This design comes from an exercise in tuning for small area and a short achievable clock period on the open sky130 flow, not from production work.
Where RTL was checked, it was by simulation tests only, not by an equivalence proof against the original.
Not every run is shown, and edits may drop behaviour that the tests do not exercise.
For runs 9 and 10, only the layout was checked, not whether the RTL still works.
Power figures rest on the tool's default switching activity, not on a simulated workload.

### Routed metal per tile, run 1

(2 px per micron) The die is cut into 38 by 38 equal tiles; black is low, pale yellow is high, scaled to the fullest tile. Values are wire area over tile area, all layers added.
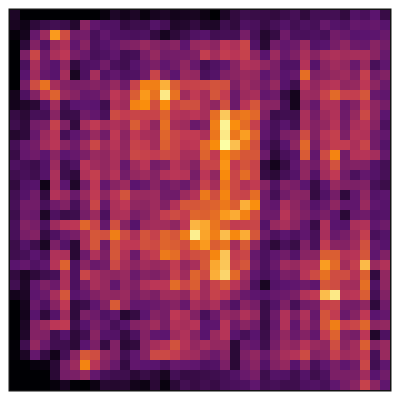
### A small window of the routed layout, run 1

Region (70, 108) to (120, 158) microns. Cells in gray, sequential cells in the stronger gray; small squares are vias.
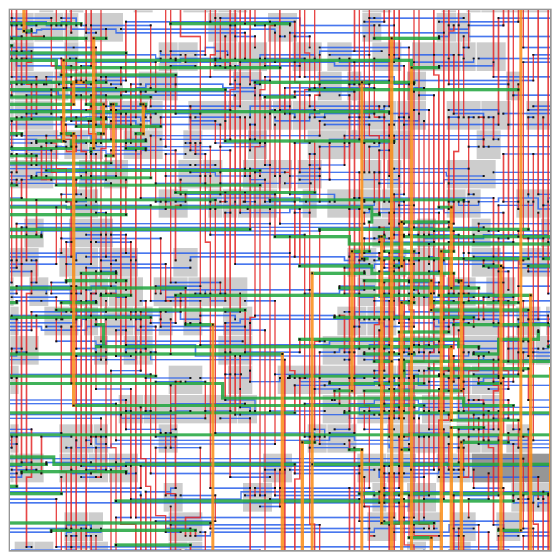
### Wiring by layer, run 1

(2 px per micron) Only two layers are drawn.
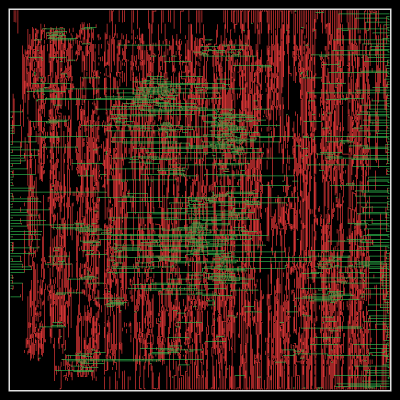
### design/flow/config.mk
export PLATFORM = sky130hd
export DESIGN_NAME = LDL_rr_pri_v1
export DESIGN_NICKNAME = LDL_rr_pri_v1
export VERILOG_FILES = /design/flow/design.v
export SDC_FILE = /design/flow/constraint.sdc
export NUM_CORES = 4
export LEC_CHECK = 0
export CAP_MARGIN = 20
export CORE_AREA = 5 5 185 185
export DIE_AREA = 0 0 190 190
export SLEW_MARGIN = 20
### design/flow/constraint.sdc
create_clock -name core_clock -period 60.0 [get_ports {clk}]
set_input_delay 12.0000 -clock core_clock [delete_from_list [all_inputs] [get_ports {clk}]]
set_output_delay 12.0000 -clock core_clock [all_outputs]
set_load 0.01 [all_outputs]
### design/flow/design.v
module  LDL_hot2bin_pri_v1
#(parameter
    BIN_WIDTH =  4
   ,HOT_WIDTH = (1 << BIN_WIDTH)
)(
     input       [HOT_WIDTH -1:0]  x
   ,output reg   [BIN_WIDTH -1:0]  y
   ,output                         valid
);
always @* begin
    y = {BIN_WIDTH{1'b0}};
    for (int j=HOT_WIDTH -1; j>=0; j--)  
        if (x[j]) begin
            y = j[BIN_WIDTH -1:0];
        end
end
assign  valid =  |x;
endmodule  
module  LDL_bin2hot_v1
#(parameter
    BIN_WIDTH =  8
   ,HOT_WIDTH = (1<<BIN_WIDTH)
)(
     input                         en
   , input       [BIN_WIDTH -1:0]  x
   ,output reg   [HOT_WIDTH -1:0]  y
);
always @* begin
    y = {HOT_WIDTH{1'b0}};
    if (en) y[x] = 1'b1;
end
endmodule  
module  LDL_rr_v1
#(parameter
    BIN_WIDTH  =  3
   ,USER_WIDTH =  1
   ,REQ_WIDTH  = (1 << BIN_WIDTH)
)(
     input                          clk
   , input                          rst
   , input       [REQ_WIDTH -1:0]   req
   , input       [REQ_WIDTH -1:0][USER_WIDTH -1:0]  iuser
   , input                          ready
   ,output reg                      valid
   ,output       [REQ_WIDTH -1:0]   ack
   ,output reg   [BIN_WIDTH -1:0]   bin
   ,output reg   [USER_WIDTH -1:0]  ouser
);
reg  [REQ_WIDTH -1:0]  msb_mask;
always @* begin
    msb_mask = {REQ_WIDTH{1'b1}};
    msb_mask =  msb_mask << (bin + 1'b1);
end
reg  [REQ_WIDTH -1:0]  lsb_mask;
always @* begin
    lsb_mask = ~msb_mask;
    lsb_mask[bin] =  ~valid;  
end
wire [BIN_WIDTH -1:0]  msb_bin, lsb_bin, nx;
wire                   msb_vld, lsb_vld;
LDL_hot2bin_pri_v1 #(
        .BIN_WIDTH              ( BIN_WIDTH              )
    )
    msb_pri (
        .x                      ( req & msb_mask         ),  
        .y                      ( msb_bin                ),  
        .valid                  ( msb_vld                )   
    );
LDL_hot2bin_pri_v1 #(
        .BIN_WIDTH              ( BIN_WIDTH              )
    )
    lsb_pri (
        .x                      ( req & lsb_mask         ),  
        .y                      ( lsb_bin                ),  
        .valid                  ( lsb_vld                )   
    );
wire  vld = msb_vld | lsb_vld;
assign nx = msb_vld ? msb_bin : lsb_bin;
    always @(posedge clk, posedge rst)
begin
    if (rst) begin
        valid <=  1'b0;
        bin   <= { BIN_WIDTH{1'b0}};
        ouser <= {USER_WIDTH{1'b0}};
    end
    else if (~valid || ready) begin
        valid <= vld;
        if (vld) begin  
            bin <= nx;
            ouser <= iuser[nx];
        end
    end
end
LDL_bin2hot_v1 #(
        .BIN_WIDTH              ( BIN_WIDTH              ) 
    )
    bin2hot (
        .en                     ( valid                  ),  
        .x                      ( bin                    ),  
        .y                      ( ack                    )   
    );
endmodule  
module  LDL_rr_pri_v1
#(parameter
    BIN_WIDTH  =  5
   ,COS_WIDTH  =  3
   ,USER_WIDTH =  8
   ,REQ_WIDTH  = (1 << BIN_WIDTH)
)(
     input                          clk
   , input                          rst
   , input       [REQ_WIDTH -1:0]   req
   , input       [REQ_WIDTH*COS_WIDTH -1:0]  icos   
   , input       [REQ_WIDTH*USER_WIDTH -1:0]  iuser
   , input                          ready
   ,output       [REQ_WIDTH -1:0]   ack
   ,output       [BIN_WIDTH -1:0]   bin
   ,output                          valid
   ,output reg   [USER_WIDTH -1:0]  ouser
   ,output reg   [ COS_WIDTH -1:0]  ocos
);
reg  [COS_WIDTH -1:0]  max_cos;
reg  [REQ_WIDTH -1:0]  max_req;
reg  [REQ_WIDTH -1:0][USER_WIDTH + COS_WIDTH -1:0]  iuser_t;
always @* begin
    max_cos = {COS_WIDTH{1'b0}};
    for(int i=0; i<REQ_WIDTH; i++) begin
        if (req[i] && (icos[i*COS_WIDTH +: COS_WIDTH]>max_cos) )
            max_cos = icos[i*COS_WIDTH +: COS_WIDTH];
    end
    for(int i=0; i<REQ_WIDTH; i++) begin
        max_req[i] = req[i];
        if (icos[i*COS_WIDTH +: COS_WIDTH]<max_cos)
            max_req[i] = 1'b0;
    end
    for(int i=0; i<REQ_WIDTH; i++) begin
        iuser_t[i] = {icos[i*COS_WIDTH +: COS_WIDTH], iuser[i*USER_WIDTH +: USER_WIDTH]};
    end
end
wire  [USER_WIDTH + COS_WIDTH -1:0]  ouser_t;
LDL_rr_v1 #(
        .BIN_WIDTH              ( BIN_WIDTH              ),
        .USER_WIDTH             ( USER_WIDTH + COS_WIDTH )
    )
    round (
        .clk                    ( clk                    ),  
        .rst                    ( rst                    ),  
        .req                    ( max_req                ),  
        .iuser                  ( iuser_t                ),  
        .ready                  ( ready                  ),  
        .ack                    ( ack                    ),  
        .bin                    ( bin                    ),  
        .ouser                  ( ouser_t                ),  
        .valid                  ( valid                  )   
    );
assign  {ocos, ouser} = ouser_t;
endmodule  
### design/flow/run.sh
#!/bin/bash
# synth_recipe.tcl (not shown) runs the flow's synth.tcl, then flattens the netlist and writes it again
# the make line also repeats each setting of config.mk as NAME=value (left out here)
make -C /OpenROAD-flow-scripts/flow DESIGN_CONFIG=/design/flow/config.mk WORK_HOME=/design/flow/orfs CLKGATE_MAP_FILE= SYNTH_SCRIPT=/design/flow/synth_recipe.tcl finish
==> results.sh, run 1 <==
export IMPL_area_sequential_sq_um=425.4
export IMPL_cts_resized=0
export IMPL_num_rows=66
export IMPL_power_density_nw_per_um2=68.83
export IMPL_wl_met3_microns=8009
export IMPL_via_per_inst=6.670
export IMPL_startpoint="req[0]"
export IMPL_synth_top_family_by_area="compound AO/OA/AOI/OAI gates"
export IMPL_endpoint="round.ouser[10]"
export IMPL_syn_avg_cell_area_sq_um=6.063
export IMPL_dr_max_layer_used="met4"
export IMPL_port_buffers=435
export IMPL_path_max_fanout=51
export IMPL_critical_path_buf_inv_count=7
export IMPL_post_place_ws_ns=2.793
export IMPL_utilization_pct=54.34
export IMPL_gp_congestion=1.043
export IMPL_worst_slack_ns=3.477
export IMPL_seq_power_share_pct=2.4
export IMPL_finalNetCount=2841
export IMPL_yosys_warnings=4
export IMPL_pg_clk_mw=0.0145
export IMPL_seq_cell_power_mw=0.0291
export IMPL_final_common_cell="clkdlybuf4s50_1"
export IMPL_crit_cells=227
export IMPL_yosys_top_cells_area="nand2_1, a211oi_1, nor2_1"
export IMPL_power_leakage_nw=6.684
export IMPL_p_int_mw=0.3983
export IMPL_inverters=103
export IMPL_syn_num_nets=2521
export IMPL_yosysTopAreaCell="nand2_1"
export IMPL_yosys_cell_count_top_type="nand2_1"
export IMPL_synth_common_cells="nand2_1, nor2_1, a211oi_1"
export IMPL_hold_path_class="reg -> reg"
export IMPL_die_area_sq_um=36100
export IMPL_cap_violations=0
export IMPL_synth_compound_area_share_pct=46.49
export IMPL_relSlewSlack_pct=28.79
export IMPL_drt_met1_wl_microns=28410
export IMPL_nClkBuffers=4
export IMPL_combinationalPowerShare_pct=96.4
export IMPL_min_delay_path_depth=3
export IMPL_use_met2_pct=64.11
export IMPL_worst_r2r_startpoint="round.bin[0]"
export IMPL_reg2reg_depth=18
export IMPL_tightest_slew_ns=1.059
export IMPL_cts_tree="yes"
export IMPL_synthCells=2094
export IMPL_end_kind="register"
export IMPL_die_x_microns=190
export IMPL_place_area_sq_um=17220
export IMPL_ctsHoldBuffers=0
export IMPL_powerComb_mw=1.16
export IMPL_power_leader="combinational logic"
export IMPL_largest_class="multi-input combinational cells"
export IMPL_initial_core_util_pct=39.32
export IMPL_grt_pass1_vias=17710
export IMPL_reg_top3="round.ouser: 11 flops, round.bin: 5 flops, round.valid: 1 flops"
export IMPL_seq_area_share_pct=2.425
export IMPL_core_sq_um=32290
export IMPL_synthFlopType="dfrtp_1"
export IMPL_n_sequential_cell=17
export IMPL_syn_to_final_growth_pct=38.19
export IMPL_cp_slowest_cell="clkdlybuf4s50_1"
export IMPL_layout_drive_gt1_share_pct=5.139
export IMPL_r2r_end="round.ouser[5]"
export IMPL_clk_insertion_delay_late_ns=0.26
export IMPL_cts_buffers=3
export IMPL_r2r_slack_ns=53.50
export IMPL_clk_pin_slew_ns=0.06
export IMPL_dr_first_iter_drc_count=2401
export IMPL_switching_share_pct=67.01
export IMPL_multiInputGateArea_sq_um=11470
export IMPL_slew_violations=0
export IMPL_busiest_layer="met2"
export IMPL_synth_simple_area_share_pct=32.72
export IMPL_yosysSeqAreaShare_pct=3.351
export IMPL_min_to="round.ouser[4]"
export IMPL_antenna_cells=6
export IMPL_buffers_excl_clock=464
export IMPL_cts_root_buf="clkbuf_16"
export IMPL_grt_antenna_before_repair=6
export IMPL_buffer_area_share_pct=26.33
export IMPL_power_switching_mw=0.8092
export IMPL_setup_viol=0
export IMPL_clock_sinks=17
export IMPL_period_share_pct=94.20
export IMPL_slowest_delay_ns=0.67
export IMPL_antenna_left=0
export IMPL_drtPass1Iterations=8
export IMPL_synth_edf_count=0
export IMPL_h_tree_depth=1
export IMPL_clock_fmax_mhz=17.69
export IMPL_p_clk_share_pct=1.2
export IMPL_post_route_drc_count=0
export IMPL_finClkSkew_ns=0.003849
export IMPL_hold_violations=0
export IMPL_crit_top_cell="nor2_1"
export IMPL_largest_reg_flops=11
export IMPL_die_h_microns=190
export IMPL_start_kind="primary input"
export IMPL_grt_overflow_total=0
export IMPL_tap_cells=442
export IMPL_final_cell_mix="clkdlybuf4s50_1, nand2_1, nor2_1"
export IMPL_synth_cell_types=105
export IMPL_hold_slack_ns=0.6180
export IMPL_multi_input_gates=1825
export IMPL_grt_start_max_net_pins=93
export IMPL_netlist_area_leader_share_pct=10.26
export IMPL_crit_type="in -> reg"
export IMPL_ys_ff_latch=17
export IMPL_fillers=3217
export IMPL_clk_share_pct=0.4493
export IMPL_post_cts_buffers=0
export IMPL_grt_pass1_wl_microns=108100
export IMPL_dp_cells=2843
export IMPL_final_cell_area_sq_um=17540
export IMPL_vdd_ir_drop_worst_uv=91.02
export IMPL_report_power_total_mw=1.208
export IMPL_synth_adder_area_share_pct=4.730
export IMPL_final_cells=2861
export IMPL_grt_use_met1_pct=46.84
export IMPL_min_from="round.ouser[4]"
export IMPL_crit_family="compound AO/OA/AOI/OAI gates"
export IMPL_synth_area_sq_um=12700
export IMPL_cts_max_path_buffers=2
export IMPL_wl_met2_microns=34520
export IMPL_status="timing/DRC/antenna clean"
export IMPL_multi_input_area_share_pct=65.35
export IMPL_grtUsageMet3_pct=7.450
export IMPL_cp_data_arrival_time_ns=56.63
export IMPL_regMostFlops="round.ouser"
export IMPL_period_needed_ns=56.52
export IMPL_io_pins=436
export IMPL_synth_mux_area_share_pct=4.119
export IMPL_dpl_hpwl_microns=57460
export IMPL_async_reset_ff_share_pct=100.0
export IMPL_setup_tns_ns=0
export IMPL_critPathRequiredTime_ns=60.11
export IMPL_synth_xor_area_share_pct=0.5519
About 'Routed metal per tile':
emptiest ninth of the die: bottom left
nearly empty tiles: 2.4%
mean over tiles: 0.36
densest ninth of the die: middle
routed via count: 19080
final wirelength: 74710 microns
GRT Overall Usage: 37.91%
wire per inst: 26.11 microns

About 'A small window of the routed layout':
[red] M2
[orange] M4
[blue] M1
[green] M3
cells with their middle in the window: 175
sequential cells in the window: 1
netlist names of flops here include: round.ouser (1)
most frequent: a211oi_1 (24), nand2_1 (16), o21ai_0 (14)

About 'Wiring by layer':
[green] M3 | wire length: 8010 microns
[red] M2 | wire length: 34.5 mm

--- run 2 (diff from run 1) ---
--- a/design/flow/design.v
+++ b/design/flow/design.v
@@ -114,44 +114,69 @@
    , input       [REQ_WIDTH*USER_WIDTH -1:0]  iuser
    , input                          ready
    ,output       [REQ_WIDTH -1:0]   ack
-   ,output       [BIN_WIDTH -1:0]   bin
-   ,output                          valid
+   ,output reg   [BIN_WIDTH -1:0]   bin
+   ,output reg                      valid
    ,output reg   [USER_WIDTH -1:0]  ouser
    ,output reg   [ COS_WIDTH -1:0]  ocos
 );
 reg  [COS_WIDTH -1:0]  max_cos;
-reg  [REQ_WIDTH -1:0]  max_req;
-reg  [REQ_WIDTH -1:0][USER_WIDTH + COS_WIDTH -1:0]  iuser_t;
+reg  [REQ_WIDTH -1:0]  run;
 always @* begin
-    max_cos = {COS_WIDTH{1'b0}};
-    for(int i=0; i<REQ_WIDTH; i++) begin
-        if (req[i] && (icos[i*COS_WIDTH +: COS_WIDTH]>max_cos) )
-            max_cos = icos[i*COS_WIDTH +: COS_WIDTH];
-    end
-    for(int i=0; i<REQ_WIDTH; i++) begin
-        max_req[i] = req[i];
-        if (icos[i*COS_WIDTH +: COS_WIDTH]<max_cos)
-            max_req[i] = 1'b0;
-    end
-    for(int i=0; i<REQ_WIDTH; i++) begin
-        iuser_t[i] = {icos[i*COS_WIDTH +: COS_WIDTH], iuser[i*USER_WIDTH +: USER_WIDTH]};
+    run = req;
+    for (int b=COS_WIDTH-1; b>=0; b--) begin
+        max_cos[b] = 1'b0;
+        for (int i=0; i<REQ_WIDTH; i++)
+            max_cos[b] = max_cos[b] | (run[i] & icos[i*COS_WIDTH + b]);
+        for (int i=0; i<REQ_WIDTH; i++)
+            run[i] = run[i] & (icos[i*COS_WIDTH + b] | ~max_cos[b]);
     end
 end
-wire  [USER_WIDTH + COS_WIDTH -1:0]  ouser_t;
-LDL_rr_v1 #(
-        .BIN_WIDTH              ( BIN_WIDTH              ),
-        .USER_WIDTH             ( USER_WIDTH + COS_WIDTH )
-    )
-    round (
-        .clk                    ( clk                    ),  
-        .rst                    ( rst                    ),  
-        .req                    ( max_req                ),  
-        .iuser                  ( iuser_t                ),  
-        .ready                  ( ready                  ),  
-        .ack                    ( ack                    ),  
-        .bin                    ( bin                    ),  
-        .ouser                  ( ouser_t                ),  
-        .valid                  ( valid                  )   
-    );
-assign  {ocos, ouser} = ouser_t;
+wire [REQ_WIDTH -1:0]  cand = run & ~{1'b0, ack[REQ_WIDTH-2:0]};
+reg  [REQ_WIDTH -1:0]  upper;
+always @* begin
+    for (int i=0; i<REQ_WIDTH; i++)
+        upper[i] = (i > bin) || (bin == REQ_WIDTH-1);
+end
+wire [REQ_WIDTH -1:0]  cu = cand & upper;
+wire                   any_u = |cu;
+wire                   any   = |cand;
+reg  [REQ_WIDTH -1:0]  pre_u, pre_a, gnt;
+always @* begin
+    pre_u[0] = 1'b0;
+    pre_a[0] = 1'b0;
+    for (int i=1; i<REQ_WIDTH; i++) begin
+        pre_u[i] = pre_u[i-1] | cu[i-1];
+        pre_a[i] = pre_a[i-1] | cand[i-1];
+    end
+    for (int i=0; i<REQ_WIDTH; i++)
+        gnt[i] = any_u ? (cu[i] & ~pre_u[i]) : (cand[i] & ~pre_a[i]);
+end
+reg  [BIN_WIDTH -1:0]  nx_bin;
+reg  [USER_WIDTH -1:0] nx_user;
+always @* begin
+    nx_bin  = {BIN_WIDTH{1'b0}};
+    nx_user = {USER_WIDTH{1'b0}};
+    for (int i=0; i<REQ_WIDTH; i++) begin
+        nx_bin  = nx_bin  | ({BIN_WIDTH{gnt[i]}} & i[BIN_WIDTH-1:0]);
+        nx_user = nx_user | ({USER_WIDTH{gnt[i]}} & iuser[i*USER_WIDTH +: USER_WIDTH]);
+    end
+end
+    always @(posedge clk, posedge rst)
+begin
+    if (rst) begin
+        valid <= 1'b0;
+        bin   <= {BIN_WIDTH{1'b0}};
+        ocos  <= {COS_WIDTH{1'b0}};
+        ouser <= {USER_WIDTH{1'b0}};
+    end
+    else if (~valid || ready) begin
+        valid <= any;
+        if (any) begin
+            bin   <= nx_bin;
+            ocos  <= max_cos;
+            ouser <= nx_user;
+        end
+    end
+end
+assign  ack = valid ? ({{(REQ_WIDTH-1){1'b0}}, 1'b1} << bin) : {REQ_WIDTH{1'b0}};
 endmodule  
--- a/design/flow/config.mk
+++ b/design/flow/config.mk
@@ -5,6 +5,7 @@
 export SDC_FILE = /design/flow/constraint.sdc
 export NUM_CORES = 4
 export LEC_CHECK = 0
+export ABC_AREA = 1
 export CAP_MARGIN = 20
 export CORE_AREA = 5 5 185 185
 export DIE_AREA = 0 0 190 190
==> run 2 against run 1 <==
  * Highest routed layer unchanged
  * Sequential share of layout area increased by 1.2 points
  * Clock power decreased by 7%
  * Synthesized cell count decreased by 26%
  * Non-clock buffer count decreased by 28
  * Final area decreased by 32%
  * Critical path depth decreased by 186
  * Maximum frequency increased to 3.0 times the previous value
  * Die area unchanged
  * First-iteration DRC count decreased by 67%
  * Clock-buffer cell count decreased by 1
  * Register-to-register slack improved by 1.3 ns
==> results.sh, run 2 <==
export IMPL_startpoint="req[29]"
export IMPL_buffer_area_share_pct=36.71
export IMPL_die_x_microns=190
export IMPL_synth_xor_area_share_pct=0
export IMPL_finalNetCount=2359
export IMPL_cts_tree="yes"
export IMPL_slowest_delay_ns=0.78
export IMPL_power_switching_mw=0.1719
export IMPL_synth_mux_area_share_pct=0
export IMPL_grt_pass1_wl_microns=64840
export IMPL_worst_slack_ns=41.05
export IMPL_drt_met1_wl_microns=18710
export IMPL_dpl_hpwl_microns=38870
export IMPL_r2r_end="ouser[7]"
export IMPL_clk_insertion_delay_late_ns=0.25
export IMPL_antenna_left=0
export IMPL_cts_max_path_buffers=2
export IMPL_tightest_slew_ns=1.070
export IMPL_clk_share_pct=0.6740
export IMPL_cp_slowest_cell="o21ai_1"
export IMPL_grt_antenna_before_repair=0
export IMPL_cts_root_buf="clkbuf_16"
export IMPL_crit_cells=41
export IMPL_post_cts_buffers=0
export IMPL_via_per_inst=4.674
export IMPL_netlist_area_leader_share_pct=34.34
export IMPL_r2r_slack_ns=54.76
export IMPL_cts_buffers=3
export IMPL_syn_avg_cell_area_sq_um=4.543
export IMPL_post_route_drc_count=0
export IMPL_rsz0062_at_grt="no"
export IMPL_antenna_cells=0
export IMPL_final_cell_mix="nand2_1, clkdlybuf4s50_1, nand3_1"
export IMPL_num_rows=66
export IMPL_tap_cells=442
export IMPL_synth_compound_area_share_pct=5.891
export IMPL_hold_path_class="reg -> reg"
export IMPL_status="timing/DRC/antenna clean"
export IMPL_relSlewSlack_pct=28.20
export IMPL_grt_overflow_total=0
export IMPL_vdd_ir_drop_worst_uv=14.85
export IMPL_reg2reg_depth=24
export IMPL_yosysSeqAreaShare_pct=6.015
export IMPL_grt_pass1_vias=10910
export IMPL_synthCells=1557
export IMPL_use_met2_pct=41.01
export IMPL_crit_type="in -> reg"
export IMPL_grtUsageMet3_pct=3.358
export IMPL_power_density_nw_per_um2=23.62
export IMPL_power_leakage_nw=6.324
export IMPL_setup_tns_ns=0
export IMPL_post_place_ws_ns=40.89
export IMPL_largest_reg_flops=8
export IMPL_core_sq_um=32290
export IMPL_place_area_sq_um=11800
export IMPL_report_power_total_mw=0.2806
export IMPL_hold_violations=0
export IMPL_endpoint="ouser[7]"
export IMPL_multiInputGateArea_sq_um=5534
export IMPL_final_cell_area_sq_um=11880
export IMPL_utilization_pct=36.80
export IMPL_synthFlopType="dfrtp_1"
export IMPL_inverters=247
export IMPL_multi_input_gates=1267
export IMPL_period_needed_ns=18.95
export IMPL_async_reset_ff_share_pct=100.0
export IMPL_multi_input_area_share_pct=46.58
export IMPL_initial_core_util_pct=21.91
export IMPL_clock_fmax_mhz=52.76
export IMPL_h_tree_depth=1
export IMPL_yosysTopAreaCell="nand2_1"
export IMPL_fillers=3668
export IMPL_synth_top_family_by_area="simple AND/OR/NAND/NOR gates"
export IMPL_ctsHoldBuffers=0
export IMPL_power_leader="combinational logic"
export IMPL_yosys_top_cells_area="nand2_1, nand3_1, inv_1"
export IMPL_wl_met2_microns=21640
export IMPL_grt_start_max_net_pins=34
export IMPL_drtPass1Iterations=6
export IMPL_slew_violations=0
export IMPL_synth_edf_count=0
export IMPL_start_kind="primary input"
export IMPL_layout_drive_gt1_share_pct=3.247
export IMPL_port_buffers=435
export IMPL_hold_slack_ns=0.4807
export IMPL_ys_ff_latch=17
export IMPL_critPathRequiredTime_ns=60.19
export IMPL_buffers_excl_clock=436
export IMPL_min_delay_path_depth=2
export IMPL_dr_first_iter_drc_count=782
export IMPL_dr_max_layer_used="met4"
export IMPL_nClkBuffers=3
export IMPL_p_clk_share_pct=4.8
export IMPL_synth_common_cells="nand2_1, nand3_1, inv_1"
export IMPL_synth_adder_area_share_pct=0
export IMPL_min_from="ocos[0]"
export IMPL_clock_sinks=17
export IMPL_busiest_layer="met2"
export IMPL_path_max_fanout=33
export IMPL_end_kind="register"
export IMPL_final_cells=2413
export IMPL_gp_congestion=0.9555
export IMPL_wl_met3_microns=2993
export IMPL_reg_top3="ouser: 8 flops, bin: 5 flops, ocos: 3 flops"
export IMPL_syn_to_final_growth_pct=67.98
export IMPL_period_share_pct=31.59
export IMPL_regMostFlops="ouser"
export IMPL_finClkSkew_ns=0.002904
export IMPL_final_common_cell="nand2_1"
export IMPL_seq_cell_power_mw=0.0223
export IMPL_clk_pin_slew_ns=0.05
export IMPL_seq_power_share_pct=8.0
export IMPL_yosys_warnings=1
export IMPL_cap_violations=0
export IMPL_die_h_microns=190
export IMPL_synth_cell_types=40
export IMPL_setup_viol=0
export IMPL_dp_cells=2409
export IMPL_io_pins=436
export IMPL_crit_family="simple AND/OR/NAND/NOR gates"
export IMPL_cp_data_arrival_time_ns=19.14
export IMPL_powerComb_mw=0.245
export IMPL_critical_path_buf_inv_count=4
export IMPL_switching_share_pct=61.25
export IMPL_area_sequential_sq_um=425.4
export IMPL_combinationalPowerShare_pct=87.2
export IMPL_syn_num_nets=1944
export IMPL_seq_area_share_pct=3.580
export IMPL_worst_r2r_startpoint="bin[0]"
export IMPL_synth_simple_area_share_pct=72.35
export IMPL_synth_area_sq_um=7073
export IMPL_largest_class="multi-input combinational cells"
export IMPL_min_to="ocos[0]"
export IMPL_p_int_mw=0.1087
export IMPL_grt_use_met1_pct=29.35
export IMPL_die_area_sq_um=36100
export IMPL_yosys_cell_count_top_type="nand2_1"
export IMPL_cts_resized=0
export IMPL_crit_top_cell="nand2_1"
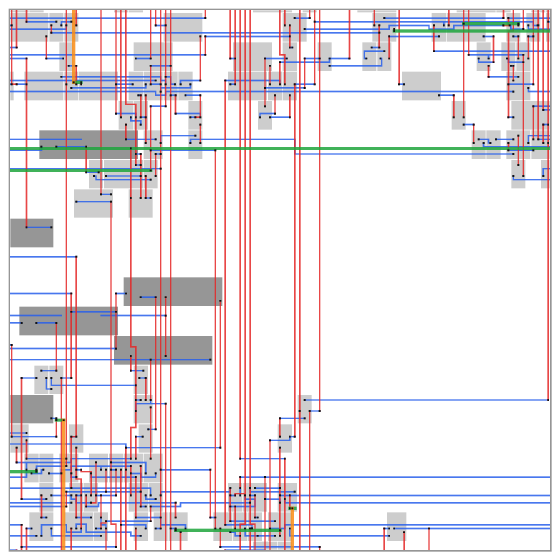
*A small window of the routed layout, run 2*
Region (70, 108) to (120, 158) microns. Cells in gray, sequential cells in the stronger gray; small squares are vias.
[orange] M4
[red] M2
[green] M3
[blue] M1
netlist names of flops here include: bin (3), ouser (1)
cells with their middle in the window: 89
most frequent: nand2_1 (21), nor2_1 (16), clkdlybuf4s50_1 (12)
sequential cells in the window: 4

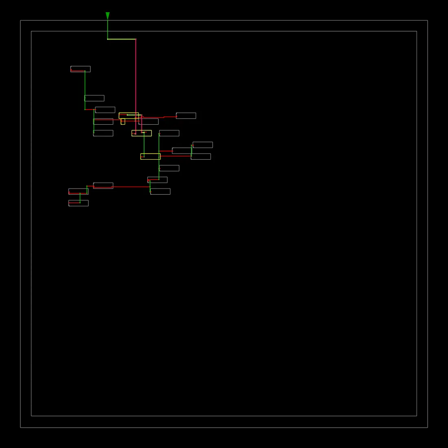
*The clock network, run 2*
FF+latch count: 17
Power Clock: 0.0135 mW

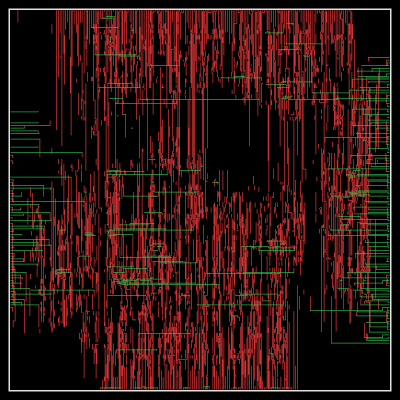
*Wiring by layer, run 2*
(2 px per micron) Only two layers are drawn.
[green] M3 | wire length: 2990 microns
[red] M2 | wire length: 21.6 mm
GRT Overall Usage: 23.02%
wire per inst: 18.44 microns
routed via count: 11280
final wirelength: 44490 microns

### Routed metal per tile, run 2

(2 px per micron) The die is cut into 38 by 38 equal tiles; black is low, pale yellow is high, scaled to the fullest tile. Values are wire area over tile area, all layers added.
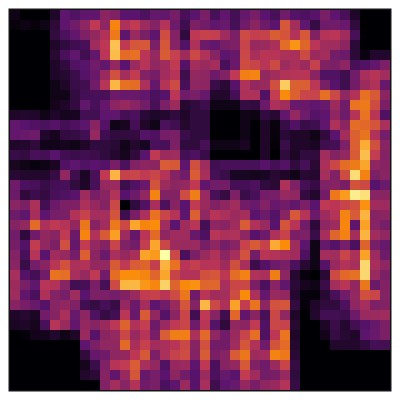

--- run 3 (diff from run 2) ---
==> design/flow/flow/run.sh (new file) <==
#!/bin/bash
# Standard ORFS layout, but the port buffers use the smallest plain buffer.
set -euo pipefail
bash standard.sh "BUFFER_PORTS_ARGS=-buffer_cell sky130_fd_sc_hd__buf_1" finish > standard.log 2>&1
==> design/flow/standard.sh (new file) <==
#!/bin/bash
# synth_recipe.tcl (not shown) runs the flow's synth.tcl, then flattens the netlist and writes it again
# the make line also repeats each setting of config.mk as NAME=value (left out here)
make -C /OpenROAD-flow-scripts/flow DESIGN_CONFIG=/design/flow/config.mk WORK_HOME=/design/flow/orfs CLKGATE_MAP_FILE= SYNTH_SCRIPT=/design/flow/synth_recipe.tcl "${@:-finish}"
removed: design/flow/run.sh
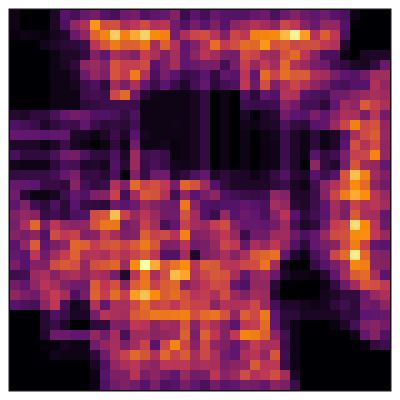
*Routed metal per tile, run 3*
(2 px per micron) The die is cut into 38 by 38 equal tiles; black is low, pale yellow is high, scaled to the fullest tile. Values are wire area over tile area, all layers added.
densest ninth of the die: bottom middle
tiles over half the peak: 18%
fullest tile: 0.67
mean over tiles: 0.19
wire per inst: 17.77 microns
routed via count: 11560
final wirelength: 42950 microns

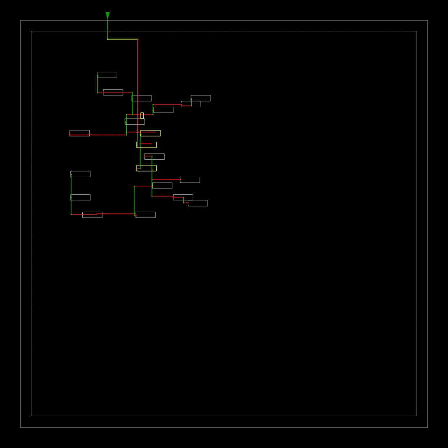
*The clock network, run 3*
worst clock skew: 0.001401 ns
CTS Buf Count: 3
CLK BUF: 4

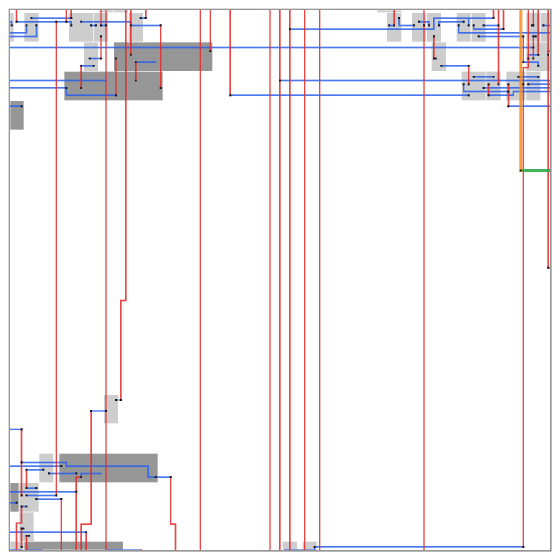
*A small window of the routed layout, run 3*
Region (70, 108) to (120, 158) microns. Cells in gray, sequential cells in the stronger gray; small squares are vias.
[blue] M1
[green] M3
[orange] M4
[red] M2
sequential cells in the window: 3
cells with their middle in the window: 25
most frequent: nand2_1 (6), inv_1 (5), buf_1 (5)
netlist names of flops here include: ouser (2), bin (1)

==> run 3 against run 2 <==
  * Still clean
  * Non-clock buffer count grew 4
  * Final area is 23% lower
  * Final cell count rose by 0.17%
  * Sequential power is essentially flat
  * Die area stayed put
  * Global-route usage shrank 0.78 points
  * Flip-flop and latch count did not move
  * Clock-buffer cell count increased by 1
  * Synthesized cell count stayed put
  * Routed wire length decreased by 3.4%
  * Clock skew is 0.0015 ns lower
  * Register-to-register slack is essentially flat
  * Critical path type unchanged
==> results.sh, run 3 <==
export IMPL_status="timing/DRC/antenna clean"
export IMPL_rsz0062_at_grt="no"
export IMPL_antenna_left=0
export IMPL_synth_top_family_by_area="simple AND/OR/NAND/NOR gates"
export IMPL_seq_cell_power_mw=0.0225
export IMPL_worst_r2r_startpoint="bin[0]"
export IMPL_setup_tns_ns=0
export IMPL_die_h_microns=190
export IMPL_reg2reg_depth=22
export IMPL_period_needed_ns=18.45
export IMPL_yosysSeqAreaShare_pct=6.015
export IMPL_grt_use_total_pct=22.24
export IMPL_power_density_nw_per_um2=28.57
export IMPL_min_from="ocos[1]"
export IMPL_clk_pin_slew_ns=0.06
export IMPL_syn_avg_cell_area_sq_um=4.543
export IMPL_ys_ff_latch=17
export IMPL_drtPass1Iterations=6
export IMPL_n_sequential_cell=17
export IMPL_report_power_total_mw=0.2627
export IMPL_buffers_excl_clock=440
export IMPL_power_switching_mw=0.1755
export IMPL_dp_cells=2413
export IMPL_yosysTopAreaCell="nand2_1"
export IMPL_grt_overflow_total=0
export IMPL_utilization_pct=28.48
export IMPL_post_route_drc_count=0
export IMPL_synth_adder_area_share_pct=0
export IMPL_r2r_slack_ns=54.77
export IMPL_p_clk_share_pct=5.3
export IMPL_synth_xor_area_share_pct=0
export IMPL_netlist_area_leader_share_pct=34.34
export IMPL_clk_insertion_delay_late_ns=0.25
export IMPL_seq_area_share_pct=4.626
export IMPL_async_reset_ff_share_pct=100.0
export IMPL_power_leakage_nw=5.169
export IMPL_dr_max_layer_used="met4"
export IMPL_place_area_sq_um=9110
export IMPL_synth_edf_count=0
export IMPL_num_rows=66
export IMPL_antenna_cells=0
export IMPL_wl_met2_microns=20540
export IMPL_end_kind="register"
export IMPL_busiest_layer="met2"
export IMPL_r2r_end="ouser[5]"
export IMPL_synth_cell_types=40
export IMPL_inverters=247
export IMPL_grt_antenna_before_repair=0
export IMPL_power_leader="combinational logic"
export IMPL_startpoint="req[1]"
export IMPL_hold_violations=0
export IMPL_die_area_sq_um=36100
export IMPL_syn_num_nets=1944
export IMPL_critPathRequiredTime_ns=60.19
export IMPL_multi_input_gates=1267
export IMPL_area_sequential_sq_um=425.4
export IMPL_grt_start_max_net_pins=34
export IMPL_powerComb_mw=0.226
export IMPL_synth_simple_area_share_pct=72.35
export IMPL_grt_pass1_wl_microns=63290
export IMPL_io_pins=436
export IMPL_crit_cells=39
export IMPL_combinationalPowerShare_pct=86.2
export IMPL_period_share_pct=30.74
export IMPL_clock_sinks=17
export IMPL_largest_class="multi-input combinational cells"
export IMPL_crit_top_cell="nand2_1"
export IMPL_cap_violations=0
export IMPL_endpoint="ouser[5]"
export IMPL_final_cell_area_sq_um=9196
export IMPL_slew_violations=0
export IMPL_final_cell_mix="nand2_1, buf_1, nand3_1"
export IMPL_hold_slack_ns=0.4782
export IMPL_syn_to_final_growth_pct=30.02
export IMPL_cp_data_arrival_time_ns=18.64
export IMPL_gp_congestion=1.008
export IMPL_ctsHoldBuffers=0
export IMPL_largest_reg_flops=8
export IMPL_multi_input_area_share_pct=60.26
export IMPL_synth_mux_area_share_pct=0
export IMPL_min_to="ocos[1]"
export IMPL_multiInputGateArea_sq_um=5542
export IMPL_wl_met3_microns=3241
export IMPL_grtUsageMet3_pct=3.229
export IMPL_grt_use_met1_pct=28.96
export IMPL_dr_first_iter_drc_count=954
export IMPL_vdd_ir_drop_worst_uv=18.47
export IMPL_grt_pass1_vias=11090
export IMPL_die_x_microns=190
export IMPL_tap_cells=442
export IMPL_yosys_cell_count_top_type="nand2_1"
export IMPL_finalNetCount=2363
export IMPL_worst_slack_ns=41.55
export IMPL_start_kind="primary input"
export IMPL_cts_tree="yes"
export IMPL_pg_clk_mw=0.0139
export IMPL_post_cts_buffers=0
export IMPL_regMostFlops="ouser"
export IMPL_synth_area_sq_um=7073
export IMPL_cts_max_path_buffers=2
export IMPL_final_common_cell="nand2_1"
### Wiring by layer, run 3

(2 px per micron) Only two layers are drawn.
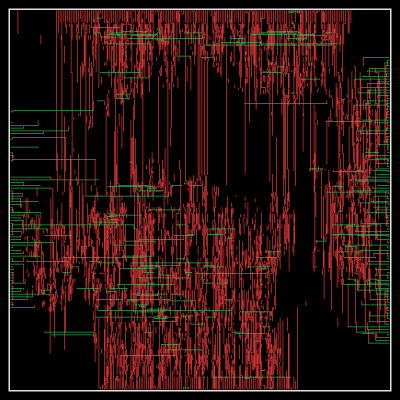

--- run 4 (diff from run 3) ---
--- a/design/flow/design.v
+++ b/design/flow/design.v
@@ -138,19 +138,19 @@
         upper[i] = (i > bin) || (bin == REQ_WIDTH-1);
 end
 wire [REQ_WIDTH -1:0]  cu = cand & upper;
+function automatic [REQ_WIDTH -1:0] pre_or(input [REQ_WIDTH -1:0] x);
+    reg [REQ_WIDTH -1:0] p;
+    p = x;
+    for (int l=0; l<BIN_WIDTH; l++)
+        for (int i=0; i<REQ_WIDTH; i++)
+            if (i[l]) p[i] = p[i] | p[((i >> l) << l) - 1];
+    pre_or = {p[REQ_WIDTH-2:0], 1'b0};
+endfunction
+wire [REQ_WIDTH -1:0]  pre_u = pre_or(cu);
+wire [REQ_WIDTH -1:0]  pre_a = pre_or(cand);
 wire                   any_u = |cu;
 wire                   any   = |cand;
-reg  [REQ_WIDTH -1:0]  pre_u, pre_a, gnt;
-always @* begin
-    pre_u[0] = 1'b0;
-    pre_a[0] = 1'b0;
-    for (int i=1; i<REQ_WIDTH; i++) begin
-        pre_u[i] = pre_u[i-1] | cu[i-1];
-        pre_a[i] = pre_a[i-1] | cand[i-1];
-    end
-    for (int i=0; i<REQ_WIDTH; i++)
-        gnt[i] = any_u ? (cu[i] & ~pre_u[i]) : (cand[i] & ~pre_a[i]);
-end
+wire [REQ_WIDTH -1:0]  gnt   = any_u ? (cu & ~pre_u) : (cand & ~pre_a);
 reg  [BIN_WIDTH -1:0]  nx_bin;
 reg  [USER_WIDTH -1:0] nx_user;
 always @* begin
==> design/flow/flow/run.sh (replaced) <==
#!/bin/bash
# Layout flow: the standard ORFS flow (standard.sh) with three changes:
#  - synthesis maps the logic with flow/area.abc (an area-oriented ABC script) instead of
#    ORFS's abc script; everything else in synthesis is the standard flow's own script, unchanged;
#  - the port buffers are the smallest plain buffer (buf_1);
#  - extra make settings from flow/knobs.txt, one NAME=value per line.
set -euo pipefail
W=$PWD
# The standard flow's synthesis script as standard.sh names it
ORIG=$(grep -o 'SYNTH_SCRIPT=[^ ]*' standard.sh | head -1 | cut -d= -f2- | tr -d "'")
cat > "$W/my_synth.tcl" <<EOT
proc abc {args} {
  set i [lsearch -exact \$args -script]
  if {\$i >= 0} { lset args [expr {\$i + 1}] {$W/flow/area.abc} }
  yosys abc {*}\$args
}
source {$ORIG}
EOT
KNOBS=()
if [[ -f flow/knobs.txt ]]; then
  while IFS= read -r l; do [[ -n "$l" ]] && KNOBS+=("$l"); done < flow/knobs.txt
fi
bash standard.sh "SYNTH_SCRIPT=$W/my_synth.tcl" \
  "BUFFER_PORTS_ARGS=-buffer_cell sky130_fd_sc_hd__buf_1" "${KNOBS[@]}" finish > standard.log 2>&1
==> design/flow/flow/area.abc (new file) <==
strash
dc2
dch -f
amap
topo
buffer -c
upsize -c
dnsize -c
--- a/design/flow/config.mk
+++ b/design/flow/config.mk
@@ -5,7 +5,6 @@
 export SDC_FILE = /design/flow/constraint.sdc
 export NUM_CORES = 4
 export LEC_CHECK = 0
-export ABC_AREA = 1
 export CAP_MARGIN = 20
 export CORE_AREA = 5 5 185 185
 export DIE_AREA = 0 0 190 190
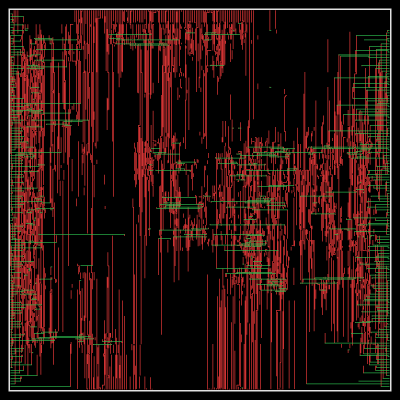
*Wiring by layer, run 4*
(2 px per micron) Only two layers are drawn.
[green] M3 | wire length: 3700 microns
[red] M2 | wire length: 22.1 mm
wire per inst: 26.61 microns
final wirelength: 44200 microns

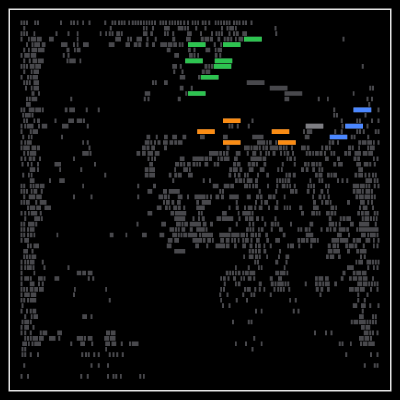
*Sequential cells grouped by signal name, run 4*
(2 px per micron)
[orange] bin | flops: 5
[green] ouser | flops: 8 | where: top middle
[blue] ocos | flops: 3
not colored: 1
register area: 425.4 sq um
Seq area share: 5.844%
final core utilization: 22.55%

==> run 4 against run 3 <==
  * Still clean
  * Setup slack lost 4.8 ns
  * Combinational power down 21%
  * Maximum frequency down 21%
  * Largest power group unchanged
  * Die area did not move
  * Final cell count shrank 31%
  * Final area fell by 21%
  * Clock skew up 0.0072 ns
  * Critical path type unchanged
  * Clock power about the same
  * Power shrank 18%
  * Via count down 25%
  * Sequential power up 7%
==> results.sh, run 4 <==
export IMPL_nClkBuffers=3
export IMPL_syn_num_nets=1169
export IMPL_start_kind="primary input"
export IMPL_multi_input_area_share_pct=56.46
export IMPL_inverters=84
export IMPL_busiest_layer="met2"
export IMPL_combinationalPowerShare_pct=82.4
export IMPL_synth_mux_area_share_pct=0
export IMPL_drtPass1Iterations=7
export IMPL_syn_avg_cell_area_sq_um=6.250
export IMPL_power_leakage_nw=2.550
export IMPL_gp_congestion=0.9697
export IMPL_clock_sinks=17
export IMPL_finalNetCount=1606
export IMPL_seq_cell_power_mw=0.0241
export IMPL_pg_clk_mw=0.0140
export IMPL_grt_use_met1_pct=27.35
export IMPL_die_area_sq_um=36100
export IMPL_cts_max_path_buffers=2
export IMPL_min_to="ocos[0]"
export IMPL_die_h_microns=190
export IMPL_largest_class="multi-input combinational cells"
export IMPL_worst_slack_ns=36.77
export IMPL_power_leader="combinational logic"
export IMPL_synth_edf_count=0
export IMPL_worst_r2r_startpoint="bin[1]"
export IMPL_status="timing/DRC/antenna clean"
export IMPL_rsz0062_at_grt="no"
export IMPL_dr_first_iter_drc_count=926
export IMPL_report_power_total_mw=0.2165
export IMPL_syn_to_final_growth_pct=48.95
export IMPL_grt_start_max_net_pins=33
export IMPL_clk_insertion_delay_late_ns=0.25
export IMPL_die_x_microns=190
export IMPL_ys_ff_latch=17
export IMPL_yosysSeqAreaShare_pct=8.705
export IMPL_powerComb_mw=0.178
export IMPL_r2r_slack_ns=50.97
export IMPL_multiInputGateArea_sq_um=4110
export IMPL_grt_antenna_before_repair=3
export IMPL_post_cts_buffers=0
export IMPL_yosysTopAreaCell="a22oi_1"
export IMPL_p_clk_share_pct=6.4
export IMPL_startpoint="icos[74]"
export IMPL_yosys_cell_count_top_type="nor2_1"
export IMPL_vdd_ir_drop_worst_uv=12.07
export IMPL_post_route_drc_count=0
export IMPL_largest_reg_flops=8
export IMPL_cts_buffers=3
export IMPL_multi_input_gates=657
export IMPL_synth_adder_area_share_pct=0
export IMPL_ctsHoldBuffers=0
export IMPL_tap_cells=442
export IMPL_synth_cell_types=57
export IMPL_finClkSkew_ns=0.008559
export IMPL_crit_cells=51
export IMPL_synth_area_sq_um=4887
export IMPL_setup_tns_ns=0
export IMPL_final_common_cell="buf_1"
export IMPL_io_pins=436
export IMPL_grt_pass1_vias=8807
export IMPL_async_reset_ff_share_pct=100.0
export IMPL_wl_met3_microns=3701
export IMPL_antenna_left=0
export IMPL_cts_tree="yes"
export IMPL_critPathRequiredTime_ns=60.14
export IMPL_synth_xor_area_share_pct=0
export IMPL_hold_violations=0
export IMPL_hold_slack_ns=0.5021
export IMPL_final_cell_area_sq_um=7279
export IMPL_r2r_end="ouser[3]"
export IMPL_wl_met2_microns=22090
export IMPL_period_needed_ns=23.23
export IMPL_grt_overflow_total=0
export IMPL_n_sequential_cell=17
export IMPL_buffers_excl_clock=456
export IMPL_grt_pass1_wl_microns=60550
export IMPL_grtUsageMet3_pct=2.239
export IMPL_reg2reg_depth=36
export IMPL_place_area_sq_um=7194
export IMPL_dp_cells=1656
export IMPL_dr_max_layer_used="met4"
export IMPL_final_cell_mix="buf_1, nor2_1, nand2_1"
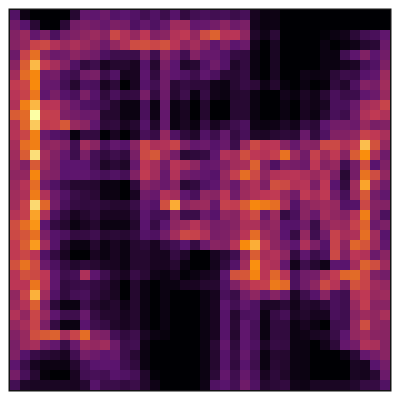
*Routed metal per tile, run 4*
(2 px per micron) The die is cut into 38 by 38 equal tiles; black is low, pale yellow is high, scaled to the fullest tile. Values are wire area over tile area, all layers added.
fullest tile: 0.82
nearly empty tiles: 9.9%
mean over tiles: 0.20
tiles over half the peak: 11%
densest ninth of the die: right middle
GRT Overall Usage: 22.71%
routed via count: 8693

--- run 5 (diff from run 4) ---
==> design/flow/flow/knobs.txt (new file) <==
SETUP_SLACK_MARGIN=43
==> run 5 against run 4 <==
  * Sequential power rose by 3%
  * Combinational power up 26%
  * Global-route usage increased by 0.80 points
  * Final cell count rose by 6.2%
  * Synthesized cell count is the same
  * Clock-buffer cell count stayed put
  * Critical endpoint is now bin[0]
  * Largest cell class unchanged
  * Highest routed layer is now met5
==> results.sh, run 5 <==
export IMPL_status="timing/DRC/antenna clean"
export IMPL_final_cell_area_sq_um=9080
export IMPL_startpoint="req[2]"
export IMPL_synth_adder_area_share_pct=0
export IMPL_worst_slack_ns=39.52
export IMPL_largest_reg_flops=8
export IMPL_p_clk_share_pct=5.5
export IMPL_n_sequential_cell=17
export IMPL_power_leakage_nw=3.385
export IMPL_place_area_sq_um=7352
export IMPL_period_needed_ns=20.48
export IMPL_busiest_layer="met2"
export IMPL_netlist_area_leader_share_pct=8.909
export IMPL_cts_root_buf="clkbuf_16"
export IMPL_clock_sinks=17
export IMPL_path_max_fanout=8
export IMPL_rsz0062_at_grt="yes"
export IMPL_async_reset_ff_share_pct=100.0
export IMPL_die_area_sq_um=36100
export IMPL_utilization_pct=28.12
export IMPL_reg2reg_depth=37
export IMPL_via_per_inst=5.215
export IMPL_cts_max_path_buffers=2
export IMPL_wl_met3_microns=3481
export IMPL_multiInputGateArea_sq_um=4943
export IMPL_critPathRequiredTime_ns=60.12
export IMPL_buffers_excl_clock=549
export IMPL_hold_violations=0
export IMPL_synth_mux_area_share_pct=0
export IMPL_gp_congestion=1.062
export IMPL_r2r_slack_ns=52.57
export IMPL_syn_avg_cell_area_sq_um=6.250
export IMPL_yosysTopAreaCell="a22oi_1"
export IMPL_wl_met2_microns=23820
export IMPL_syn_to_final_growth_pct=85.79
export IMPL_grt_antenna_before_repair=6
export IMPL_syn_num_nets=1169
export IMPL_synth_area_sq_um=4887
export IMPL_r2r_end="bin[0]"
export IMPL_synth_xor_area_share_pct=0
export IMPL_post_cts_buffers=56
export IMPL_finalNetCount=1706
export IMPL_ys_ff_latch=17
export IMPL_drt_met1_wl_microns=17600
export IMPL_vdd_ir_drop_worst_uv=15.19
export IMPL_area_sequential_sq_um=425.4
export IMPL_final_common_cell="buf_1"
export IMPL_grt_start_max_net_pins=27
export IMPL_yosys_cell_count_top_type="nor2_1"
export IMPL_inverters=85
export IMPL_start_kind="primary input"
export IMPL_hold_slack_ns=0.4903
export IMPL_relSlewSlack_pct=24.52
export IMPL_multi_input_gates=663
export IMPL_antenna_left=0
export IMPL_die_x_microns=190
export IMPL_reg_top3="ouser: 8 flops, bin: 5 flops, ocos: 3 flops"
export IMPL_ctsHoldBuffers=0
export IMPL_final_cell_mix="buf_1, nor2_1, buf_4"
export IMPL_multi_input_area_share_pct=54.44
export IMPL_worst_r2r_startpoint="bin[1]"
export IMPL_io_pins=436
export IMPL_seq_cell_power_mw=0.0248
export IMPL_setup_tns_ns=0
export IMPL_dr_first_iter_drc_count=1007
export IMPL_p_int_mw=0.1118
export IMPL_synth_top_family_by_area="compound AO/OA/AOI/OAI gates"
export IMPL_report_power_total_mw=0.2638
export IMPL_grt_pass1_vias=9379
export IMPL_synth_cell_types=57
export IMPL_min_to="ouser[0]"
export IMPL_clk_insertion_delay_late_ns=0.26
export IMPL_post_route_drc_count=0
export IMPL_powerComb_mw=0.225
export IMPL_nClkBuffers=3
export IMPL_grtUsageMet3_pct=3.431
export IMPL_die_h_microns=190
export IMPL_pg_clk_mw=0.0144
export IMPL_finClkSkew_ns=0.008403
export IMPL_cts_tree="yes"
export IMPL_power_leader="combinational logic"
export IMPL_period_share_pct=34.13
export IMPL_dp_cells=1654
export IMPL_end_kind="register"
export IMPL_largest_class="multi-input combinational cells"
export IMPL_setup_viol=0
export IMPL_tap_cells=442
export IMPL_power_density_nw_per_um2=29.05
export IMPL_crit_top_cell="nand2b_4"
export IMPL_dr_max_layer_used="met5"
export IMPL_crit_cells=51
export IMPL_grt_use_met1_pct=27.16
export IMPL_combinationalPowerShare_pct=85.1
export IMPL_synth_edf_count=0
export IMPL_cts_buffers=3
export IMPL_grt_overflow_total=0
export IMPL_grt_pass1_wl_microns=63000
export IMPL_yosysSeqAreaShare_pct=8.705
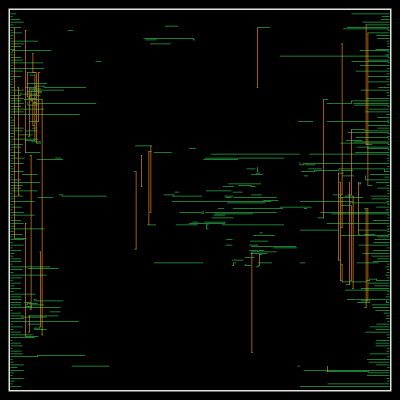
*Wiring by layer, run 5*
(2 px per micron) Only two layers are drawn.
[orange] M4 | wire length: 1560 microns
[green] M3 | wire length: 3480 microns
GRT Overall Usage: 23.51%
final wirelength: 46490 microns
wire per inst: 26.35 microns

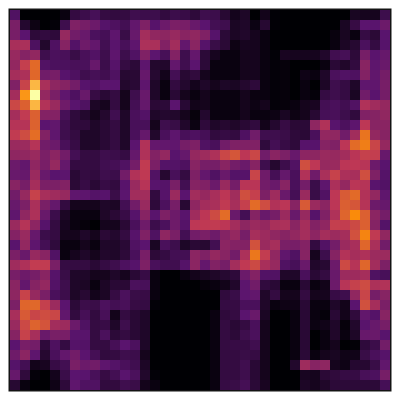
*Routed metal per tile, run 5*
(2 px per micron) The die is cut into 38 by 38 equal tiles; black is low, pale yellow is high, scaled to the fullest tile. Values are wire area over tile area, all layers added.
fullest tile: 0.97
emptiest ninth of the die: bottom middle
densest ninth of the die: right middle
tiles over half the peak: 5.9%
mean over tiles: 0.21
routed via count: 9200

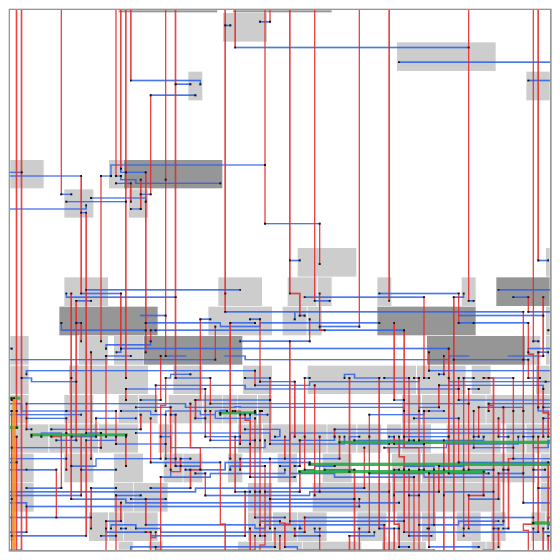
*A small window of the routed layout, run 5*
Region (70, 108) to (120, 158) microns. Cells in gray, sequential cells in the stronger gray; small squares are vias.
[green] M3
[red] M2
[blue] M1
[orange] M4
most frequent: buf_4 (12), dfrtp_1 (6)
netlist names of flops here include: bin (4)
cells with their middle in the window: 90
sequential cells in the window: 6

--- run 6 (diff from run 5) ---
--- a/design/flow/config.mk
+++ b/design/flow/config.mk
@@ -6,6 +6,6 @@
 export NUM_CORES = 4
 export LEC_CHECK = 0
 export CAP_MARGIN = 20
-export CORE_AREA = 5 5 185 185
-export DIE_AREA = 0 0 190 190
+export CORE_AREA = 2 2 108 108
+export DIE_AREA = 0 0 110 110
 export SLEW_MARGIN = 20
removed: design/flow/flow/knobs.txt
==> run 6 against run 5 <==
  * Synthesized cell count is the same
  * Synthesized area did not move
  * The flow now stops in I/O pin placement (3_2_place_iop)
==> results.sh, run 6 <==
export IMPL_synth_top_family_by_area="compound AO/OA/AOI/OAI gates"
export IMPL_die_x_microns=110
export IMPL_haltStage="I/O pin placement (3_2_place_iop)"
export IMPL_syn_num_nets=1169
export IMPL_ys_ff_latch=17
export IMPL_synth_compound_area_share_pct=47.36
export IMPL_synth_area_sq_um=4887
export IMPL_synth_cell_types=57
export IMPL_netlist_area_leader_share_pct=8.909
export IMPL_die_h_microns=110
export IMPL_synthCells=782
export IMPL_yosys_warnings=1
export IMPL_num_rows=38
export IMPL_yosysSeqAreaShare_pct=8.705
export IMPL_synth_mux_area_share_pct=0
export IMPL_yosysTopAreaCell="a22oi_1"
export IMPL_synth_adder_area_share_pct=0
export IMPL_initial_core_util_pct=44.89
export IMPL_status="did not finish"
export IMPL_error_line="[ERROR PPL-0024] Number of IO pins (436) exceeds maximum number of available positions (390). Increase the die perimeter from 440.00um to 592.96um."
export IMPL_synth_edf_count=0
export IMPL_synthFlopType="dfrtp_1"
export IMPL_yosys_top_cells_area="a22oi_1, dfrtp_1, nor2_1"
export IMPL_synth_xor_area_share_pct=0
export IMPL_yosys_cell_count_top_type="nor2_1"
export IMPL_syn_avg_cell_area_sq_um=6.250
export IMPL_synth_common_cells="nor2_1, nand2_1, inv_1"
export IMPL_async_reset_ff_share_pct=100.0
export IMPL_synth_simple_area_share_pct=34.64
--- run 7 (diff from run 6) ---
==> design/flow/flow/knobs.txt (new file) <==
PLACE_PINS_ARGS=-min_distance 1 -min_distance_in_tracks
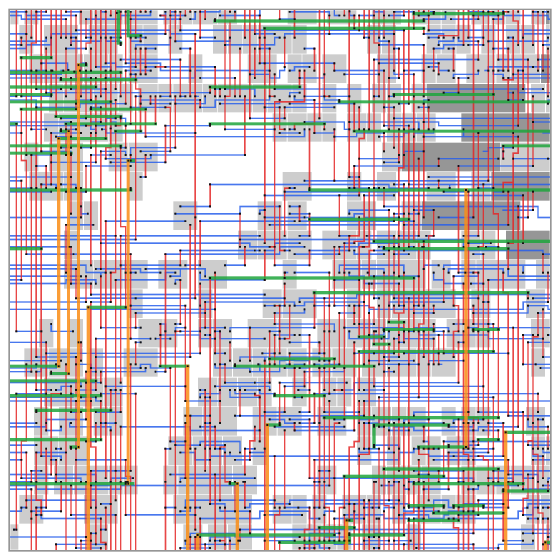
*A small window of the routed layout, run 7*
Region (30, 52) to (80, 102) microns. Cells in gray, sequential cells in the stronger gray; small squares are vias.
[blue] M1
[green] M3
[orange] M4
[red] M2
netlist names of flops here include: bin (3), ouser (2)
cells with their middle in the window: 246
most frequent: buf_1 (38), nor2_1 (29), nand2_1 (27)
sequential cells in the window: 5

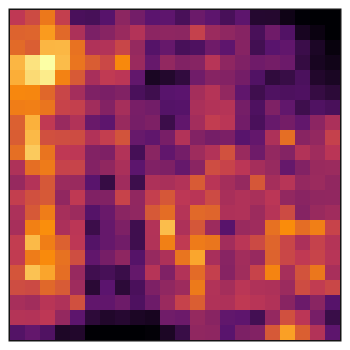
*Routed metal per tile, run 7*
(3 px per micron) The die is cut into 22 by 22 equal tiles; black is low, pale yellow is high, scaled to the fullest tile. Values are wire area over tile area, all layers added.
tiles over half the peak: 28%
emptiest ninth of the die: top right
densest ninth of the die: top left
fullest tile: 1.0
wire per inst: 21.33 microns
GRT Overall Usage: 44.25%

==> run 7 against run 6 <==
  * Now clean on timing, DRC and antenna
  * Synthesized cell count unchanged
  * Synthesized area unchanged
==> results.sh, run 7 <==
export IMPL_clock_sinks=17
export IMPL_tap_cells=140
export IMPL_drtPass1Iterations=9
export IMPL_critical_path_buf_inv_count=6
export IMPL_synth_cell_types=57
export IMPL_regMostFlops="ouser"
export IMPL_grt_start_max_net_pins=33
export IMPL_grt_pass1_vias=8020
export IMPL_crit_family="simple AND/OR/NAND/NOR gates"
export IMPL_synth_edf_count=0
export IMPL_wl_met2_microns=12180
export IMPL_synth_simple_area_share_pct=34.64
export IMPL_initial_core_util_pct=44.89
export IMPL_synthCells=782
export IMPL_synth_area_sq_um=4887
export IMPL_largest_reg_flops=8
export IMPL_slew_violations=0
export IMPL_combinationalPowerShare_pct=82.7
export IMPL_ctsHoldBuffers=0
export IMPL_setup_tns_ns=0
export IMPL_use_met2_pct=70.03
export IMPL_r2r_slack_ns=52.10
export IMPL_min_from="ouser[1]"
export IMPL_dp_cells=1349
export IMPL_synth_common_cells="nor2_1, nand2_1, inv_1"
export IMPL_final_cell_mix="buf_1, nor2_1, nand2_1"
export IMPL_min_delay_path_depth=1
export IMPL_yosys_warnings=1
export IMPL_hold_slack_ns=0.4968
export IMPL_die_h_microns=110
export IMPL_period_needed_ns=21.65
export IMPL_min_to="ouser[1]"
export IMPL_yosys_cell_count_top_type="nor2_1"
export IMPL_clk_share_pct=0.6853
export IMPL_synth_adder_area_share_pct=0
export IMPL_seq_cell_power_mw=0.0249
export IMPL_vdd_ir_drop_worst_uv=23.26
export IMPL_crit_type="in -> reg"
export IMPL_yosysTopAreaCell="a22oi_1"
export IMPL_synth_compound_area_share_pct=47.36
export IMPL_reg2reg_depth=37
export IMPL_cp_slowest_cell="nor2b_1"
export IMPL_area_sequential_sq_um=425.4
export IMPL_netlist_area_leader_share_pct=8.909
export IMPL_synth_mux_area_share_pct=0
export IMPL_yosysSeqAreaShare_pct=8.705
export IMPL_post_cts_buffers=0
export IMPL_syn_to_final_growth_pct=38.22
export IMPL_synthFlopType="dfrtp_1"
export IMPL_yosys_top_cells_area="a22oi_1, dfrtp_1, nor2_1"
export IMPL_reg_top3="ouser: 8 flops, bin: 5 flops, ocos: 3 flops"
export IMPL_report_power_total_mw=0.1917
export IMPL_worst_r2r_startpoint="bin[3]"
export IMPL_grt_antenna_before_repair=0
export IMPL_port_buffers=435
export IMPL_fillers=1073
export IMPL_crit_cells=49
export IMPL_status="timing/DRC/antenna clean"
export IMPL_grtUsageMet3_pct=11.23
export IMPL_synth_xor_area_share_pct=0
export IMPL_final_cells=1354
export IMPL_core_sq_um=10890
export IMPL_num_rows=38
export IMPL_multi_input_gates=657
export IMPL_place_area_sq_um=6706
export IMPL_period_share_pct=36.08
export IMPL_n_sequential_cell=17
export IMPL_finalNetCount=1601
export IMPL_dpl_hpwl_microns=24490
export IMPL_relSlewSlack_pct=30.83
export IMPL_cts_resized=0
export IMPL_largest_class="multi-input combinational cells"
export IMPL_start_kind="primary input"
export IMPL_die_x_microns=110
export IMPL_cts_root_buf="clkbuf_8"
export IMPL_ys_ff_latch=17
export IMPL_post_route_drc_count=0
export IMPL_pg_clk_mw=0.00834
export IMPL_hold_violations=0
export IMPL_power_leader="combinational logic"
export IMPL_async_reset_ff_share_pct=100.0
export IMPL_synth_top_family_by_area="compound AO/OA/AOI/OAI gates"
export IMPL_critPathRequiredTime_ns=60.14
export IMPL_syn_num_nets=1169
export IMPL_antenna_cells=1
export IMPL_buffers_excl_clock=451
export IMPL_grt_pass1_wl_microns=41530
export IMPL_clk_insertion_delay_late_ns=0.25
export IMPL_io_pins=436
export IMPL_h_tree_depth=1
export IMPL_switching_share_pct=60.74
export IMPL_clk_pin_slew_ns=0.06
export IMPL_final_common_cell="buf_1"
export IMPL_multi_input_area_share_pct=59.77
export IMPL_antenna_left=0
export IMPL_syn_avg_cell_area_sq_um=6.250
export IMPL_cts_buffers=3
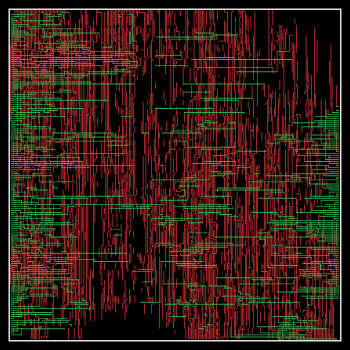
*Wiring by layer, run 7*
(3 px per micron) Only two layers are drawn.
[red] M2 | wire length: 12200 microns
[green] M3 | wire length: 4110 microns
final wirelength: 28880 microns
routed via count: 8720

### Sequential cells grouped by signal name, run 7

(3 px per micron)
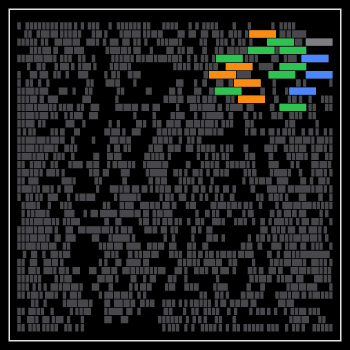

--- run 8 (diff from run 7) ---
--- a/design/flow/config.mk
+++ b/design/flow/config.mk
@@ -6,6 +6,6 @@
 export NUM_CORES = 4
 export LEC_CHECK = 0
 export CAP_MARGIN = 20
-export CORE_AREA = 2 2 108 108
-export DIE_AREA = 0 0 110 110
+export CORE_AREA = 2 2 148 148
+export DIE_AREA = 0 0 150 150
 export SLEW_MARGIN = 20
removed: design/flow/flow/knobs.txt
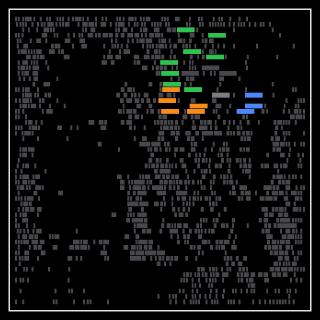
*Sequential cells grouped by signal name, run 8*
(2 px per micron)
[orange] bin | flops: 5
[blue] ocos | flops: 3
[green] ouser | flops: 8 | where: top middle
not colored: 1
Seq area share: 6.044%
final core utilization: 33.59%
power in sequential cells: 0.0243 mW

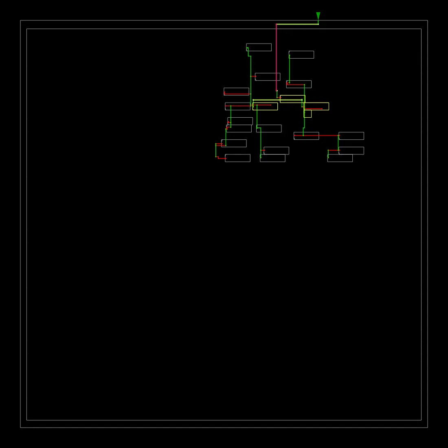
*The clock network, run 8*
Clk Latency, worst-skew pair: 0.25 ns
CLK BUF: 3
Power Clock: 0.0136 mW
worst clock skew: 0.005192 ns
CTS sink cnt: 17

==> run 8 against run 7 <==
  * Largest power group unchanged
  * Still clean on timing, DRC and antenna
  * Worst hold slack got worse by 0.010 ns
  * First-iteration DRC count fell by 5.7%
  * Largest cell class unchanged
  * Flip-flop and latch count did not move
  * Power rose by 6.4%
  * Core utilization fell by 28 points
==> results.sh, run 8 <==
export IMPL_status="timing/DRC/antenna clean"
export IMPL_relSlewSlack_pct=22.75
export IMPL_grt_use_met1_pct=36.93
export IMPL_synth_compound_area_share_pct=47.36
export IMPL_hold_slack_ns=0.4865
export IMPL_synth_top_family_by_area="compound AO/OA/AOI/OAI gates"
export IMPL_yosysSeqAreaShare_pct=8.705
export IMPL_place_area_sq_um=6948
export IMPL_syn_num_nets=1169
export IMPL_wl_met2_microns=18320
export IMPL_crit_cells=49
export IMPL_ys_ff_latch=17
export IMPL_multiInputGateArea_sq_um=4103
export IMPL_synth_xor_area_share_pct=0
export IMPL_report_power_total_mw=0.2040
export IMPL_synth_adder_area_share_pct=0
export IMPL_synth_common_cells="nor2_1, nand2_1, inv_1"
export IMPL_syn_to_final_growth_pct=44.01
export IMPL_multi_input_area_share_pct=58.29
export IMPL_buffers_excl_clock=452
export IMPL_start_kind="primary input"
export IMPL_num_rows=53
export IMPL_crit_top_cell="nor2_1"
export IMPL_area_sequential_sq_um=425.4
export IMPL_largest_class="multi-input combinational cells"
export IMPL_fillers=2459
export IMPL_yosysTopAreaCell="a22oi_1"
export IMPL_initial_core_util_pct=23.32
export IMPL_final_common_cell="buf_1"
export IMPL_final_cells=1492
export IMPL_synth_mux_area_share_pct=0
export IMPL_yosys_warnings=1
export IMPL_reg2reg_depth=34
export IMPL_synth_cell_types=57
export IMPL_post_route_drc_count=0
export IMPL_multi_input_gates=657
export IMPL_die_h_microns=150
export IMPL_post_cts_buffers=0
export IMPL_final_cell_area_sq_um=7038
export IMPL_crit_family="simple AND/OR/NAND/NOR gates"
export IMPL_reg_top3="ouser: 8 flops, bin: 5 flops, ocos: 3 flops"
export IMPL_core_sq_um=20960
export IMPL_n_sequential_cell=17
export IMPL_h_tree_depth=1
export IMPL_dp_cells=1485
export IMPL_min_from="ouser[0]"
export IMPL_min_delay_path_depth=1
export IMPL_largest_reg_flops=8
export IMPL_port_buffers=435
export IMPL_ctsHoldBuffers=0
export IMPL_clk_pin_slew_ns=0.06
export IMPL_power_leader="combinational logic"
export IMPL_hold_violations=0
export IMPL_path_max_fanout=32
export IMPL_crit_type="in -> reg"
export IMPL_critical_path_buf_inv_count=7
export IMPL_grt_antenna_before_repair=6
export IMPL_via_per_inst=5.729
export IMPL_synthFlopType="dfrtp_1"
export IMPL_grtUsageMet3_pct=6.128
export IMPL_min_to="ouser[0]"
export IMPL_cts_resized=0
export IMPL_antenna_cells=3
export IMPL_io_pins=436
export IMPL_setup_tns_ns=0
export IMPL_syn_avg_cell_area_sq_um=6.250
export IMPL_p_clk_share_pct=6.7
export IMPL_die_x_microns=150
export IMPL_synth_edf_count=0
export IMPL_switching_share_pct=60.49
export IMPL_cp_data_arrival_time_ns=22.76
export IMPL_hold_path_class="reg -> reg"
export IMPL_regMostFlops="ouser"
export IMPL_cp_slowest_cell="nor2b_1"
export IMPL_period_needed_ns=22.62
export IMPL_post_place_ws_ns=37.27
export IMPL_synthCells=782
export IMPL_endpoint="ouser[3]"
export IMPL_drtPass1Iterations=7
export IMPL_cts_buffers=3
export IMPL_critPathRequiredTime_ns=60.14
export IMPL_worst_r2r_startpoint="bin[4]"
export IMPL_vdd_ir_drop_worst_uv=16.60
export IMPL_async_reset_ff_share_pct=100.0
export IMPL_synth_area_sq_um=4887
export IMPL_dpl_hpwl_microns=32170
export IMPL_finalNetCount=1602
export IMPL_tap_cells=275
export IMPL_grt_pass1_vias=8200
export IMPL_use_met2_pct=55.96
export IMPL_yosys_cell_count_top_type="nor2_1"
export IMPL_period_share_pct=37.70
export IMPL_yosys_top_cells_area="a22oi_1, dfrtp_1, nor2_1"
export IMPL_cts_root_buf="clkbuf_16"
export IMPL_synth_simple_area_share_pct=34.64
export IMPL_netlist_area_leader_share_pct=8.909
export IMPL_slew_violations=0
export IMPL_grt_pass1_wl_microns=51750
export IMPL_r2r_slack_ns=51.50
export IMPL_antenna_left=0
export IMPL_clk_share_pct=1.173
export IMPL_combinationalPowerShare_pct=81.4
export IMPL_final_cell_mix="buf_1, nor2_1, nand2_1"
export IMPL_grt_start_max_net_pins=33
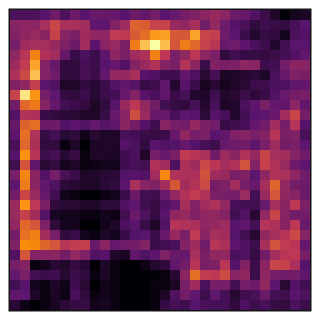
*Routed metal per tile, run 8*
(2 px per micron) The die is cut into 30 by 30 equal tiles; black is low, pale yellow is high, scaled to the fullest tile. Values are wire area over tile area, all layers added.
fullest tile: 1.0
nearly empty tiles: 2.7%
densest ninth of the die: top middle
routed via count: 8547
final wirelength: 37890 microns
GRT Overall Usage: 31.27%
wire per inst: 25.39 microns

--- run 9 (diff from run 8) ---
--- a/design/flow/design.v
+++ b/design/flow/design.v
@@ -131,13 +131,16 @@
             run[i] = run[i] & (icos[i*COS_WIDTH + b] | ~max_cos[b]);
     end
 end
-wire [REQ_WIDTH -1:0]  cand = run & ~{1'b0, ack[REQ_WIDTH-2:0]};
+wire  load = ~valid | ready;
+wire [REQ_WIDTH -1:0]  cand = run & ~{1'b0, ack[REQ_WIDTH-2:0]} & {REQ_WIDTH{load}};
 reg  [REQ_WIDTH -1:0]  upper;
 always @* begin
     for (int i=0; i<REQ_WIDTH; i++)
         upper[i] = (i > bin) || (bin == REQ_WIDTH-1);
 end
-wire [REQ_WIDTH -1:0]  cu = cand & upper;
+wire                   any_u = |(cand & upper);
+wire                   any   = |cand;
+wire [REQ_WIDTH -1:0]  pick  = cand & (upper | {REQ_WIDTH{~any_u}});
 function automatic [REQ_WIDTH -1:0] pre_or(input [REQ_WIDTH -1:0] x);
     reg [REQ_WIDTH -1:0] p;
     p = x;
@@ -146,16 +149,12 @@
             if (i[l]) p[i] = p[i] | p[((i >> l) << l) - 1];
     pre_or = {p[REQ_WIDTH-2:0], 1'b0};
 endfunction
-wire [REQ_WIDTH -1:0]  pre_u = pre_or(cu);
-wire [REQ_WIDTH -1:0]  pre_a = pre_or(cand);
-wire                   any_u = |cu;
-wire                   any   = |cand;
-wire [REQ_WIDTH -1:0]  gnt   = any_u ? (cu & ~pre_u) : (cand & ~pre_a);
+wire [REQ_WIDTH -1:0]  gnt = pick & ~pre_or(pick);
 reg  [BIN_WIDTH -1:0]  nx_bin;
 reg  [USER_WIDTH -1:0] nx_user;
 always @* begin
-    nx_bin  = {BIN_WIDTH{1'b0}};
-    nx_user = {USER_WIDTH{1'b0}};
+    nx_bin  = bin   & {BIN_WIDTH{~any}};
+    nx_user = ouser & {USER_WIDTH{~any}};
     for (int i=0; i<REQ_WIDTH; i++) begin
         nx_bin  = nx_bin  | ({BIN_WIDTH{gnt[i]}} & i[BIN_WIDTH-1:0]);
         nx_user = nx_user | ({USER_WIDTH{gnt[i]}} & iuser[i*USER_WIDTH +: USER_WIDTH]);
@@ -169,13 +168,11 @@
         ocos  <= {COS_WIDTH{1'b0}};
         ouser <= {USER_WIDTH{1'b0}};
     end
-    else if (~valid || ready) begin
-        valid <= any;
-        if (any) begin
-            bin   <= nx_bin;
-            ocos  <= max_cos;
-            ouser <= nx_user;
-        end
+    else begin
+        valid <= any | ~load;
+        bin   <= nx_bin;
+        ocos  <= any ? max_cos : ocos;
+        ouser <= nx_user;
     end
 end
 assign  ack = valid ? ({{(REQ_WIDTH-1){1'b0}}, 1'b1} << bin) : {REQ_WIDTH{1'b0}};
==> design/flow/flow/area.abc (replaced) <==
strash
dc2
&get -n
&st
&dch -f
&nf -R 100
&put
topo
buffer -c
upsize -c
dnsize -c
==> design/flow/flow/knobs.txt (new file) <==
PLACE_PINS_ARGS=-min_distance 1 -min_distance_in_tracks
--- a/design/flow/config.mk
+++ b/design/flow/config.mk
@@ -6,6 +6,6 @@
 export NUM_CORES = 4
 export LEC_CHECK = 0
 export CAP_MARGIN = 20
-export CORE_AREA = 2 2 148 148
-export DIE_AREA = 0 0 150 150
+export CORE_AREA = 2 2 108 108
+export DIE_AREA = 0 0 110 110
 export SLEW_MARGIN = 20
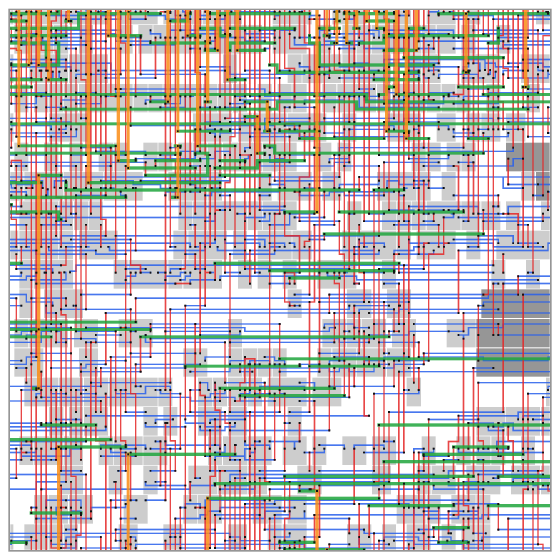
*A small window of the routed layout, run 9*
Region (30, 52) to (80, 102) microns. Cells in gray, sequential cells in the stronger gray; small squares are vias.
[orange] M4
[blue] M1
[red] M2
[green] M3
sequential cells in the window: 3
cells with their middle in the window: 250
most frequent: buf_1 (84), a221o_1 (28), nor2_1 (27)

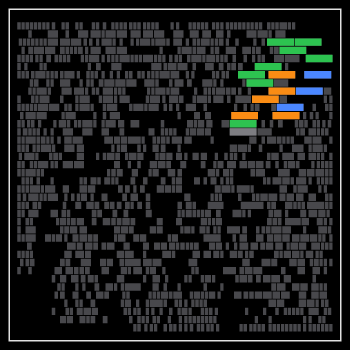
*Sequential cells grouped by signal name, run 9*
(3 px per micron)
[green] ouser | flops: 8 | where: top right
[blue] ocos | flops: 3
[orange] bin | flops: 5 | where: top right
not colored: 1
Seq area share: 6.562%
power in sequential cells: 0.0253 mW

==> run 9 against run 8 <==
  * Clock power shrank 39%
  * Via count decreased by 0.70%
  * Sequential share of layout area rose by 0.52 points
  * Clock skew increased by 0.00084 ns
  * Still clean
  * Register-to-register slack improved by 0.93 ns
  * Combinational power down 25%
  * Routed wire length down 25%
  * Core utilization increased by 26 points
  * Synthesized cell count down 11%
  * Power decreased by 22%
  * Critical endpoint is now ouser[0]
  * First-iteration DRC count increased by 60%
  * Sequential power rose by 4%
==> results.sh, run 9 <==
export IMPL_status="timing/DRC/antenna clean"
export IMPL_netlist_area_leader_share_pct=13.66
export IMPL_cts_buffers=3
export IMPL_num_rows=38
export IMPL_grt_antenna_before_repair=0
export IMPL_yosys_warnings=1
export IMPL_syn_num_nets=1080
export IMPL_relSlewSlack_pct=23.68
export IMPL_finalNetCount=1499
export IMPL_crit_top_cell="nand2b_1"
export IMPL_n_sequential_cell=17
export IMPL_post_cts_buffers=0
export IMPL_ctsHoldBuffers=0
export IMPL_path_max_fanout=39
export IMPL_tap_cells=140
export IMPL_syn_avg_cell_area_sq_um=6.765
export IMPL_dpl_hpwl_microns=24260
export IMPL_die_h_microns=110
export IMPL_regMostFlops="ouser"
export IMPL_final_common_cell="buf_1"
export IMPL_ys_ff_latch=17
export IMPL_cp_data_arrival_time_ns=22.05
export IMPL_yosys_top_cells_area="a221o_1, dfrtp_1, nor2_1"
export IMPL_core_sq_um=10890
export IMPL_cp_slowest_cell="nor3_1"
export IMPL_synth_common_cells="nor2_1, nand2_1, a221o_1"
export IMPL_post_place_ws_ns=38.29
export IMPL_multi_input_area_share_pct=61.76
export IMPL_die_x_microns=110
export IMPL_h_tree_depth=1
export IMPL_yosysTopAreaCell="a221o_1"
export IMPL_vdd_ir_drop_worst_uv=27.12
export IMPL_yosys_cell_count_top_type="nor2_1"
export IMPL_hold_violations=0
export IMPL_antenna_left=0
export IMPL_critical_path_buf_inv_count=4
export IMPL_grt_pass1_wl_microns=39650
export IMPL_synth_mux_area_share_pct=0
export IMPL_p_clk_share_pct=5.3
export IMPL_clk_share_pct=0.7141
export IMPL_clk_pin_slew_ns=0.07
export IMPL_async_reset_ff_share_pct=100.0
export IMPL_use_met2_pct=65.03
export IMPL_reg_top3="ouser: 8 flops, bin: 5 flops, ocos: 3 flops"
export IMPL_min_to="ocos[2]"
export IMPL_synthCells=693
export IMPL_nClkBuffers=3
export IMPL_clk_insertion_delay_late_ns=0.25
export IMPL_cts_root_buf="clkbuf_8"
export IMPL_utilization_pct=59.54
export IMPL_critPathRequiredTime_ns=60.19
export IMPL_period_share_pct=36.43
export IMPL_yosysSeqAreaShare_pct=9.074
export IMPL_area_sequential_sq_um=425.4
export IMPL_report_power_total_mw=0.1585
export IMPL_antenna_cells=0
export IMPL_synth_compound_area_share_pct=49.45
export IMPL_wl_met2_microns=12010
export IMPL_switching_share_pct=57.19
export IMPL_place_area_sq_um=6436
export IMPL_min_from="ocos[2]"
export IMPL_dp_cells=1247
export IMPL_hold_slack_ns=0.5148
export IMPL_finClkSkew_ns=0.006037
export IMPL_post_route_drc_count=0
export IMPL_synth_top_family_by_area="compound AO/OA/AOI/OAI gates"
export IMPL_grt_use_met1_pct=55.23
export IMPL_fillers=1073
export IMPL_synth_edf_count=0
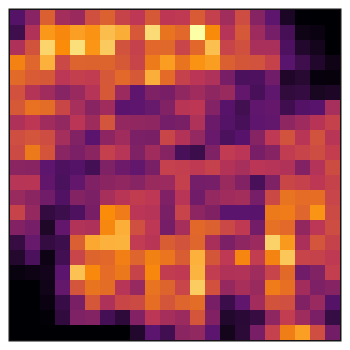
*Routed metal per tile, run 9*
(3 px per micron) The die is cut into 22 by 22 equal tiles; black is low, pale yellow is high, scaled to the fullest tile. Values are wire area over tile area, all layers added.
mean over tiles: 0.43
emptiest ninth of the die: top right
tiles over half the peak: 40%
final wirelength: 28420 microns
routed via count: 8487
wire per inst: 22.72 microns
GRT Overall Usage: 42.18%

--- run 10 (diff from run 9) ---
==> design/flow/flow/area.abc (replaced) <==
strash
dc2
dch -f
map -D 5000
topo
stime -c
buffer -c
upsize -c -D 5000
dnsize -c -D 5000
--- a/design/flow/config.mk
+++ b/design/flow/config.mk
@@ -6,6 +6,6 @@
 export NUM_CORES = 4
 export LEC_CHECK = 0
 export CAP_MARGIN = 20
-export CORE_AREA = 2 2 108 108
-export DIE_AREA = 0 0 110 110
+export CORE_AREA = 2 2 148 148
+export DIE_AREA = 0 0 150 150
 export SLEW_MARGIN = 20
removed: design/flow/flow/knobs.txt
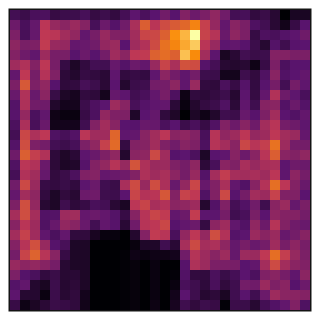
*Routed metal per tile, run 10*
(2 px per micron) The die is cut into 30 by 30 equal tiles; black is low, pale yellow is high, scaled to the fullest tile. Values are wire area over tile area, all layers added.
tiles over half the peak: 8.2%
emptiest ninth of the die: bottom middle
mean over tiles: 0.28
routed via count: 9307
final wirelength: 37810 microns
wire per inst: 22.20 microns
GRT Overall Usage: 31.56%

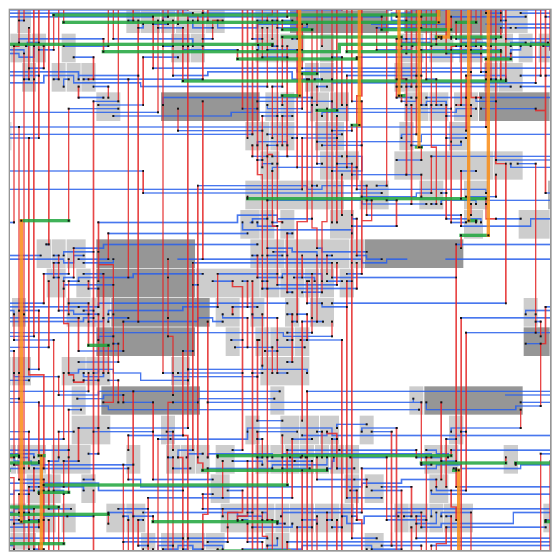
*A small window of the routed layout, run 10*
Region (50, 80) to (100, 130) microns. Cells in gray, sequential cells in the stronger gray; small squares are vias.
[blue] M1
[green] M3
[red] M2
[orange] M4
netlist names of flops here include: bin (5), ouser (5)
cells with their middle in the window: 156
most frequent: inv_1 (21), nand4_1 (18), nand2_1 (16)
sequential cells in the window: 11

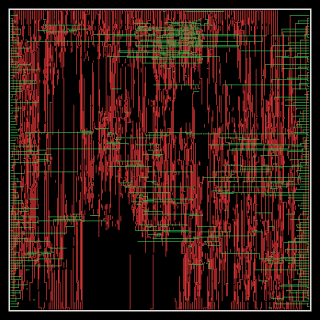
*Wiring by layer, run 10*
(2 px per micron) Only two layers are drawn.
[green] M3 | wire length: 3850 microns
[red] M2 | wire length: 18300 microns

==> run 10 against run 9 <==
  * Still clean
  * Power increased by 9.2%
  * Global-route usage decreased by 11 points
  * Combinational power increased by 7%
  * Flip-flop and latch count unchanged
  * Register-to-register slack about the same
  * Critical path depth decreased by 3
  * Synthesized area increased by 17%
  * Critical path type unchanged
==> results.sh, run 10 <==
export IMPL_status="timing/DRC/antenna clean"
export IMPL_synth_mux_area_share_pct=0
export IMPL_synth_top_family_by_area="simple AND/OR/NAND/NOR gates"
export IMPL_dpl_hpwl_microns=32880
export IMPL_area_sequential_sq_um=425.4
export IMPL_num_rows=53
export IMPL_post_cts_buffers=0
export IMPL_post_place_ws_ns=38.34
export IMPL_finalNetCount=1811
export IMPL_tap_cells=275
export IMPL_cp_data_arrival_time_ns=21.76
export IMPL_pg_clk_mw=0.0136
export IMPL_cts_buffers=3
export IMPL_yosys_warnings=1
export IMPL_h_tree_depth=1
export IMPL_hold_violations=0
export IMPL_vdd_ir_drop_worst_uv=9.921
export IMPL_place_area_sq_um=7382
export IMPL_cap_violations=0
export IMPL_syn_num_nets=1387
export IMPL_p_clk_share_pct=7.9
export IMPL_netlist_area_leader_share_pct=14.19
export IMPL_cp_slowest_cell="nor2_1"
export IMPL_grt_use_met1_pct=37.70
export IMPL_die_h_microns=150
export IMPL_path_max_fanout=22
export IMPL_clk_insertion_delay_late_ns=0.25
export IMPL_synthCells=1000
export IMPL_grt_antenna_before_repair=5
export IMPL_clk_pin_slew_ns=0.05
export IMPL_critical_path_buf_inv_count=2
export IMPL_reg_top3="ouser: 8 flops, bin: 5 flops, ocos: 3 flops"
export IMPL_wl_met2_microns=18260
export IMPL_dp_cells=1694
export IMPL_seq_cell_power_mw=0.0254
export IMPL_utilization_pct=35.75
export IMPL_core_sq_um=20960
export IMPL_synth_common_cells="nand2_1, inv_1, nor2_1"
export IMPL_synth_cell_types=52
export IMPL_nClkBuffers=4
export IMPL_r2r_slack_ns=52.42
export IMPL_synth_edf_count=0
export IMPL_yosysSeqAreaShare_pct=7.770
export IMPL_use_met2_pct=55.96
export IMPL_min_from="ocos[1]"
export IMPL_wl_met3_microns=3854
export IMPL_syn_avg_cell_area_sq_um=5.475
export IMPL_relSlewSlack_pct=33.18
export IMPL_buffers_excl_clock=442
export IMPL_final_common_cell="buf_1"
export IMPL_crit_top_cell="nand2_1"
export IMPL_yosys_top_cells_area="nand2_1, inv_1, dfrtp_1"
export IMPL_hold_slack_ns=0.5147
export IMPL_seq_area_share_pct=5.679
export IMPL_min_to="ocos[1]"
export IMPL_switching_share_pct=61.98
export IMPL_yosys_cell_count_top_type="nand2_1"
export IMPL_setup_viol=0
export IMPL_synth_compound_area_share_pct=35.83
export IMPL_critPathRequiredTime_ns=60.18
export IMPL_die_x_microns=150
export IMPL_finClkSkew_ns=0.0007051
export IMPL_period_share_pct=35.97
export IMPL_multi_input_area_share_pct=56.14
### The clock network, run 10

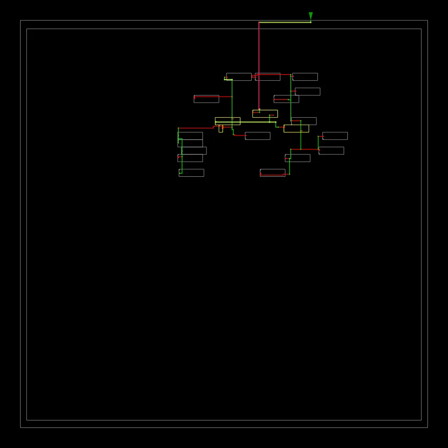

--- run 11 (diff from run 10) ---
--- a/design/flow/design.v
+++ b/design/flow/design.v
@@ -141,15 +141,8 @@
 wire                   any_u = |(cand & upper);
 wire                   any   = |cand;
 wire [REQ_WIDTH -1:0]  pick  = cand & (upper | {REQ_WIDTH{~any_u}});
-function automatic [REQ_WIDTH -1:0] pre_or(input [REQ_WIDTH -1:0] x);
-    reg [REQ_WIDTH -1:0] p;
-    p = x;
-    for (int l=0; l<BIN_WIDTH; l++)
-        for (int i=0; i<REQ_WIDTH; i++)
-            if (i[l]) p[i] = p[i] | p[((i >> l) << l) - 1];
-    pre_or = {p[REQ_WIDTH-2:0], 1'b0};
-endfunction
-wire [REQ_WIDTH -1:0]  gnt = pick & ~pre_or(pick);
+wire [REQ_WIDTH -1:0]  gnt;
+LDL_rr_first32 first (.x(pick), .y(gnt));
 reg  [BIN_WIDTH -1:0]  nx_bin;
 reg  [USER_WIDTH -1:0] nx_user;
 always @* begin
@@ -177,3 +170,16 @@
 end
 assign  ack = valid ? ({{(REQ_WIDTH-1){1'b0}}, 1'b1} << bin) : {REQ_WIDTH{1'b0}};
 endmodule  
+module  LDL_rr_first32 (
+     input       [31:0]  x
+   ,output       [31:0]  y
+);
+reg  [31:0]  p;
+always @* begin
+    p = x;
+    for (int l=0; l<5; l++)
+        for (int i=0; i<32; i++)
+            if (i[l]) p[i] = p[i] | p[((i >> l) << l) - 1];
+end
+assign  y = x & ~{p[30:0], 1'b0};
+endmodule  
==> design/flow/flow/run.sh (replaced) <==
#!/bin/bash
# Layout flow: the standard ORFS flow (standard.sh) with these changes:
#  - synthesis maps the logic with ABC scripts of our own: the modules named in
#    flow/fast_modules.txt with flow/fast.abc, then everything else with
#    flow/area.abc; the rest of synthesis is the standard flow's own script, unchanged;
#  - the port buffers are the smallest plain buffer (buf_1);
#  - extra make settings from flow/knobs.txt, one NAME=value per line.
set -euo pipefail
W=$PWD
# The standard flow's synthesis script as standard.sh names it
ORIG=$(grep -o 'SYNTH_SCRIPT=[^ ]*' standard.sh | head -1 | cut -d= -f2- | tr -d "'")
FAST=""
if [[ -f flow/fast_modules.txt ]]; then FAST=$(tr '\n' ' ' < flow/fast_modules.txt); fi
cat > "$W/my_synth.tcl" <<EOT
proc abc {args} {
  set i [lsearch -exact \$args -script]
  set fast \$args
  set area \$args
  if {\$i >= 0} {
    lset fast [expr {\$i + 1}] {$W/flow/fast.abc}
    lset area [expr {\$i + 1}] {$W/flow/area.abc}
  }
  foreach m {$FAST} { yosys abc {*}\$fast \$m }
  yosys abc {*}\$area
}
source {$ORIG}
EOT
KNOBS=()
if [[ -f flow/knobs.txt ]]; then
  while IFS= read -r l; do [[ -n "$l" ]] && KNOBS+=("$l"); done < flow/knobs.txt
fi
bash standard.sh "SYNTH_SCRIPT=$W/my_synth.tcl" \
  "BUFFER_PORTS_ARGS=-buffer_cell sky130_fd_sc_hd__buf_1" "${KNOBS[@]}" finish > standard.log 2>&1
==> design/flow/flow/area.abc (replaced) <==
strash
dc2
&get -n
&st
&dch -f
&nf -R 100
&put
topo
buffer -c
upsize -c
dnsize -c
==> design/flow/flow/fast.abc (new file) <==
strash
dch
map -B 0.9
topo
stime -c
buffer -c
upsize -c
dnsize -c
==> design/flow/flow/fast_modules.txt (new file) <==
LDL_rr_first32
--- a/design/flow/config.mk
+++ b/design/flow/config.mk
@@ -9,3 +9,4 @@
 export CORE_AREA = 2 2 148 148
 export DIE_AREA = 0 0 150 150
 export SLEW_MARGIN = 20
+export SYNTH_HIERARCHICAL = 1
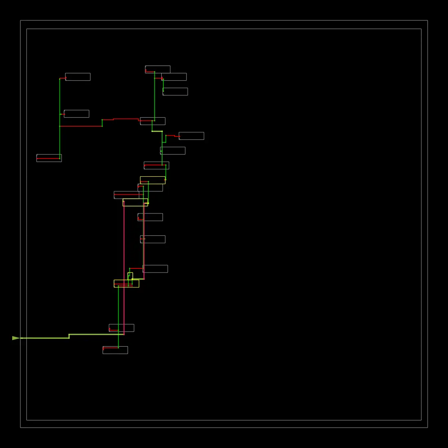
*The clock network, run 11*
Power Clock: 0.0146 mW
Clk Latency, worst-skew pair: 0.26 ns
worst clock skew: 0.01043 ns

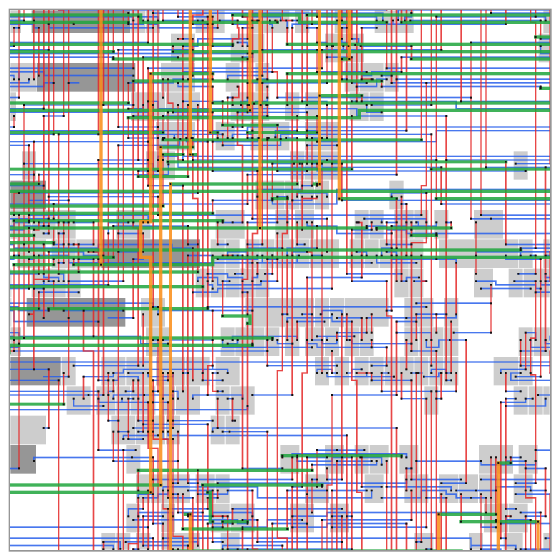
*A small window of the routed layout, run 11*
Region (50, 80) to (100, 130) microns. Cells in gray, sequential cells in the stronger gray; small squares are vias.
[orange] M4
[green] M3
[red] M2
[blue] M1
most frequent: nor2_1 (38), nand2_1 (20), inv_1 (18)
netlist names of flops here include: ouser (3), bin (2)
sequential cells in the window: 5
cells with their middle in the window: 179

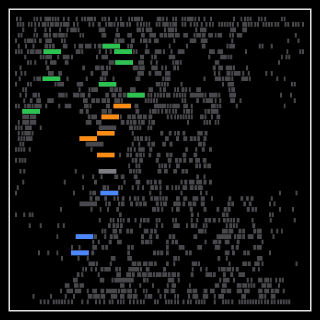
*Sequential cells grouped by signal name, run 11*
(2 px per micron)
[blue] ocos | flops: 3
[orange] bin | flops: 5
[green] ouser | flops: 8
not colored: 1
power in sequential cells: 0.0272 mW
final core utilization: 31.78%
Seq area share: 6.389%

==> run 11 against run 10 <==
  * Critical path depth fell by 10
  * Via count down 4.8%
  * Sequential share of layout area is 0.71 points higher
  * Maximum frequency up 3.1%
  * Clock-buffer cell count shrank 1
  * Core utilization fell by 4.0 points
  * Synthesized cell count decreased by 25%
  * Combinational power decreased by 19%
==> results.sh, run 11 <==
export IMPL_status="timing/DRC/antenna clean"
export IMPL_ctsHoldBuffers=0
export IMPL_power_leakage_nw=2.214
export IMPL_busiest_layer="met2"
export IMPL_dr_max_layer_used="met5"
export IMPL_r2r_slack_ns=52.90
export IMPL_cap_violations=0
export IMPL_yosys_warnings=8
export IMPL_slowest_delay_ns=1.17
export IMPL_regMostFlops="ouser"
export IMPL_gp_congestion=1.059
export IMPL_area_sequential_sq_um=425.4
export IMPL_syn_to_final_growth_pct=39.94
export IMPL_grt_use_total_pct=33.54
export IMPL_n_sequential_cell=17
export IMPL_drt_met1_wl_microns=15800
export IMPL_switching_share_pct=61.23
export IMPL_synthFlopType="dfrtp_1"
export IMPL_crit_family="compound AO/OA/AOI/OAI gates"
export IMPL_clock_fmax_mhz=47.78
export IMPL_synth_common_cells="nor2_1, o21ai_0, a222oi_1"
export IMPL_die_area_sq_um=22500
export IMPL_tap_cells=275
export IMPL_via_per_inst=6.280
export IMPL_use_met2_pct=48.49
export IMPL_r2r_end="ouser[3]"
export IMPL_endpoint="ouser[3]"
export IMPL_largest_reg_flops=8
export IMPL_wire_per_inst_microns=28.53
export IMPL_initial_core_util_pct=22.71
export IMPL_synth_cell_types=50
export IMPL_final_cell_mix="buf_1, nor2_1, o21ai_0"
export IMPL_layout_drive_gt1_share_pct=3.521
export IMPL_synth_compound_area_share_pct=49.80
export IMPL_dpl_hpwl_microns=33590
export IMPL_vias=8861
export IMPL_synthCells=747
export IMPL_antenna_cells=0
export IMPL_finalNetCount=1524
export IMPL_period_needed_ns=20.93
export IMPL_slew_violations=0
export IMPL_rsz0062_at_grt="no"
export IMPL_drtPass1Iterations=10
export IMPL_path_max_fanout=54
export IMPL_antenna_left=0
export IMPL_hold_slack_ns=0.5096
export IMPL_final_common_cell="buf_1"
export IMPL_yosys_top_cells_area="a222oi_1, dfrtp_1, nor2_1"
export IMPL_place_area_sq_um=6551
export IMPL_hold_violations=0
export IMPL_min_from="ouser[7]"
export IMPL_syn_num_nets=1134
export IMPL_wl_met3_microns=6187
export IMPL_netlist_area_leader_share_pct=13.25
export IMPL_crit_type="in -> reg"
export IMPL_power_leader="combinational logic"
export IMPL_cts_resized=0
export IMPL_cts_max_path_buffers=2
export IMPL_buffers_excl_clock=445
export IMPL_synth_edf_count=0
export IMPL_cp_data_arrival_time_ns=21.07
export IMPL_worst_r2r_startpoint="bin[4]"
export IMPL_seq_power_share_pct=18.2
export IMPL_p_clk_share_pct=9.7
export IMPL_cp_slowest_cell="a21oi_1"
export IMPL_setup_tns_ns=0
export IMPL_critical_path_buf_inv_count=4
export IMPL_tightest_slew_ns=1.144
export IMPL_wl_met2_microns=17000
export IMPL_dr_first_iter_drc_count=1721
export IMPL_syn_avg_cell_area_sq_um=6.370
export IMPL_synth_adder_area_share_pct=0
export IMPL_synth_mux_area_share_pct=0
export IMPL_largest_class="multi-input combinational cells"
export IMPL_final_cell_area_sq_um=6659
export IMPL_end_kind="register"
export IMPL_fillers=2486
export IMPL_post_route_drc_count=0
export IMPL_grt_use_met1_pct=47.08
export IMPL_synth_area_sq_um=4758
export IMPL_period_share_pct=34.88
export IMPL_nClkBuffers=3
export IMPL_relSlewSlack_pct=23.42
export IMPL_synth_simple_area_share_pct=32.68
export IMPL_grt_antenna_before_repair=1
export IMPL_p_int_mw=0.05806
export IMPL_cts_tree="yes"
export IMPL_multi_input_area_share_pct=59.15
export IMPL_setup_viol=0
export IMPL_yosysSeqAreaShare_pct=8.940
export IMPL_vdd_ir_drop_worst_uv=9.576
export IMPL_grt_pass1_wl_microns=55400
export IMPL_crit_cells=32
export IMPL_post_cts_buffers=0
export IMPL_async_reset_ff_share_pct=100.0
export IMPL_post_place_ws_ns=39.21
export IMPL_finalWirelength_microns=40250
export IMPL_critPathRequiredTime_ns=60.14
export IMPL_min_to="ouser[7]"
export IMPL_num_rows=53
export IMPL_min_delay_path_depth=2
export IMPL_final_cells=1411
export IMPL_synth_top_family_by_area="compound AO/OA/AOI/OAI gates"
export IMPL_grt_pass1_vias=8040
export IMPL_yosys_cell_count_top_type="nor2_1"
export IMPL_power_density_nw_per_um2=22.49
export IMPL_cts_root_buf="clkbuf_16"
export IMPL_reg_top3="ouser: 8 flops, bin: 5 flops, ocos: 3 flops"
export IMPL_inverters=38
export IMPL_power_switching_mw=0.09168
export IMPL_die_x_microns=150
export IMPL_die_h_microns=150
export IMPL_h_tree_depth=1
export IMPL_report_power_total_mw=0.1497
export IMPL_cts_buffers=3
export IMPL_clk_share_pct=1.203
export IMPL_combinationalPowerShare_pct=72.1
export IMPL_dp_cells=1406
export IMPL_start_kind="primary input"
export IMPL_worst_slack_ns=39.07
export IMPL_core_sq_um=20960
export IMPL_clk_pin_slew_ns=0.07
export IMPL_buffer_area_share_pct=25.95
--- run 12 (diff from run 11) ---
==> design/flow/flow/area.abc (replaced) <==
strash
dc2
&get -n
&st
&dch -f
&nf -R 50
&put
topo
buffer -c
upsize -c
dnsize -c
--- a/design/flow/config.mk
+++ b/design/flow/config.mk
@@ -8,5 +8,5 @@
 export CAP_MARGIN = 20
 export CORE_AREA = 2 2 148 148
 export DIE_AREA = 0 0 150 150
-export SLEW_MARGIN = 20
+export SLEW_MARGIN = 70
 export SYNTH_HIERARCHICAL = 1
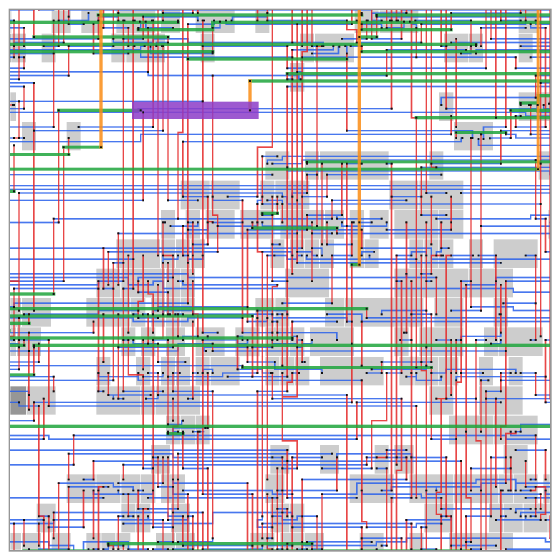
*A small window of the routed layout, run 12*
Region (50, 80) to (100, 130) microns. Cells in gray, sequential cells in the stronger gray; small squares are vias.
[blue] M1
[red] M2
[orange] M4
[green] M3
[purple] M5
sequential cells in the window: 0
most frequent: nor2_1 (25), nand2_1 (18), nor2_4 (18)
cells with their middle in the window: 160

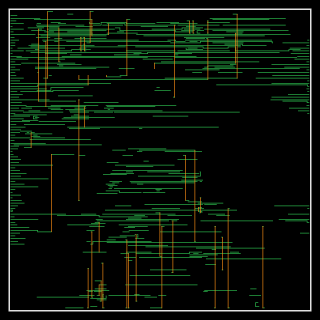
*Wiring by layer, run 12*
(2 px per micron) Only two layers are drawn.
[orange] M4 | wire length: 942 microns
[green] M3 | wire length: 5680 microns
routed via count: 9029
wire per inst: 28.88 microns

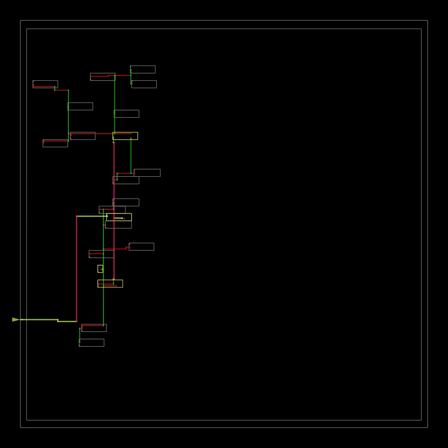
*The clock network, run 12*
worst clock skew: 0.009876 ns
Power Clock: 0.0144 mW

==> run 12 against run 11 <==
  * Worst hold slack got worse by 0.0079 ns
  * Core utilization up 2.1 points
  * Highest routed layer unchanged
  * Global-route usage up 0.89 points
  * Largest cell class unchanged
==> results.sh, run 12 <==
export IMPL_vdd_ir_drop_worst_uv=14.15
export IMPL_gp_congestion=1.074
export IMPL_setup_viol=0
export IMPL_via_per_inst=6.310
export IMPL_syn_avg_cell_area_sq_um=6.402
export IMPL_report_power_total_mw=0.1622
export IMPL_seq_cell_power_mw=0.0267
export IMPL_start_kind="primary input"
export IMPL_regMostFlops="ouser"
export IMPL_n_sequential_cell=17
export IMPL_dpl_hpwl_microns=34670
export IMPL_critical_path_buf_inv_count=9
export IMPL_buffers_excl_clock=463
export IMPL_syn_num_nets=1135
export IMPL_h_tree_depth=1
export IMPL_path_max_fanout=41
export IMPL_largest_class="multi-input combinational cells"
export IMPL_hold_violations=0
export IMPL_dr_max_layer_used="met5"
export IMPL_die_area_sq_um=22500
export IMPL_setup_tns_ns=0
export IMPL_cp_data_arrival_time_ns=20.32
export IMPL_utilization_pct=33.83
export IMPL_yosys_cell_count_top_type="nor2_1"
export IMPL_antenna_cells=1
export IMPL_period_share_pct=33.63
export IMPL_wl_met2_microns=17720
export IMPL_synth_adder_area_share_pct=0
export IMPL_largest_reg_flops=8
export IMPL_post_cts_buffers=0
export IMPL_core_sq_um=20960
export IMPL_status="timing/DRC/antenna clean"
export IMPL_r2r_end="ouser[2]"
export IMPL_dr_first_iter_drc_count=1728
export IMPL_nClkBuffers=3
export IMPL_finalNetCount=1543
export IMPL_tightest_slew_ns=0.4841
export IMPL_synth_simple_area_share_pct=33.37
export IMPL_inverters=37
export IMPL_min_delay_path_depth=2
export IMPL_synth_edf_count=0
export IMPL_synth_mux_area_share_pct=0
export IMPL_end_kind="register"
export IMPL_crit_cells=35
export IMPL_finalWirelength_microns=41320
export IMPL_crit_family="simple AND/OR/NAND/NOR gates"
export IMPL_post_place_ws_ns=39.80
export IMPL_final_cell_mix="buf_1, nor2_1, a222oi_1"
export IMPL_crit_type="in -> reg"
export IMPL_grt_pass1_vias=8189
export IMPL_worst_slack_ns=39.82
export IMPL_cts_root_buf="clkbuf_16"
export IMPL_cp_slowest_cell="clkdlybuf4s50_1"
export IMPL_syn_to_final_growth_pct=48.05
export IMPL_min_from="ouser[7]"
export IMPL_p_clk_share_pct=8.9
export IMPL_seq_area_share_pct=6.089
export IMPL_power_density_nw_per_um2=22.88
export IMPL_synth_top_family_by_area="compound AO/OA/AOI/OAI gates"
export IMPL_min_to="ouser[7]"
export IMPL_final_cell_area_sq_um=7089
export IMPL_r2r_slack_ns=54.07
export IMPL_rsz0062_at_grt="no"
export IMPL_grt_use_met1_pct=49.14
export IMPL_synthFlopType="dfrtp_1"
export IMPL_synth_cell_types=53
export IMPL_drt_met1_wl_microns=16950
export IMPL_period_needed_ns=20.18
export IMPL_tap_cells=275
export IMPL_seq_power_share_pct=16.5
export IMPL_synth_area_sq_um=4788
export IMPL_buffer_area_share_pct=26.00
export IMPL_cts_tree="yes"
export IMPL_cts_max_path_buffers=2
export IMPL_dp_cells=1420
export IMPL_async_reset_ff_share_pct=100.0
export IMPL_endpoint="ouser[2]"
export IMPL_worst_r2r_startpoint="bin[4]"
### Routed metal per tile, run 12

(2 px per micron) The die is cut into 30 by 30 equal tiles; black is low, pale yellow is high, scaled to the fullest tile. Values are wire area over tile area, all layers added.
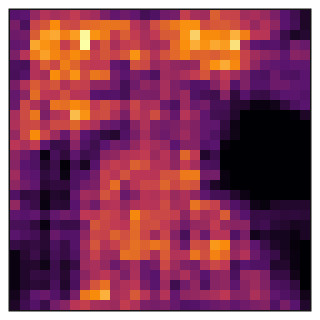

--- run 13 (diff from run 12) ---
==> design/flow/flow/area.abc (replaced) <==
strash
dc2
&get -n
&st
&dch -f
&nf -R 100
&put
topo
buffer -c
upsize -c
dnsize -c
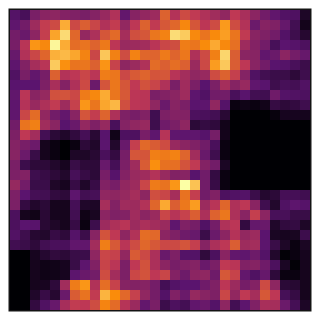
*Routed metal per tile, run 13*
(2 px per micron) The die is cut into 30 by 30 equal tiles; black is low, pale yellow is high, scaled to the fullest tile. Values are wire area over tile area, all layers added.
emptiest ninth of the die: right middle
nearly empty tiles: 8.4%
mean over tiles: 0.32
tiles over half the peak: 24%
routed via count: 9002
GRT Overall Usage: 33.22%
final wirelength: 40090 microns
wire per inst: 28.17 microns

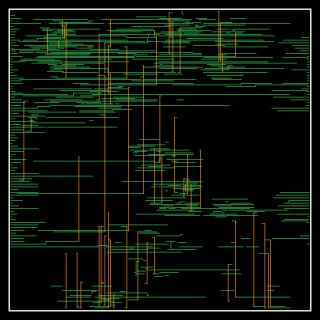
*Wiring by layer, run 13*
(2 px per micron) Only two layers are drawn.
[orange] M4 | wire length: 1430 microns
[green] M3 | wire length: 6150 microns

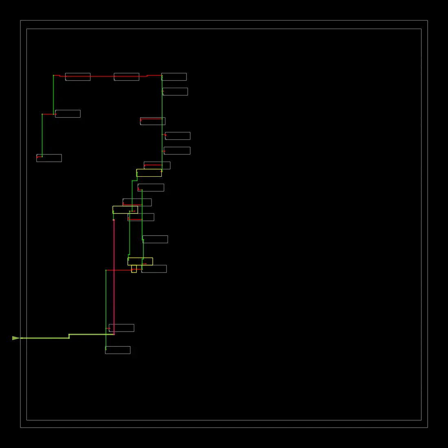
*The clock network, run 13*
worst clock skew: 0.009411 ns
Clk Latency, worst-skew pair: 0.25 ns
Power Clock: 0.0139 mW

==> run 13 against run 12 <==
  * Still clean on timing, DRC and antenna
  * Maximum frequency up 3.4%
  * Final area down 1.0%
  * Final cell count down 0.56%
  * Synthesized cell count down 0.13%
  * First-iteration DRC count up 1.7%
  * Worst hold slack better by 0.0047 ns
  * Die area unchanged
  * Combinational power down 3%
  * Critical path depth down 1
==> results.sh, run 13 <==
export IMPL_final_cell_mix="buf_1, nor2_1, a222oi_1"
export IMPL_r2r_end="ouser[3]"
export IMPL_gp_congestion=1.059
export IMPL_synth_edf_count=0
export IMPL_synth_simple_area_share_pct=32.68
export IMPL_worst_r2r_startpoint="bin[4]"
export IMPL_setup_tns_ns=0
export IMPL_multiInputGateArea_sq_um=4244
export IMPL_die_area_sq_um=22500
export IMPL_grt_start_max_net_pins=55
export IMPL_crit_cells=34
export IMPL_synth_cell_types=50
export IMPL_cts_resized=0
export IMPL_vdd_ir_drop_worst_uv=12.45
export IMPL_status="timing/DRC/antenna clean"
export IMPL_h_tree_depth=1
export IMPL_period_share_pct=32.52
export IMPL_setup_viol=0
export IMPL_finalNetCount=1536
export IMPL_buffer_area_share_pct=25.23
export IMPL_min_from="ouser[1]"
export IMPL_crit_family="compound AO/OA/AOI/OAI gates"
export IMPL_p_clk_share_pct=8.7
export IMPL_synthFlopType="dfrtp_1"
export IMPL_cts_root_buf="clkbuf_16"
export IMPL_post_place_ws_ns=40.17
export IMPL_crit_type="in -> reg"
export IMPL_power_density_nw_per_um2=22.70
export IMPL_area_sequential_sq_um=434.2
export IMPL_grt_pass1_vias=8154
export IMPL_largest_class="multi-input combinational cells"
export IMPL_post_cts_buffers=0
export IMPL_syn_num_nets=1134
export IMPL_critical_path_buf_inv_count=6
export IMPL_via_per_inst=6.326
export IMPL_path_max_fanout=54
export IMPL_regMostFlops="ouser"
export IMPL_endpoint="ouser[3]"
export IMPL_switching_share_pct=61.88
export IMPL_antenna_cells=0
export IMPL_synth_adder_area_share_pct=0
export IMPL_wl_met2_microns=16640
export IMPL_dr_first_iter_drc_count=1757
export IMPL_seq_area_share_pct=6.186
export IMPL_powerComb_mw=0.117
export IMPL_die_h_microns=150
export IMPL_core_sq_um=20960
export IMPL_n_sequential_cell=17
export IMPL_cts_tree="yes"
export IMPL_syn_to_final_growth_pct=47.49
export IMPL_drt_met1_wl_microns=15840
export IMPL_seq_power_share_pct=17.8
export IMPL_dp_cells=1418
export IMPL_yosys_cell_count_top_type="nor2_1"
export IMPL_largest_reg_flops=8
export IMPL_period_needed_ns=19.51
export IMPL_end_kind="register"
export IMPL_tightest_slew_ns=0.4875
export IMPL_r2r_slack_ns=54.31
export IMPL_post_route_drc_count=0
export IMPL_cts_max_path_buffers=2
export IMPL_hold_violations=0
export IMPL_synth_mux_area_share_pct=0
export IMPL_dr_max_layer_used="met5"
export IMPL_min_to="ouser[1]"
export IMPL_dpl_hpwl_microns=33630
export IMPL_final_common_cell="buf_1"
export IMPL_nClkBuffers=3
export IMPL_min_delay_path_depth=1
export IMPL_cp_slowest_cell="a21oi_4"
export IMPL_cp_data_arrival_time_ns=19.65
export IMPL_buffers_excl_clock=457
export IMPL_grt_use_met1_pct=46.51
export IMPL_final_cell_area_sq_um=7018
export IMPL_start_kind="primary input"
export IMPL_async_reset_ff_share_pct=100.0
export IMPL_synth_top_family_by_area="compound AO/OA/AOI/OAI gates"
export IMPL_syn_avg_cell_area_sq_um=6.370
export IMPL_seq_cell_power_mw=0.0283
export IMPL_worst_slack_ns=40.49
--- run 14 (diff from run 13) ---
--- a/design/flow/config.mk
+++ b/design/flow/config.mk
@@ -8,5 +8,5 @@
 export CAP_MARGIN = 20
 export CORE_AREA = 2 2 148 148
 export DIE_AREA = 0 0 150 150
-export SLEW_MARGIN = 70
+export SLEW_MARGIN = 60
 export SYNTH_HIERARCHICAL = 1
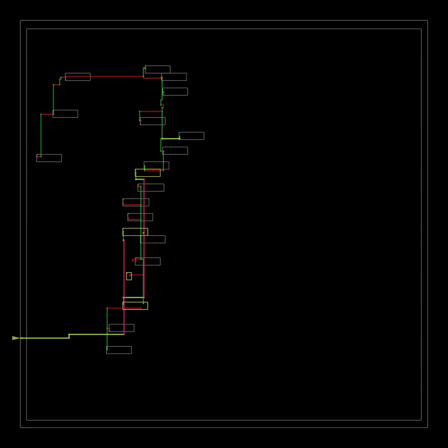
*The clock network, run 14*
Power Clock: 0.0146 mW
worst clock skew: 0.01272 ns
Clk Latency, worst-skew pair: 0.27 ns

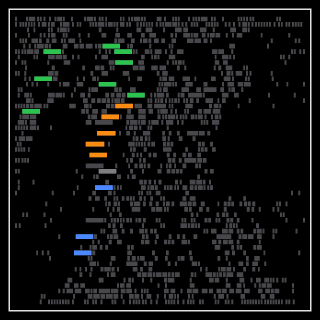
*Sequential cells grouped by signal name, run 14*
(2 px per micron)
[orange] bin | flops: 5
[green] ouser | flops: 8
[blue] ocos | flops: 3
not colored: 1
power in sequential cells: 0.0276 mW
final core utilization: 32.69%

==> run 14 against run 13 <==
  * Die area unchanged
  * Via count decreased by 1.2%
  * Still clean on timing, DRC and antenna
  * Critical endpoint unchanged
  * Global-route usage about the same
  * Final cell count decreased by 0.42%
  * Critical path depth unchanged
  * Maximum frequency decreased by 3.5%
  * Flip-flop and latch count unchanged
  * Clock-buffer cell count unchanged
  * Synthesized area unchanged
  * Clock skew increased by 0.0033 ns
  * Register-to-register slack got worse by 0.31 ns
==> results.sh, run 14 <==
export IMPL_nClkBuffers=3
export IMPL_crit_cells=34
export IMPL_cts_tree="yes"
export IMPL_reg2reg_depth=20
export IMPL_clock_fmax_mhz=49.44
export IMPL_cts_max_path_buffers=2
export IMPL_area_sequential_sq_um=427.9
export IMPL_relSlewSlack_pct=57.22
export IMPL_multiInputGateArea_sq_um=4116
export IMPL_switching_share_pct=61.98
export IMPL_synth_simple_area_share_pct=32.68
export IMPL_synth_xor_area_share_pct=0
export IMPL_clk_share_pct=1.169
export IMPL_post_cts_buffers=0
export IMPL_die_h_microns=150
export IMPL_synth_mux_area_share_pct=0
export IMPL_slew_violations=0
export IMPL_regMostFlops="ouser"
export IMPL_seq_area_share_pct=6.247
export IMPL_grt_use_met1_pct=45.73
export IMPL_place_area_sq_um=6716
export IMPL_port_buffers=435
export IMPL_setup_tns_ns=0
export IMPL_dpl_hpwl_microns=33600
export IMPL_dr_first_iter_drc_count=1798
export IMPL_period_share_pct=33.71
export IMPL_min_to="ouser[7]"
export IMPL_cp_slowest_cell="o21ai_0"
export IMPL_endpoint="ouser[3]"
export IMPL_final_cell_area_sq_um=6850
export IMPL_p_int_mw=0.05922
export IMPL_syn_to_final_growth_pct=43.97
export IMPL_yosysSeqAreaShare_pct=8.940
export IMPL_netlist_area_leader_share_pct=13.25
export IMPL_hold_slack_ns=0.5217
export IMPL_synthFlopType="dfrtp_1"
export IMPL_critPathRequiredTime_ns=60.15
export IMPL_tightest_slew_ns=0.6350
export IMPL_p_clk_share_pct=9.4
export IMPL_crit_family="compound AO/OA/AOI/OAI gates"
export IMPL_grt_start_max_net_pins=55
export IMPL_synth_adder_area_share_pct=0
export IMPL_multi_input_gates=632
export IMPL_h_tree_depth=1
export IMPL_n_sequential_cell=17
export IMPL_buffer_area_share_pct=25.32
export IMPL_hold_path_class="reg -> reg"
export IMPL_slowest_delay_ns=0.55
export IMPL_grtUsageMet3_pct=13.29
export IMPL_hold_violations=0
export IMPL_powerComb_mw=0.114
export IMPL_die_area_sq_um=22500
export IMPL_synth_edf_count=0
export IMPL_io_pins=436
export IMPL_status="timing/DRC/antenna clean"
export IMPL_path_max_fanout=54
export IMPL_cts_buffers=3
export IMPL_via_per_inst=6.276
export IMPL_dp_cells=1410
export IMPL_synth_compound_area_share_pct=49.80
export IMPL_layout_drive_gt1_share_pct=5.877
export IMPL_grt_pass1_wl_microns=54530
export IMPL_grt_pass1_vias=8078
export IMPL_finalWirelength_microns=40260
export IMPL_post_place_ws_ns=39.82
export IMPL_busiest_layer="met2"
export IMPL_startpoint="req[26]"
export IMPL_antenna_left=0
export IMPL_crit_type="in -> reg"
export IMPL_setup_viol=0
export IMPL_seq_power_share_pct=17.7
export IMPL_cts_root_buf="clkbuf_16"
export IMPL_min_delay_path_depth=2
export IMPL_critical_path_buf_inv_count=5
export IMPL_power_leader="combinational logic"
export IMPL_wl_met2_microns=16890
export IMPL_synth_area_sq_um=4758
export IMPL_yosysTopAreaCell="a222oi_1"
export IMPL_die_x_microns=150
export IMPL_synthCells=747
export IMPL_multi_input_area_share_pct=60.09
export IMPL_cp_data_arrival_time_ns=20.38
export IMPL_antenna_cells=2
export IMPL_ys_ff_latch=17
export IMPL_syn_avg_cell_area_sq_um=6.370
export IMPL_clk_pin_slew_ns=0.07
export IMPL_finalNetCount=1528
export IMPL_gp_congestion=1.059
export IMPL_yosys_warnings=8
export IMPL_largest_class="multi-input combinational cells"
export IMPL_yosys_cell_count_top_type="nor2_1"
export IMPL_tap_cells=275
export IMPL_report_power_total_mw=0.1558
export IMPL_cts_resized=0
export IMPL_inverters=38
export IMPL_ctsHoldBuffers=0
export IMPL_grt_antenna_before_repair=2
export IMPL_synth_cell_types=50
export IMPL_end_kind="register"
export IMPL_synth_common_cells="nor2_1, o21ai_0, a222oi_1"
export IMPL_dr_max_layer_used="met5"
export IMPL_yosys_top_cells_area="a222oi_1, dfrtp_1, nor2_1"
export IMPL_fillers=2444
export IMPL_worst_r2r_startpoint="bin[2]"
export IMPL_power_switching_mw=0.09656
export IMPL_cap_violations=0
export IMPL_synth_top_family_by_area="compound AO/OA/AOI/OAI gates"
export IMPL_drt_met1_wl_microns=15760
export IMPL_use_met2_pct=47.44
export IMPL_reg_top3="ouser: 8 flops, bin: 5 flops, ocos: 3 flops"
export IMPL_initial_core_util_pct=22.71
export IMPL_grt_overflow_total=0
export IMPL_min_from="ouser[7]"
export IMPL_power_leakage_nw=2.222
export IMPL_syn_num_nets=1134
export IMPL_largest_reg_flops=8
export IMPL_power_density_nw_per_um2=22.74
export IMPL_r2r_end="ouser[3]"
export IMPL_r2r_slack_ns=54.00
export IMPL_final_cell_mix="buf_1, nor2_1, a222oi_1"
export IMPL_num_rows=53
export IMPL_worst_slack_ns=39.77
export IMPL_drtPass1Iterations=11
export IMPL_combinationalPowerShare_pct=72.9
export IMPL_final_cells=1417
export IMPL_final_common_cell="buf_1"
export IMPL_clock_sinks=17
export IMPL_start_kind="primary input"
export IMPL_async_reset_ff_share_pct=100.0
export IMPL_period_needed_ns=20.23
export IMPL_post_route_drc_count=0
export IMPL_vdd_ir_drop_worst_uv=9.463
export IMPL_core_sq_um=20960
export IMPL_rsz0062_at_grt="no"
export IMPL_wl_met3_microns=6266
export IMPL_buffers_excl_clock=449
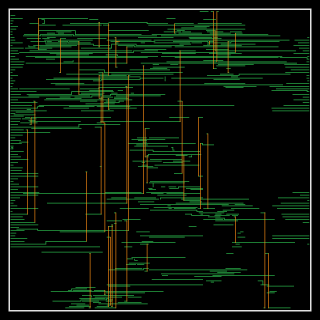
*Wiring by layer, run 14*
(2 px per micron) Only two layers are drawn.
[orange] M4 | wire length: 1270 microns
[green] M3 | wire length: 6270 microns
GRT Overall Usage: 33.27%
routed via count: 8893
wire per inst: 28.41 microns

--- run 15 (diff from run 14) ---
--- a/design/flow/flow/run.sh
+++ b/design/flow/flow/run.sh
@@ -4,11 +4,17 @@
 #    flow/fast_modules.txt with flow/fast.abc, then everything else with
 #    flow/area.abc; the rest of synthesis is the standard flow's own script, unchanged;
 #  - the port buffers are the smallest plain buffer (buf_1);
+#  - the cells in flow/area_dont_use.txt (one per line) are kept out of the
+#    flow/area.abc mapping;
 #  - extra make settings from flow/knobs.txt, one NAME=value per line.
 set -euo pipefail
 W=$PWD
 # The standard flow's synthesis script as standard.sh names it
 ORIG=$(grep -o 'SYNTH_SCRIPT=[^ ]*' standard.sh | head -1 | cut -d= -f2- | tr -d "'")
+AREA_DU=""
+if [[ -f flow/area_dont_use.txt ]]; then
+  while IFS= read -r c; do [[ -n "$c" ]] && AREA_DU+=" -dont_use $c"; done < flow/area_dont_use.txt
+fi
 FAST=""
 if [[ -f flow/fast_modules.txt ]]; then FAST=$(tr '\n' ' ' < flow/fast_modules.txt); fi
 cat > "$W/my_synth.tcl" <<EOT
@@ -21,7 +27,7 @@
     lset area [expr {\$i + 1}] {$W/flow/area.abc}
   }
   foreach m {$FAST} { yosys abc {*}\$fast \$m }
-  yosys abc {*}\$area
+  yosys abc {*}\$area$AREA_DU
 }
 source {$ORIG}
 EOT
==> design/flow/flow/area_dont_use.txt (new file) <==
sky130_fd_sc_hd__nor4_1
sky130_fd_sc_hd__nor4b_1
sky130_fd_sc_hd__nor4bb_1
--- a/design/flow/config.mk
+++ b/design/flow/config.mk
@@ -8,5 +8,5 @@
 export CAP_MARGIN = 20
 export CORE_AREA = 2 2 148 148
 export DIE_AREA = 0 0 150 150
-export SLEW_MARGIN = 60
+export SLEW_MARGIN = 70
 export SYNTH_HIERARCHICAL = 1
==> run 15 against run 14 <==
  * Combinational power is 8% higher
  * Setup slack improved by 0.49 ns
  * Sequential share of layout area down 0.10 points
  * Final cell count rose by 2.1%
  * Final area is 2.9% higher
  * Via count rose by 2.4%
  * Non-clock buffer count rose by 5
  * Sequential power barely moved
  * Routed wire length rose by 2.1%
  * Die area did not move
  * Core utilization increased by 0.94 points
  * Still clean on timing, DRC and antenna
  * Clock power shrank 3%
  * Largest power group unchanged
==> results.sh, run 15 <==
export IMPL_status="timing/DRC/antenna clean"
export IMPL_antenna_left=0
export IMPL_finClkSkew_ns=0.01331
export IMPL_crit_type="in -> reg"
export IMPL_via_per_inst=6.292
export IMPL_port_buffers=435
export IMPL_reg_top3="ouser: 8 flops, bin: 5 flops, ocos: 3 flops"
export IMPL_regMostFlops="ouser"
export IMPL_yosys_warnings=8
export IMPL_wl_met2_microns=17240
export IMPL_finalNetCount=1560
export IMPL_tap_cells=275
export IMPL_cts_max_path_buffers=2
export IMPL_core_sq_um=20960
export IMPL_grtUsageMet3_pct=11.86
export IMPL_min_to="ouser[1]"
export IMPL_dpl_hpwl_microns=35090
export IMPL_min_delay_path_depth=2
export IMPL_relSlewSlack_pct=69.38
export IMPL_final_cell_area_sq_um=7047
export IMPL_cap_violations=0
export IMPL_dp_cells=1442
export IMPL_grt_pass1_vias=8585
export IMPL_yosysTopAreaCell="a222oi_1"
export IMPL_final_common_cell="buf_1"
export IMPL_setup_tns_ns=0
export IMPL_use_met2_pct=49.36
export IMPL_die_x_microns=150
export IMPL_syn_to_final_growth_pct=46.32
export IMPL_inverters=50
export IMPL_post_place_ws_ns=40.41
export IMPL_gp_congestion=1.049
export IMPL_clock_fmax_mhz=50.67
export IMPL_antenna_cells=0
export IMPL_post_route_drc_count=0
export IMPL_layout_drive_gt1_share_pct=7.509
export IMPL_n_sequential_cell=17
export IMPL_final_cells=1447
export IMPL_cp_data_arrival_time_ns=19.85
export IMPL_final_cell_mix="buf_1, nor2_1, a222oi_1"
export IMPL_hold_path_class="reg -> reg"
export IMPL_multi_input_area_share_pct=60.12
export IMPL_slew_violations=0
export IMPL_reg2reg_depth=21
export IMPL_grt_start_max_net_pins=34
export IMPL_power_switching_mw=0.1029
export IMPL_hold_violations=0
export IMPL_vdd_ir_drop_worst_uv=12.67
export IMPL_yosys_top_cells_area="a222oi_1, dfrtp_1, nor2_1"
export IMPL_p_int_mw=0.06142
export IMPL_dr_max_layer_used="met5"
export IMPL_min_from="ouser[1]"
export IMPL_clk_pin_slew_ns=0.07
export IMPL_crit_family="simple AND/OR/NAND/NOR gates"
export IMPL_period_share_pct=32.89
export IMPL_drt_met1_wl_microns=16430
export IMPL_num_rows=53
export IMPL_period_needed_ns=19.74
export IMPL_pg_clk_mw=0.0141
export IMPL_place_area_sq_um=6938
export IMPL_synthFlopType="dfrtp_1"
export IMPL_path_max_fanout=33
export IMPL_power_leader="combinational logic"
export IMPL_switching_share_pct=62.62
export IMPL_synth_cell_types=48
export IMPL_slowest_delay_ns=0.61
export IMPL_critPathRequiredTime_ns=60.11
export IMPL_end_kind="register"
export IMPL_netlist_area_leader_share_pct=13.09
export IMPL_startpoint="icos[14]"
export IMPL_seq_cell_power_mw=0.0276
export IMPL_nClkBuffers=3
export IMPL_multiInputGateArea_sq_um=4237
export IMPL_buffers_excl_clock=454
export IMPL_syn_avg_cell_area_sq_um=6.214
export IMPL_synth_common_cells="nor2_1, nor3_1, a222oi_1"
export IMPL_dr_first_iter_drc_count=1666
export IMPL_grt_antenna_before_repair=1
export IMPL_buffer_area_share_pct=25.02
export IMPL_clock_sinks=17
export IMPL_cp_slowest_cell="or4_4"
export IMPL_setup_viol=0
export IMPL_hold_slack_ns=0.5319
export IMPL_crit_cells=35
export IMPL_grt_overflow_total=0
export IMPL_tightest_slew_ns=0.4593
export IMPL_io_pins=436
export IMPL_largest_class="multi-input combinational cells"
export IMPL_r2r_slack_ns=53.88
export IMPL_p_clk_share_pct=8.6
export IMPL_syn_num_nets=1162
export IMPL_h_tree_depth=1
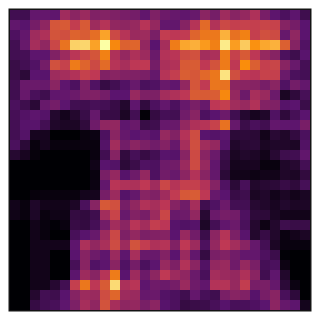
*Routed metal per tile, run 15*
(2 px per micron) The die is cut into 30 by 30 equal tiles; black is low, pale yellow is high, scaled to the fullest tile. Values are wire area over tile area, all layers added.
emptiest ninth of the die: left middle
fullest tile: 1.1
nearly empty tiles: 8.1%
mean over tiles: 0.33
tiles over half the peak: 15%
densest ninth of the die: top right
routed via count: 9104
wire per inst: 28.42 microns
GRT Overall Usage: 34.12%
final wirelength: 41120 microns

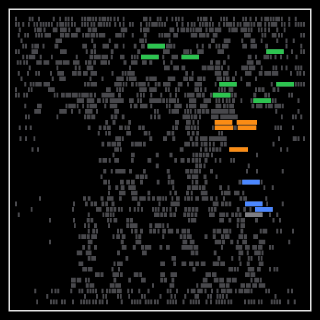
*Sequential cells grouped by signal name, run 15*
(2 px per micron)
[green] ouser | flops: 8
[blue] ocos | flops: 3
[orange] bin | flops: 5 | where: right middle
register area: 432.9 sq um
final core utilization: 33.63%
Seq area share: 6.143%

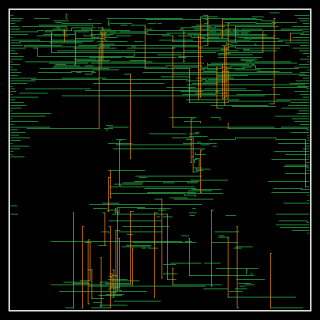
*Wiring by layer, run 15*
(2 px per micron) Only two layers are drawn.
[orange] M4 | wire length: 1360 microns
[green] M3 | wire length: 5980 microns


==> gallery <==
Sequential cells grouped by signal name.
(2 px per micron)
(a)
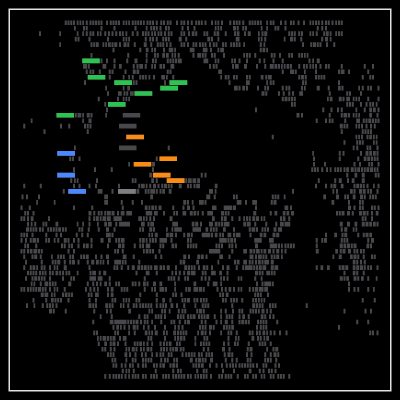
(b)
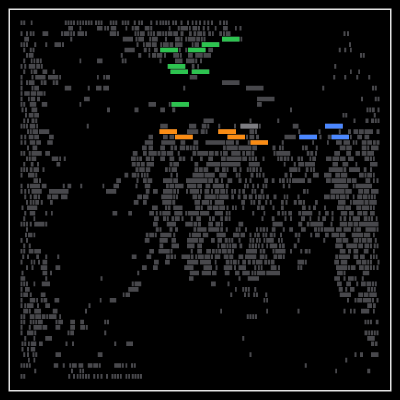
(c)
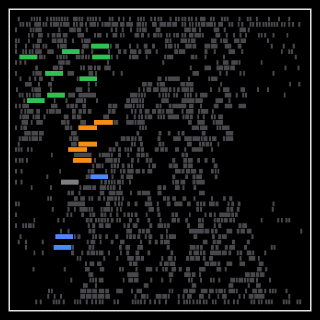
(d)
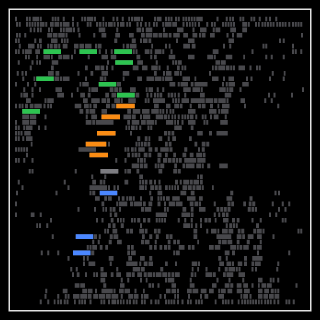
(e)
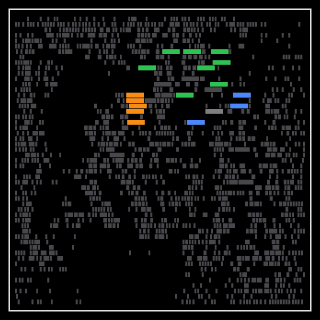
(f)
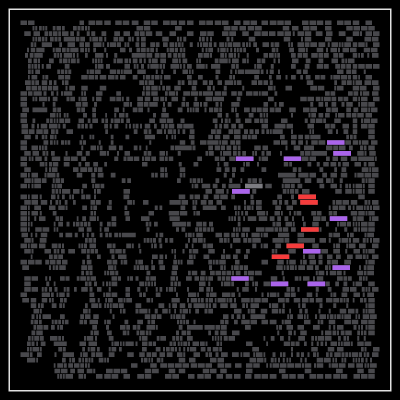
- (b) = run 5
- (a) = run 3
- (d) = run 13
- (f) = run 1
- (e) = run 10
- (c) = run 12
Of these, most cells: (f)

port drivers added, routing unchanged:
In the flow no input, the clock included, has a driving cell. The finished layouts below were timed again as built, in two steps. Step 1 sets driving cells, clkbuf_16 on the clock port and buf_2 on the other inputs (assumed; they add their load-dependent delay and slew). Step 2 adds t to the input delays and takes it off the output delays; t is the mean of the earliest and latest rising clock arrival at the registers after step 1. Input paths then give back, and output paths get back, about the clock's delay inside the block. a / b / c = ideal ports / drivers / drivers and shift; a / b = the first two.
run | t (ns) | slack for setup (ns) | worst setup path at the end | clock arrival spread, ns
run 1 | 0.307 | 3.477 / 3.496 / 3.189 | input to register | 0.004 / 0.004
run 2 | 0.281 | 41.048 / 41.044 / 40.763 | input to register | 0.004 / 0.004
run 3 | 0.282 | 41.554 / 41.547 / 41.264 | input to register | 0.001 / 0.001
run 4 | 0.275 | 36.771 / 36.770 / 36.496 | input to register | 0.009 / 0.009
run 5 | 0.280 | 39.523 / 39.503 / 39.223 | input to register | 0.008 / 0.008
run 7 | 0.267 | 38.353 / 38.344 / 38.077 | input to register | 0.006 / 0.006
run 8 | 0.277 | 37.382 / 37.379 / 37.102 | input to register | 0.005 / 0.005
run 9 | 0.271 | 38.141 / 38.139 / 37.868 | input to register | 0.006 / 0.006
run 10 | 0.279 | 38.417 / 38.407 / 38.128 | input to register | 0.001 / 0.000
run 11 | 0.293 | 39.072 / 39.082 / 38.789 | input to register | 0.011 / 0.011
run 12 | 0.291 | 39.822 / 39.824 / 39.533 | input to register | 0.010 / 0.010
run 13 | 0.283 | 40.485 / 40.487 / 40.204 | input to register | 0.009 / 0.010
run 14 | 0.292 | 39.773 / 39.781 / 39.489 | input to register | 0.013 / 0.014
run 15 | 0.282 | 40.264 / 40.273 / 39.990 | input to register | 0.013 / 0.013
After both steps setup and hold are still met in every run listed. The setup slack of run 5, which loses most, moves by -0.020 ns with the drivers and by -0.300 ns with both steps.
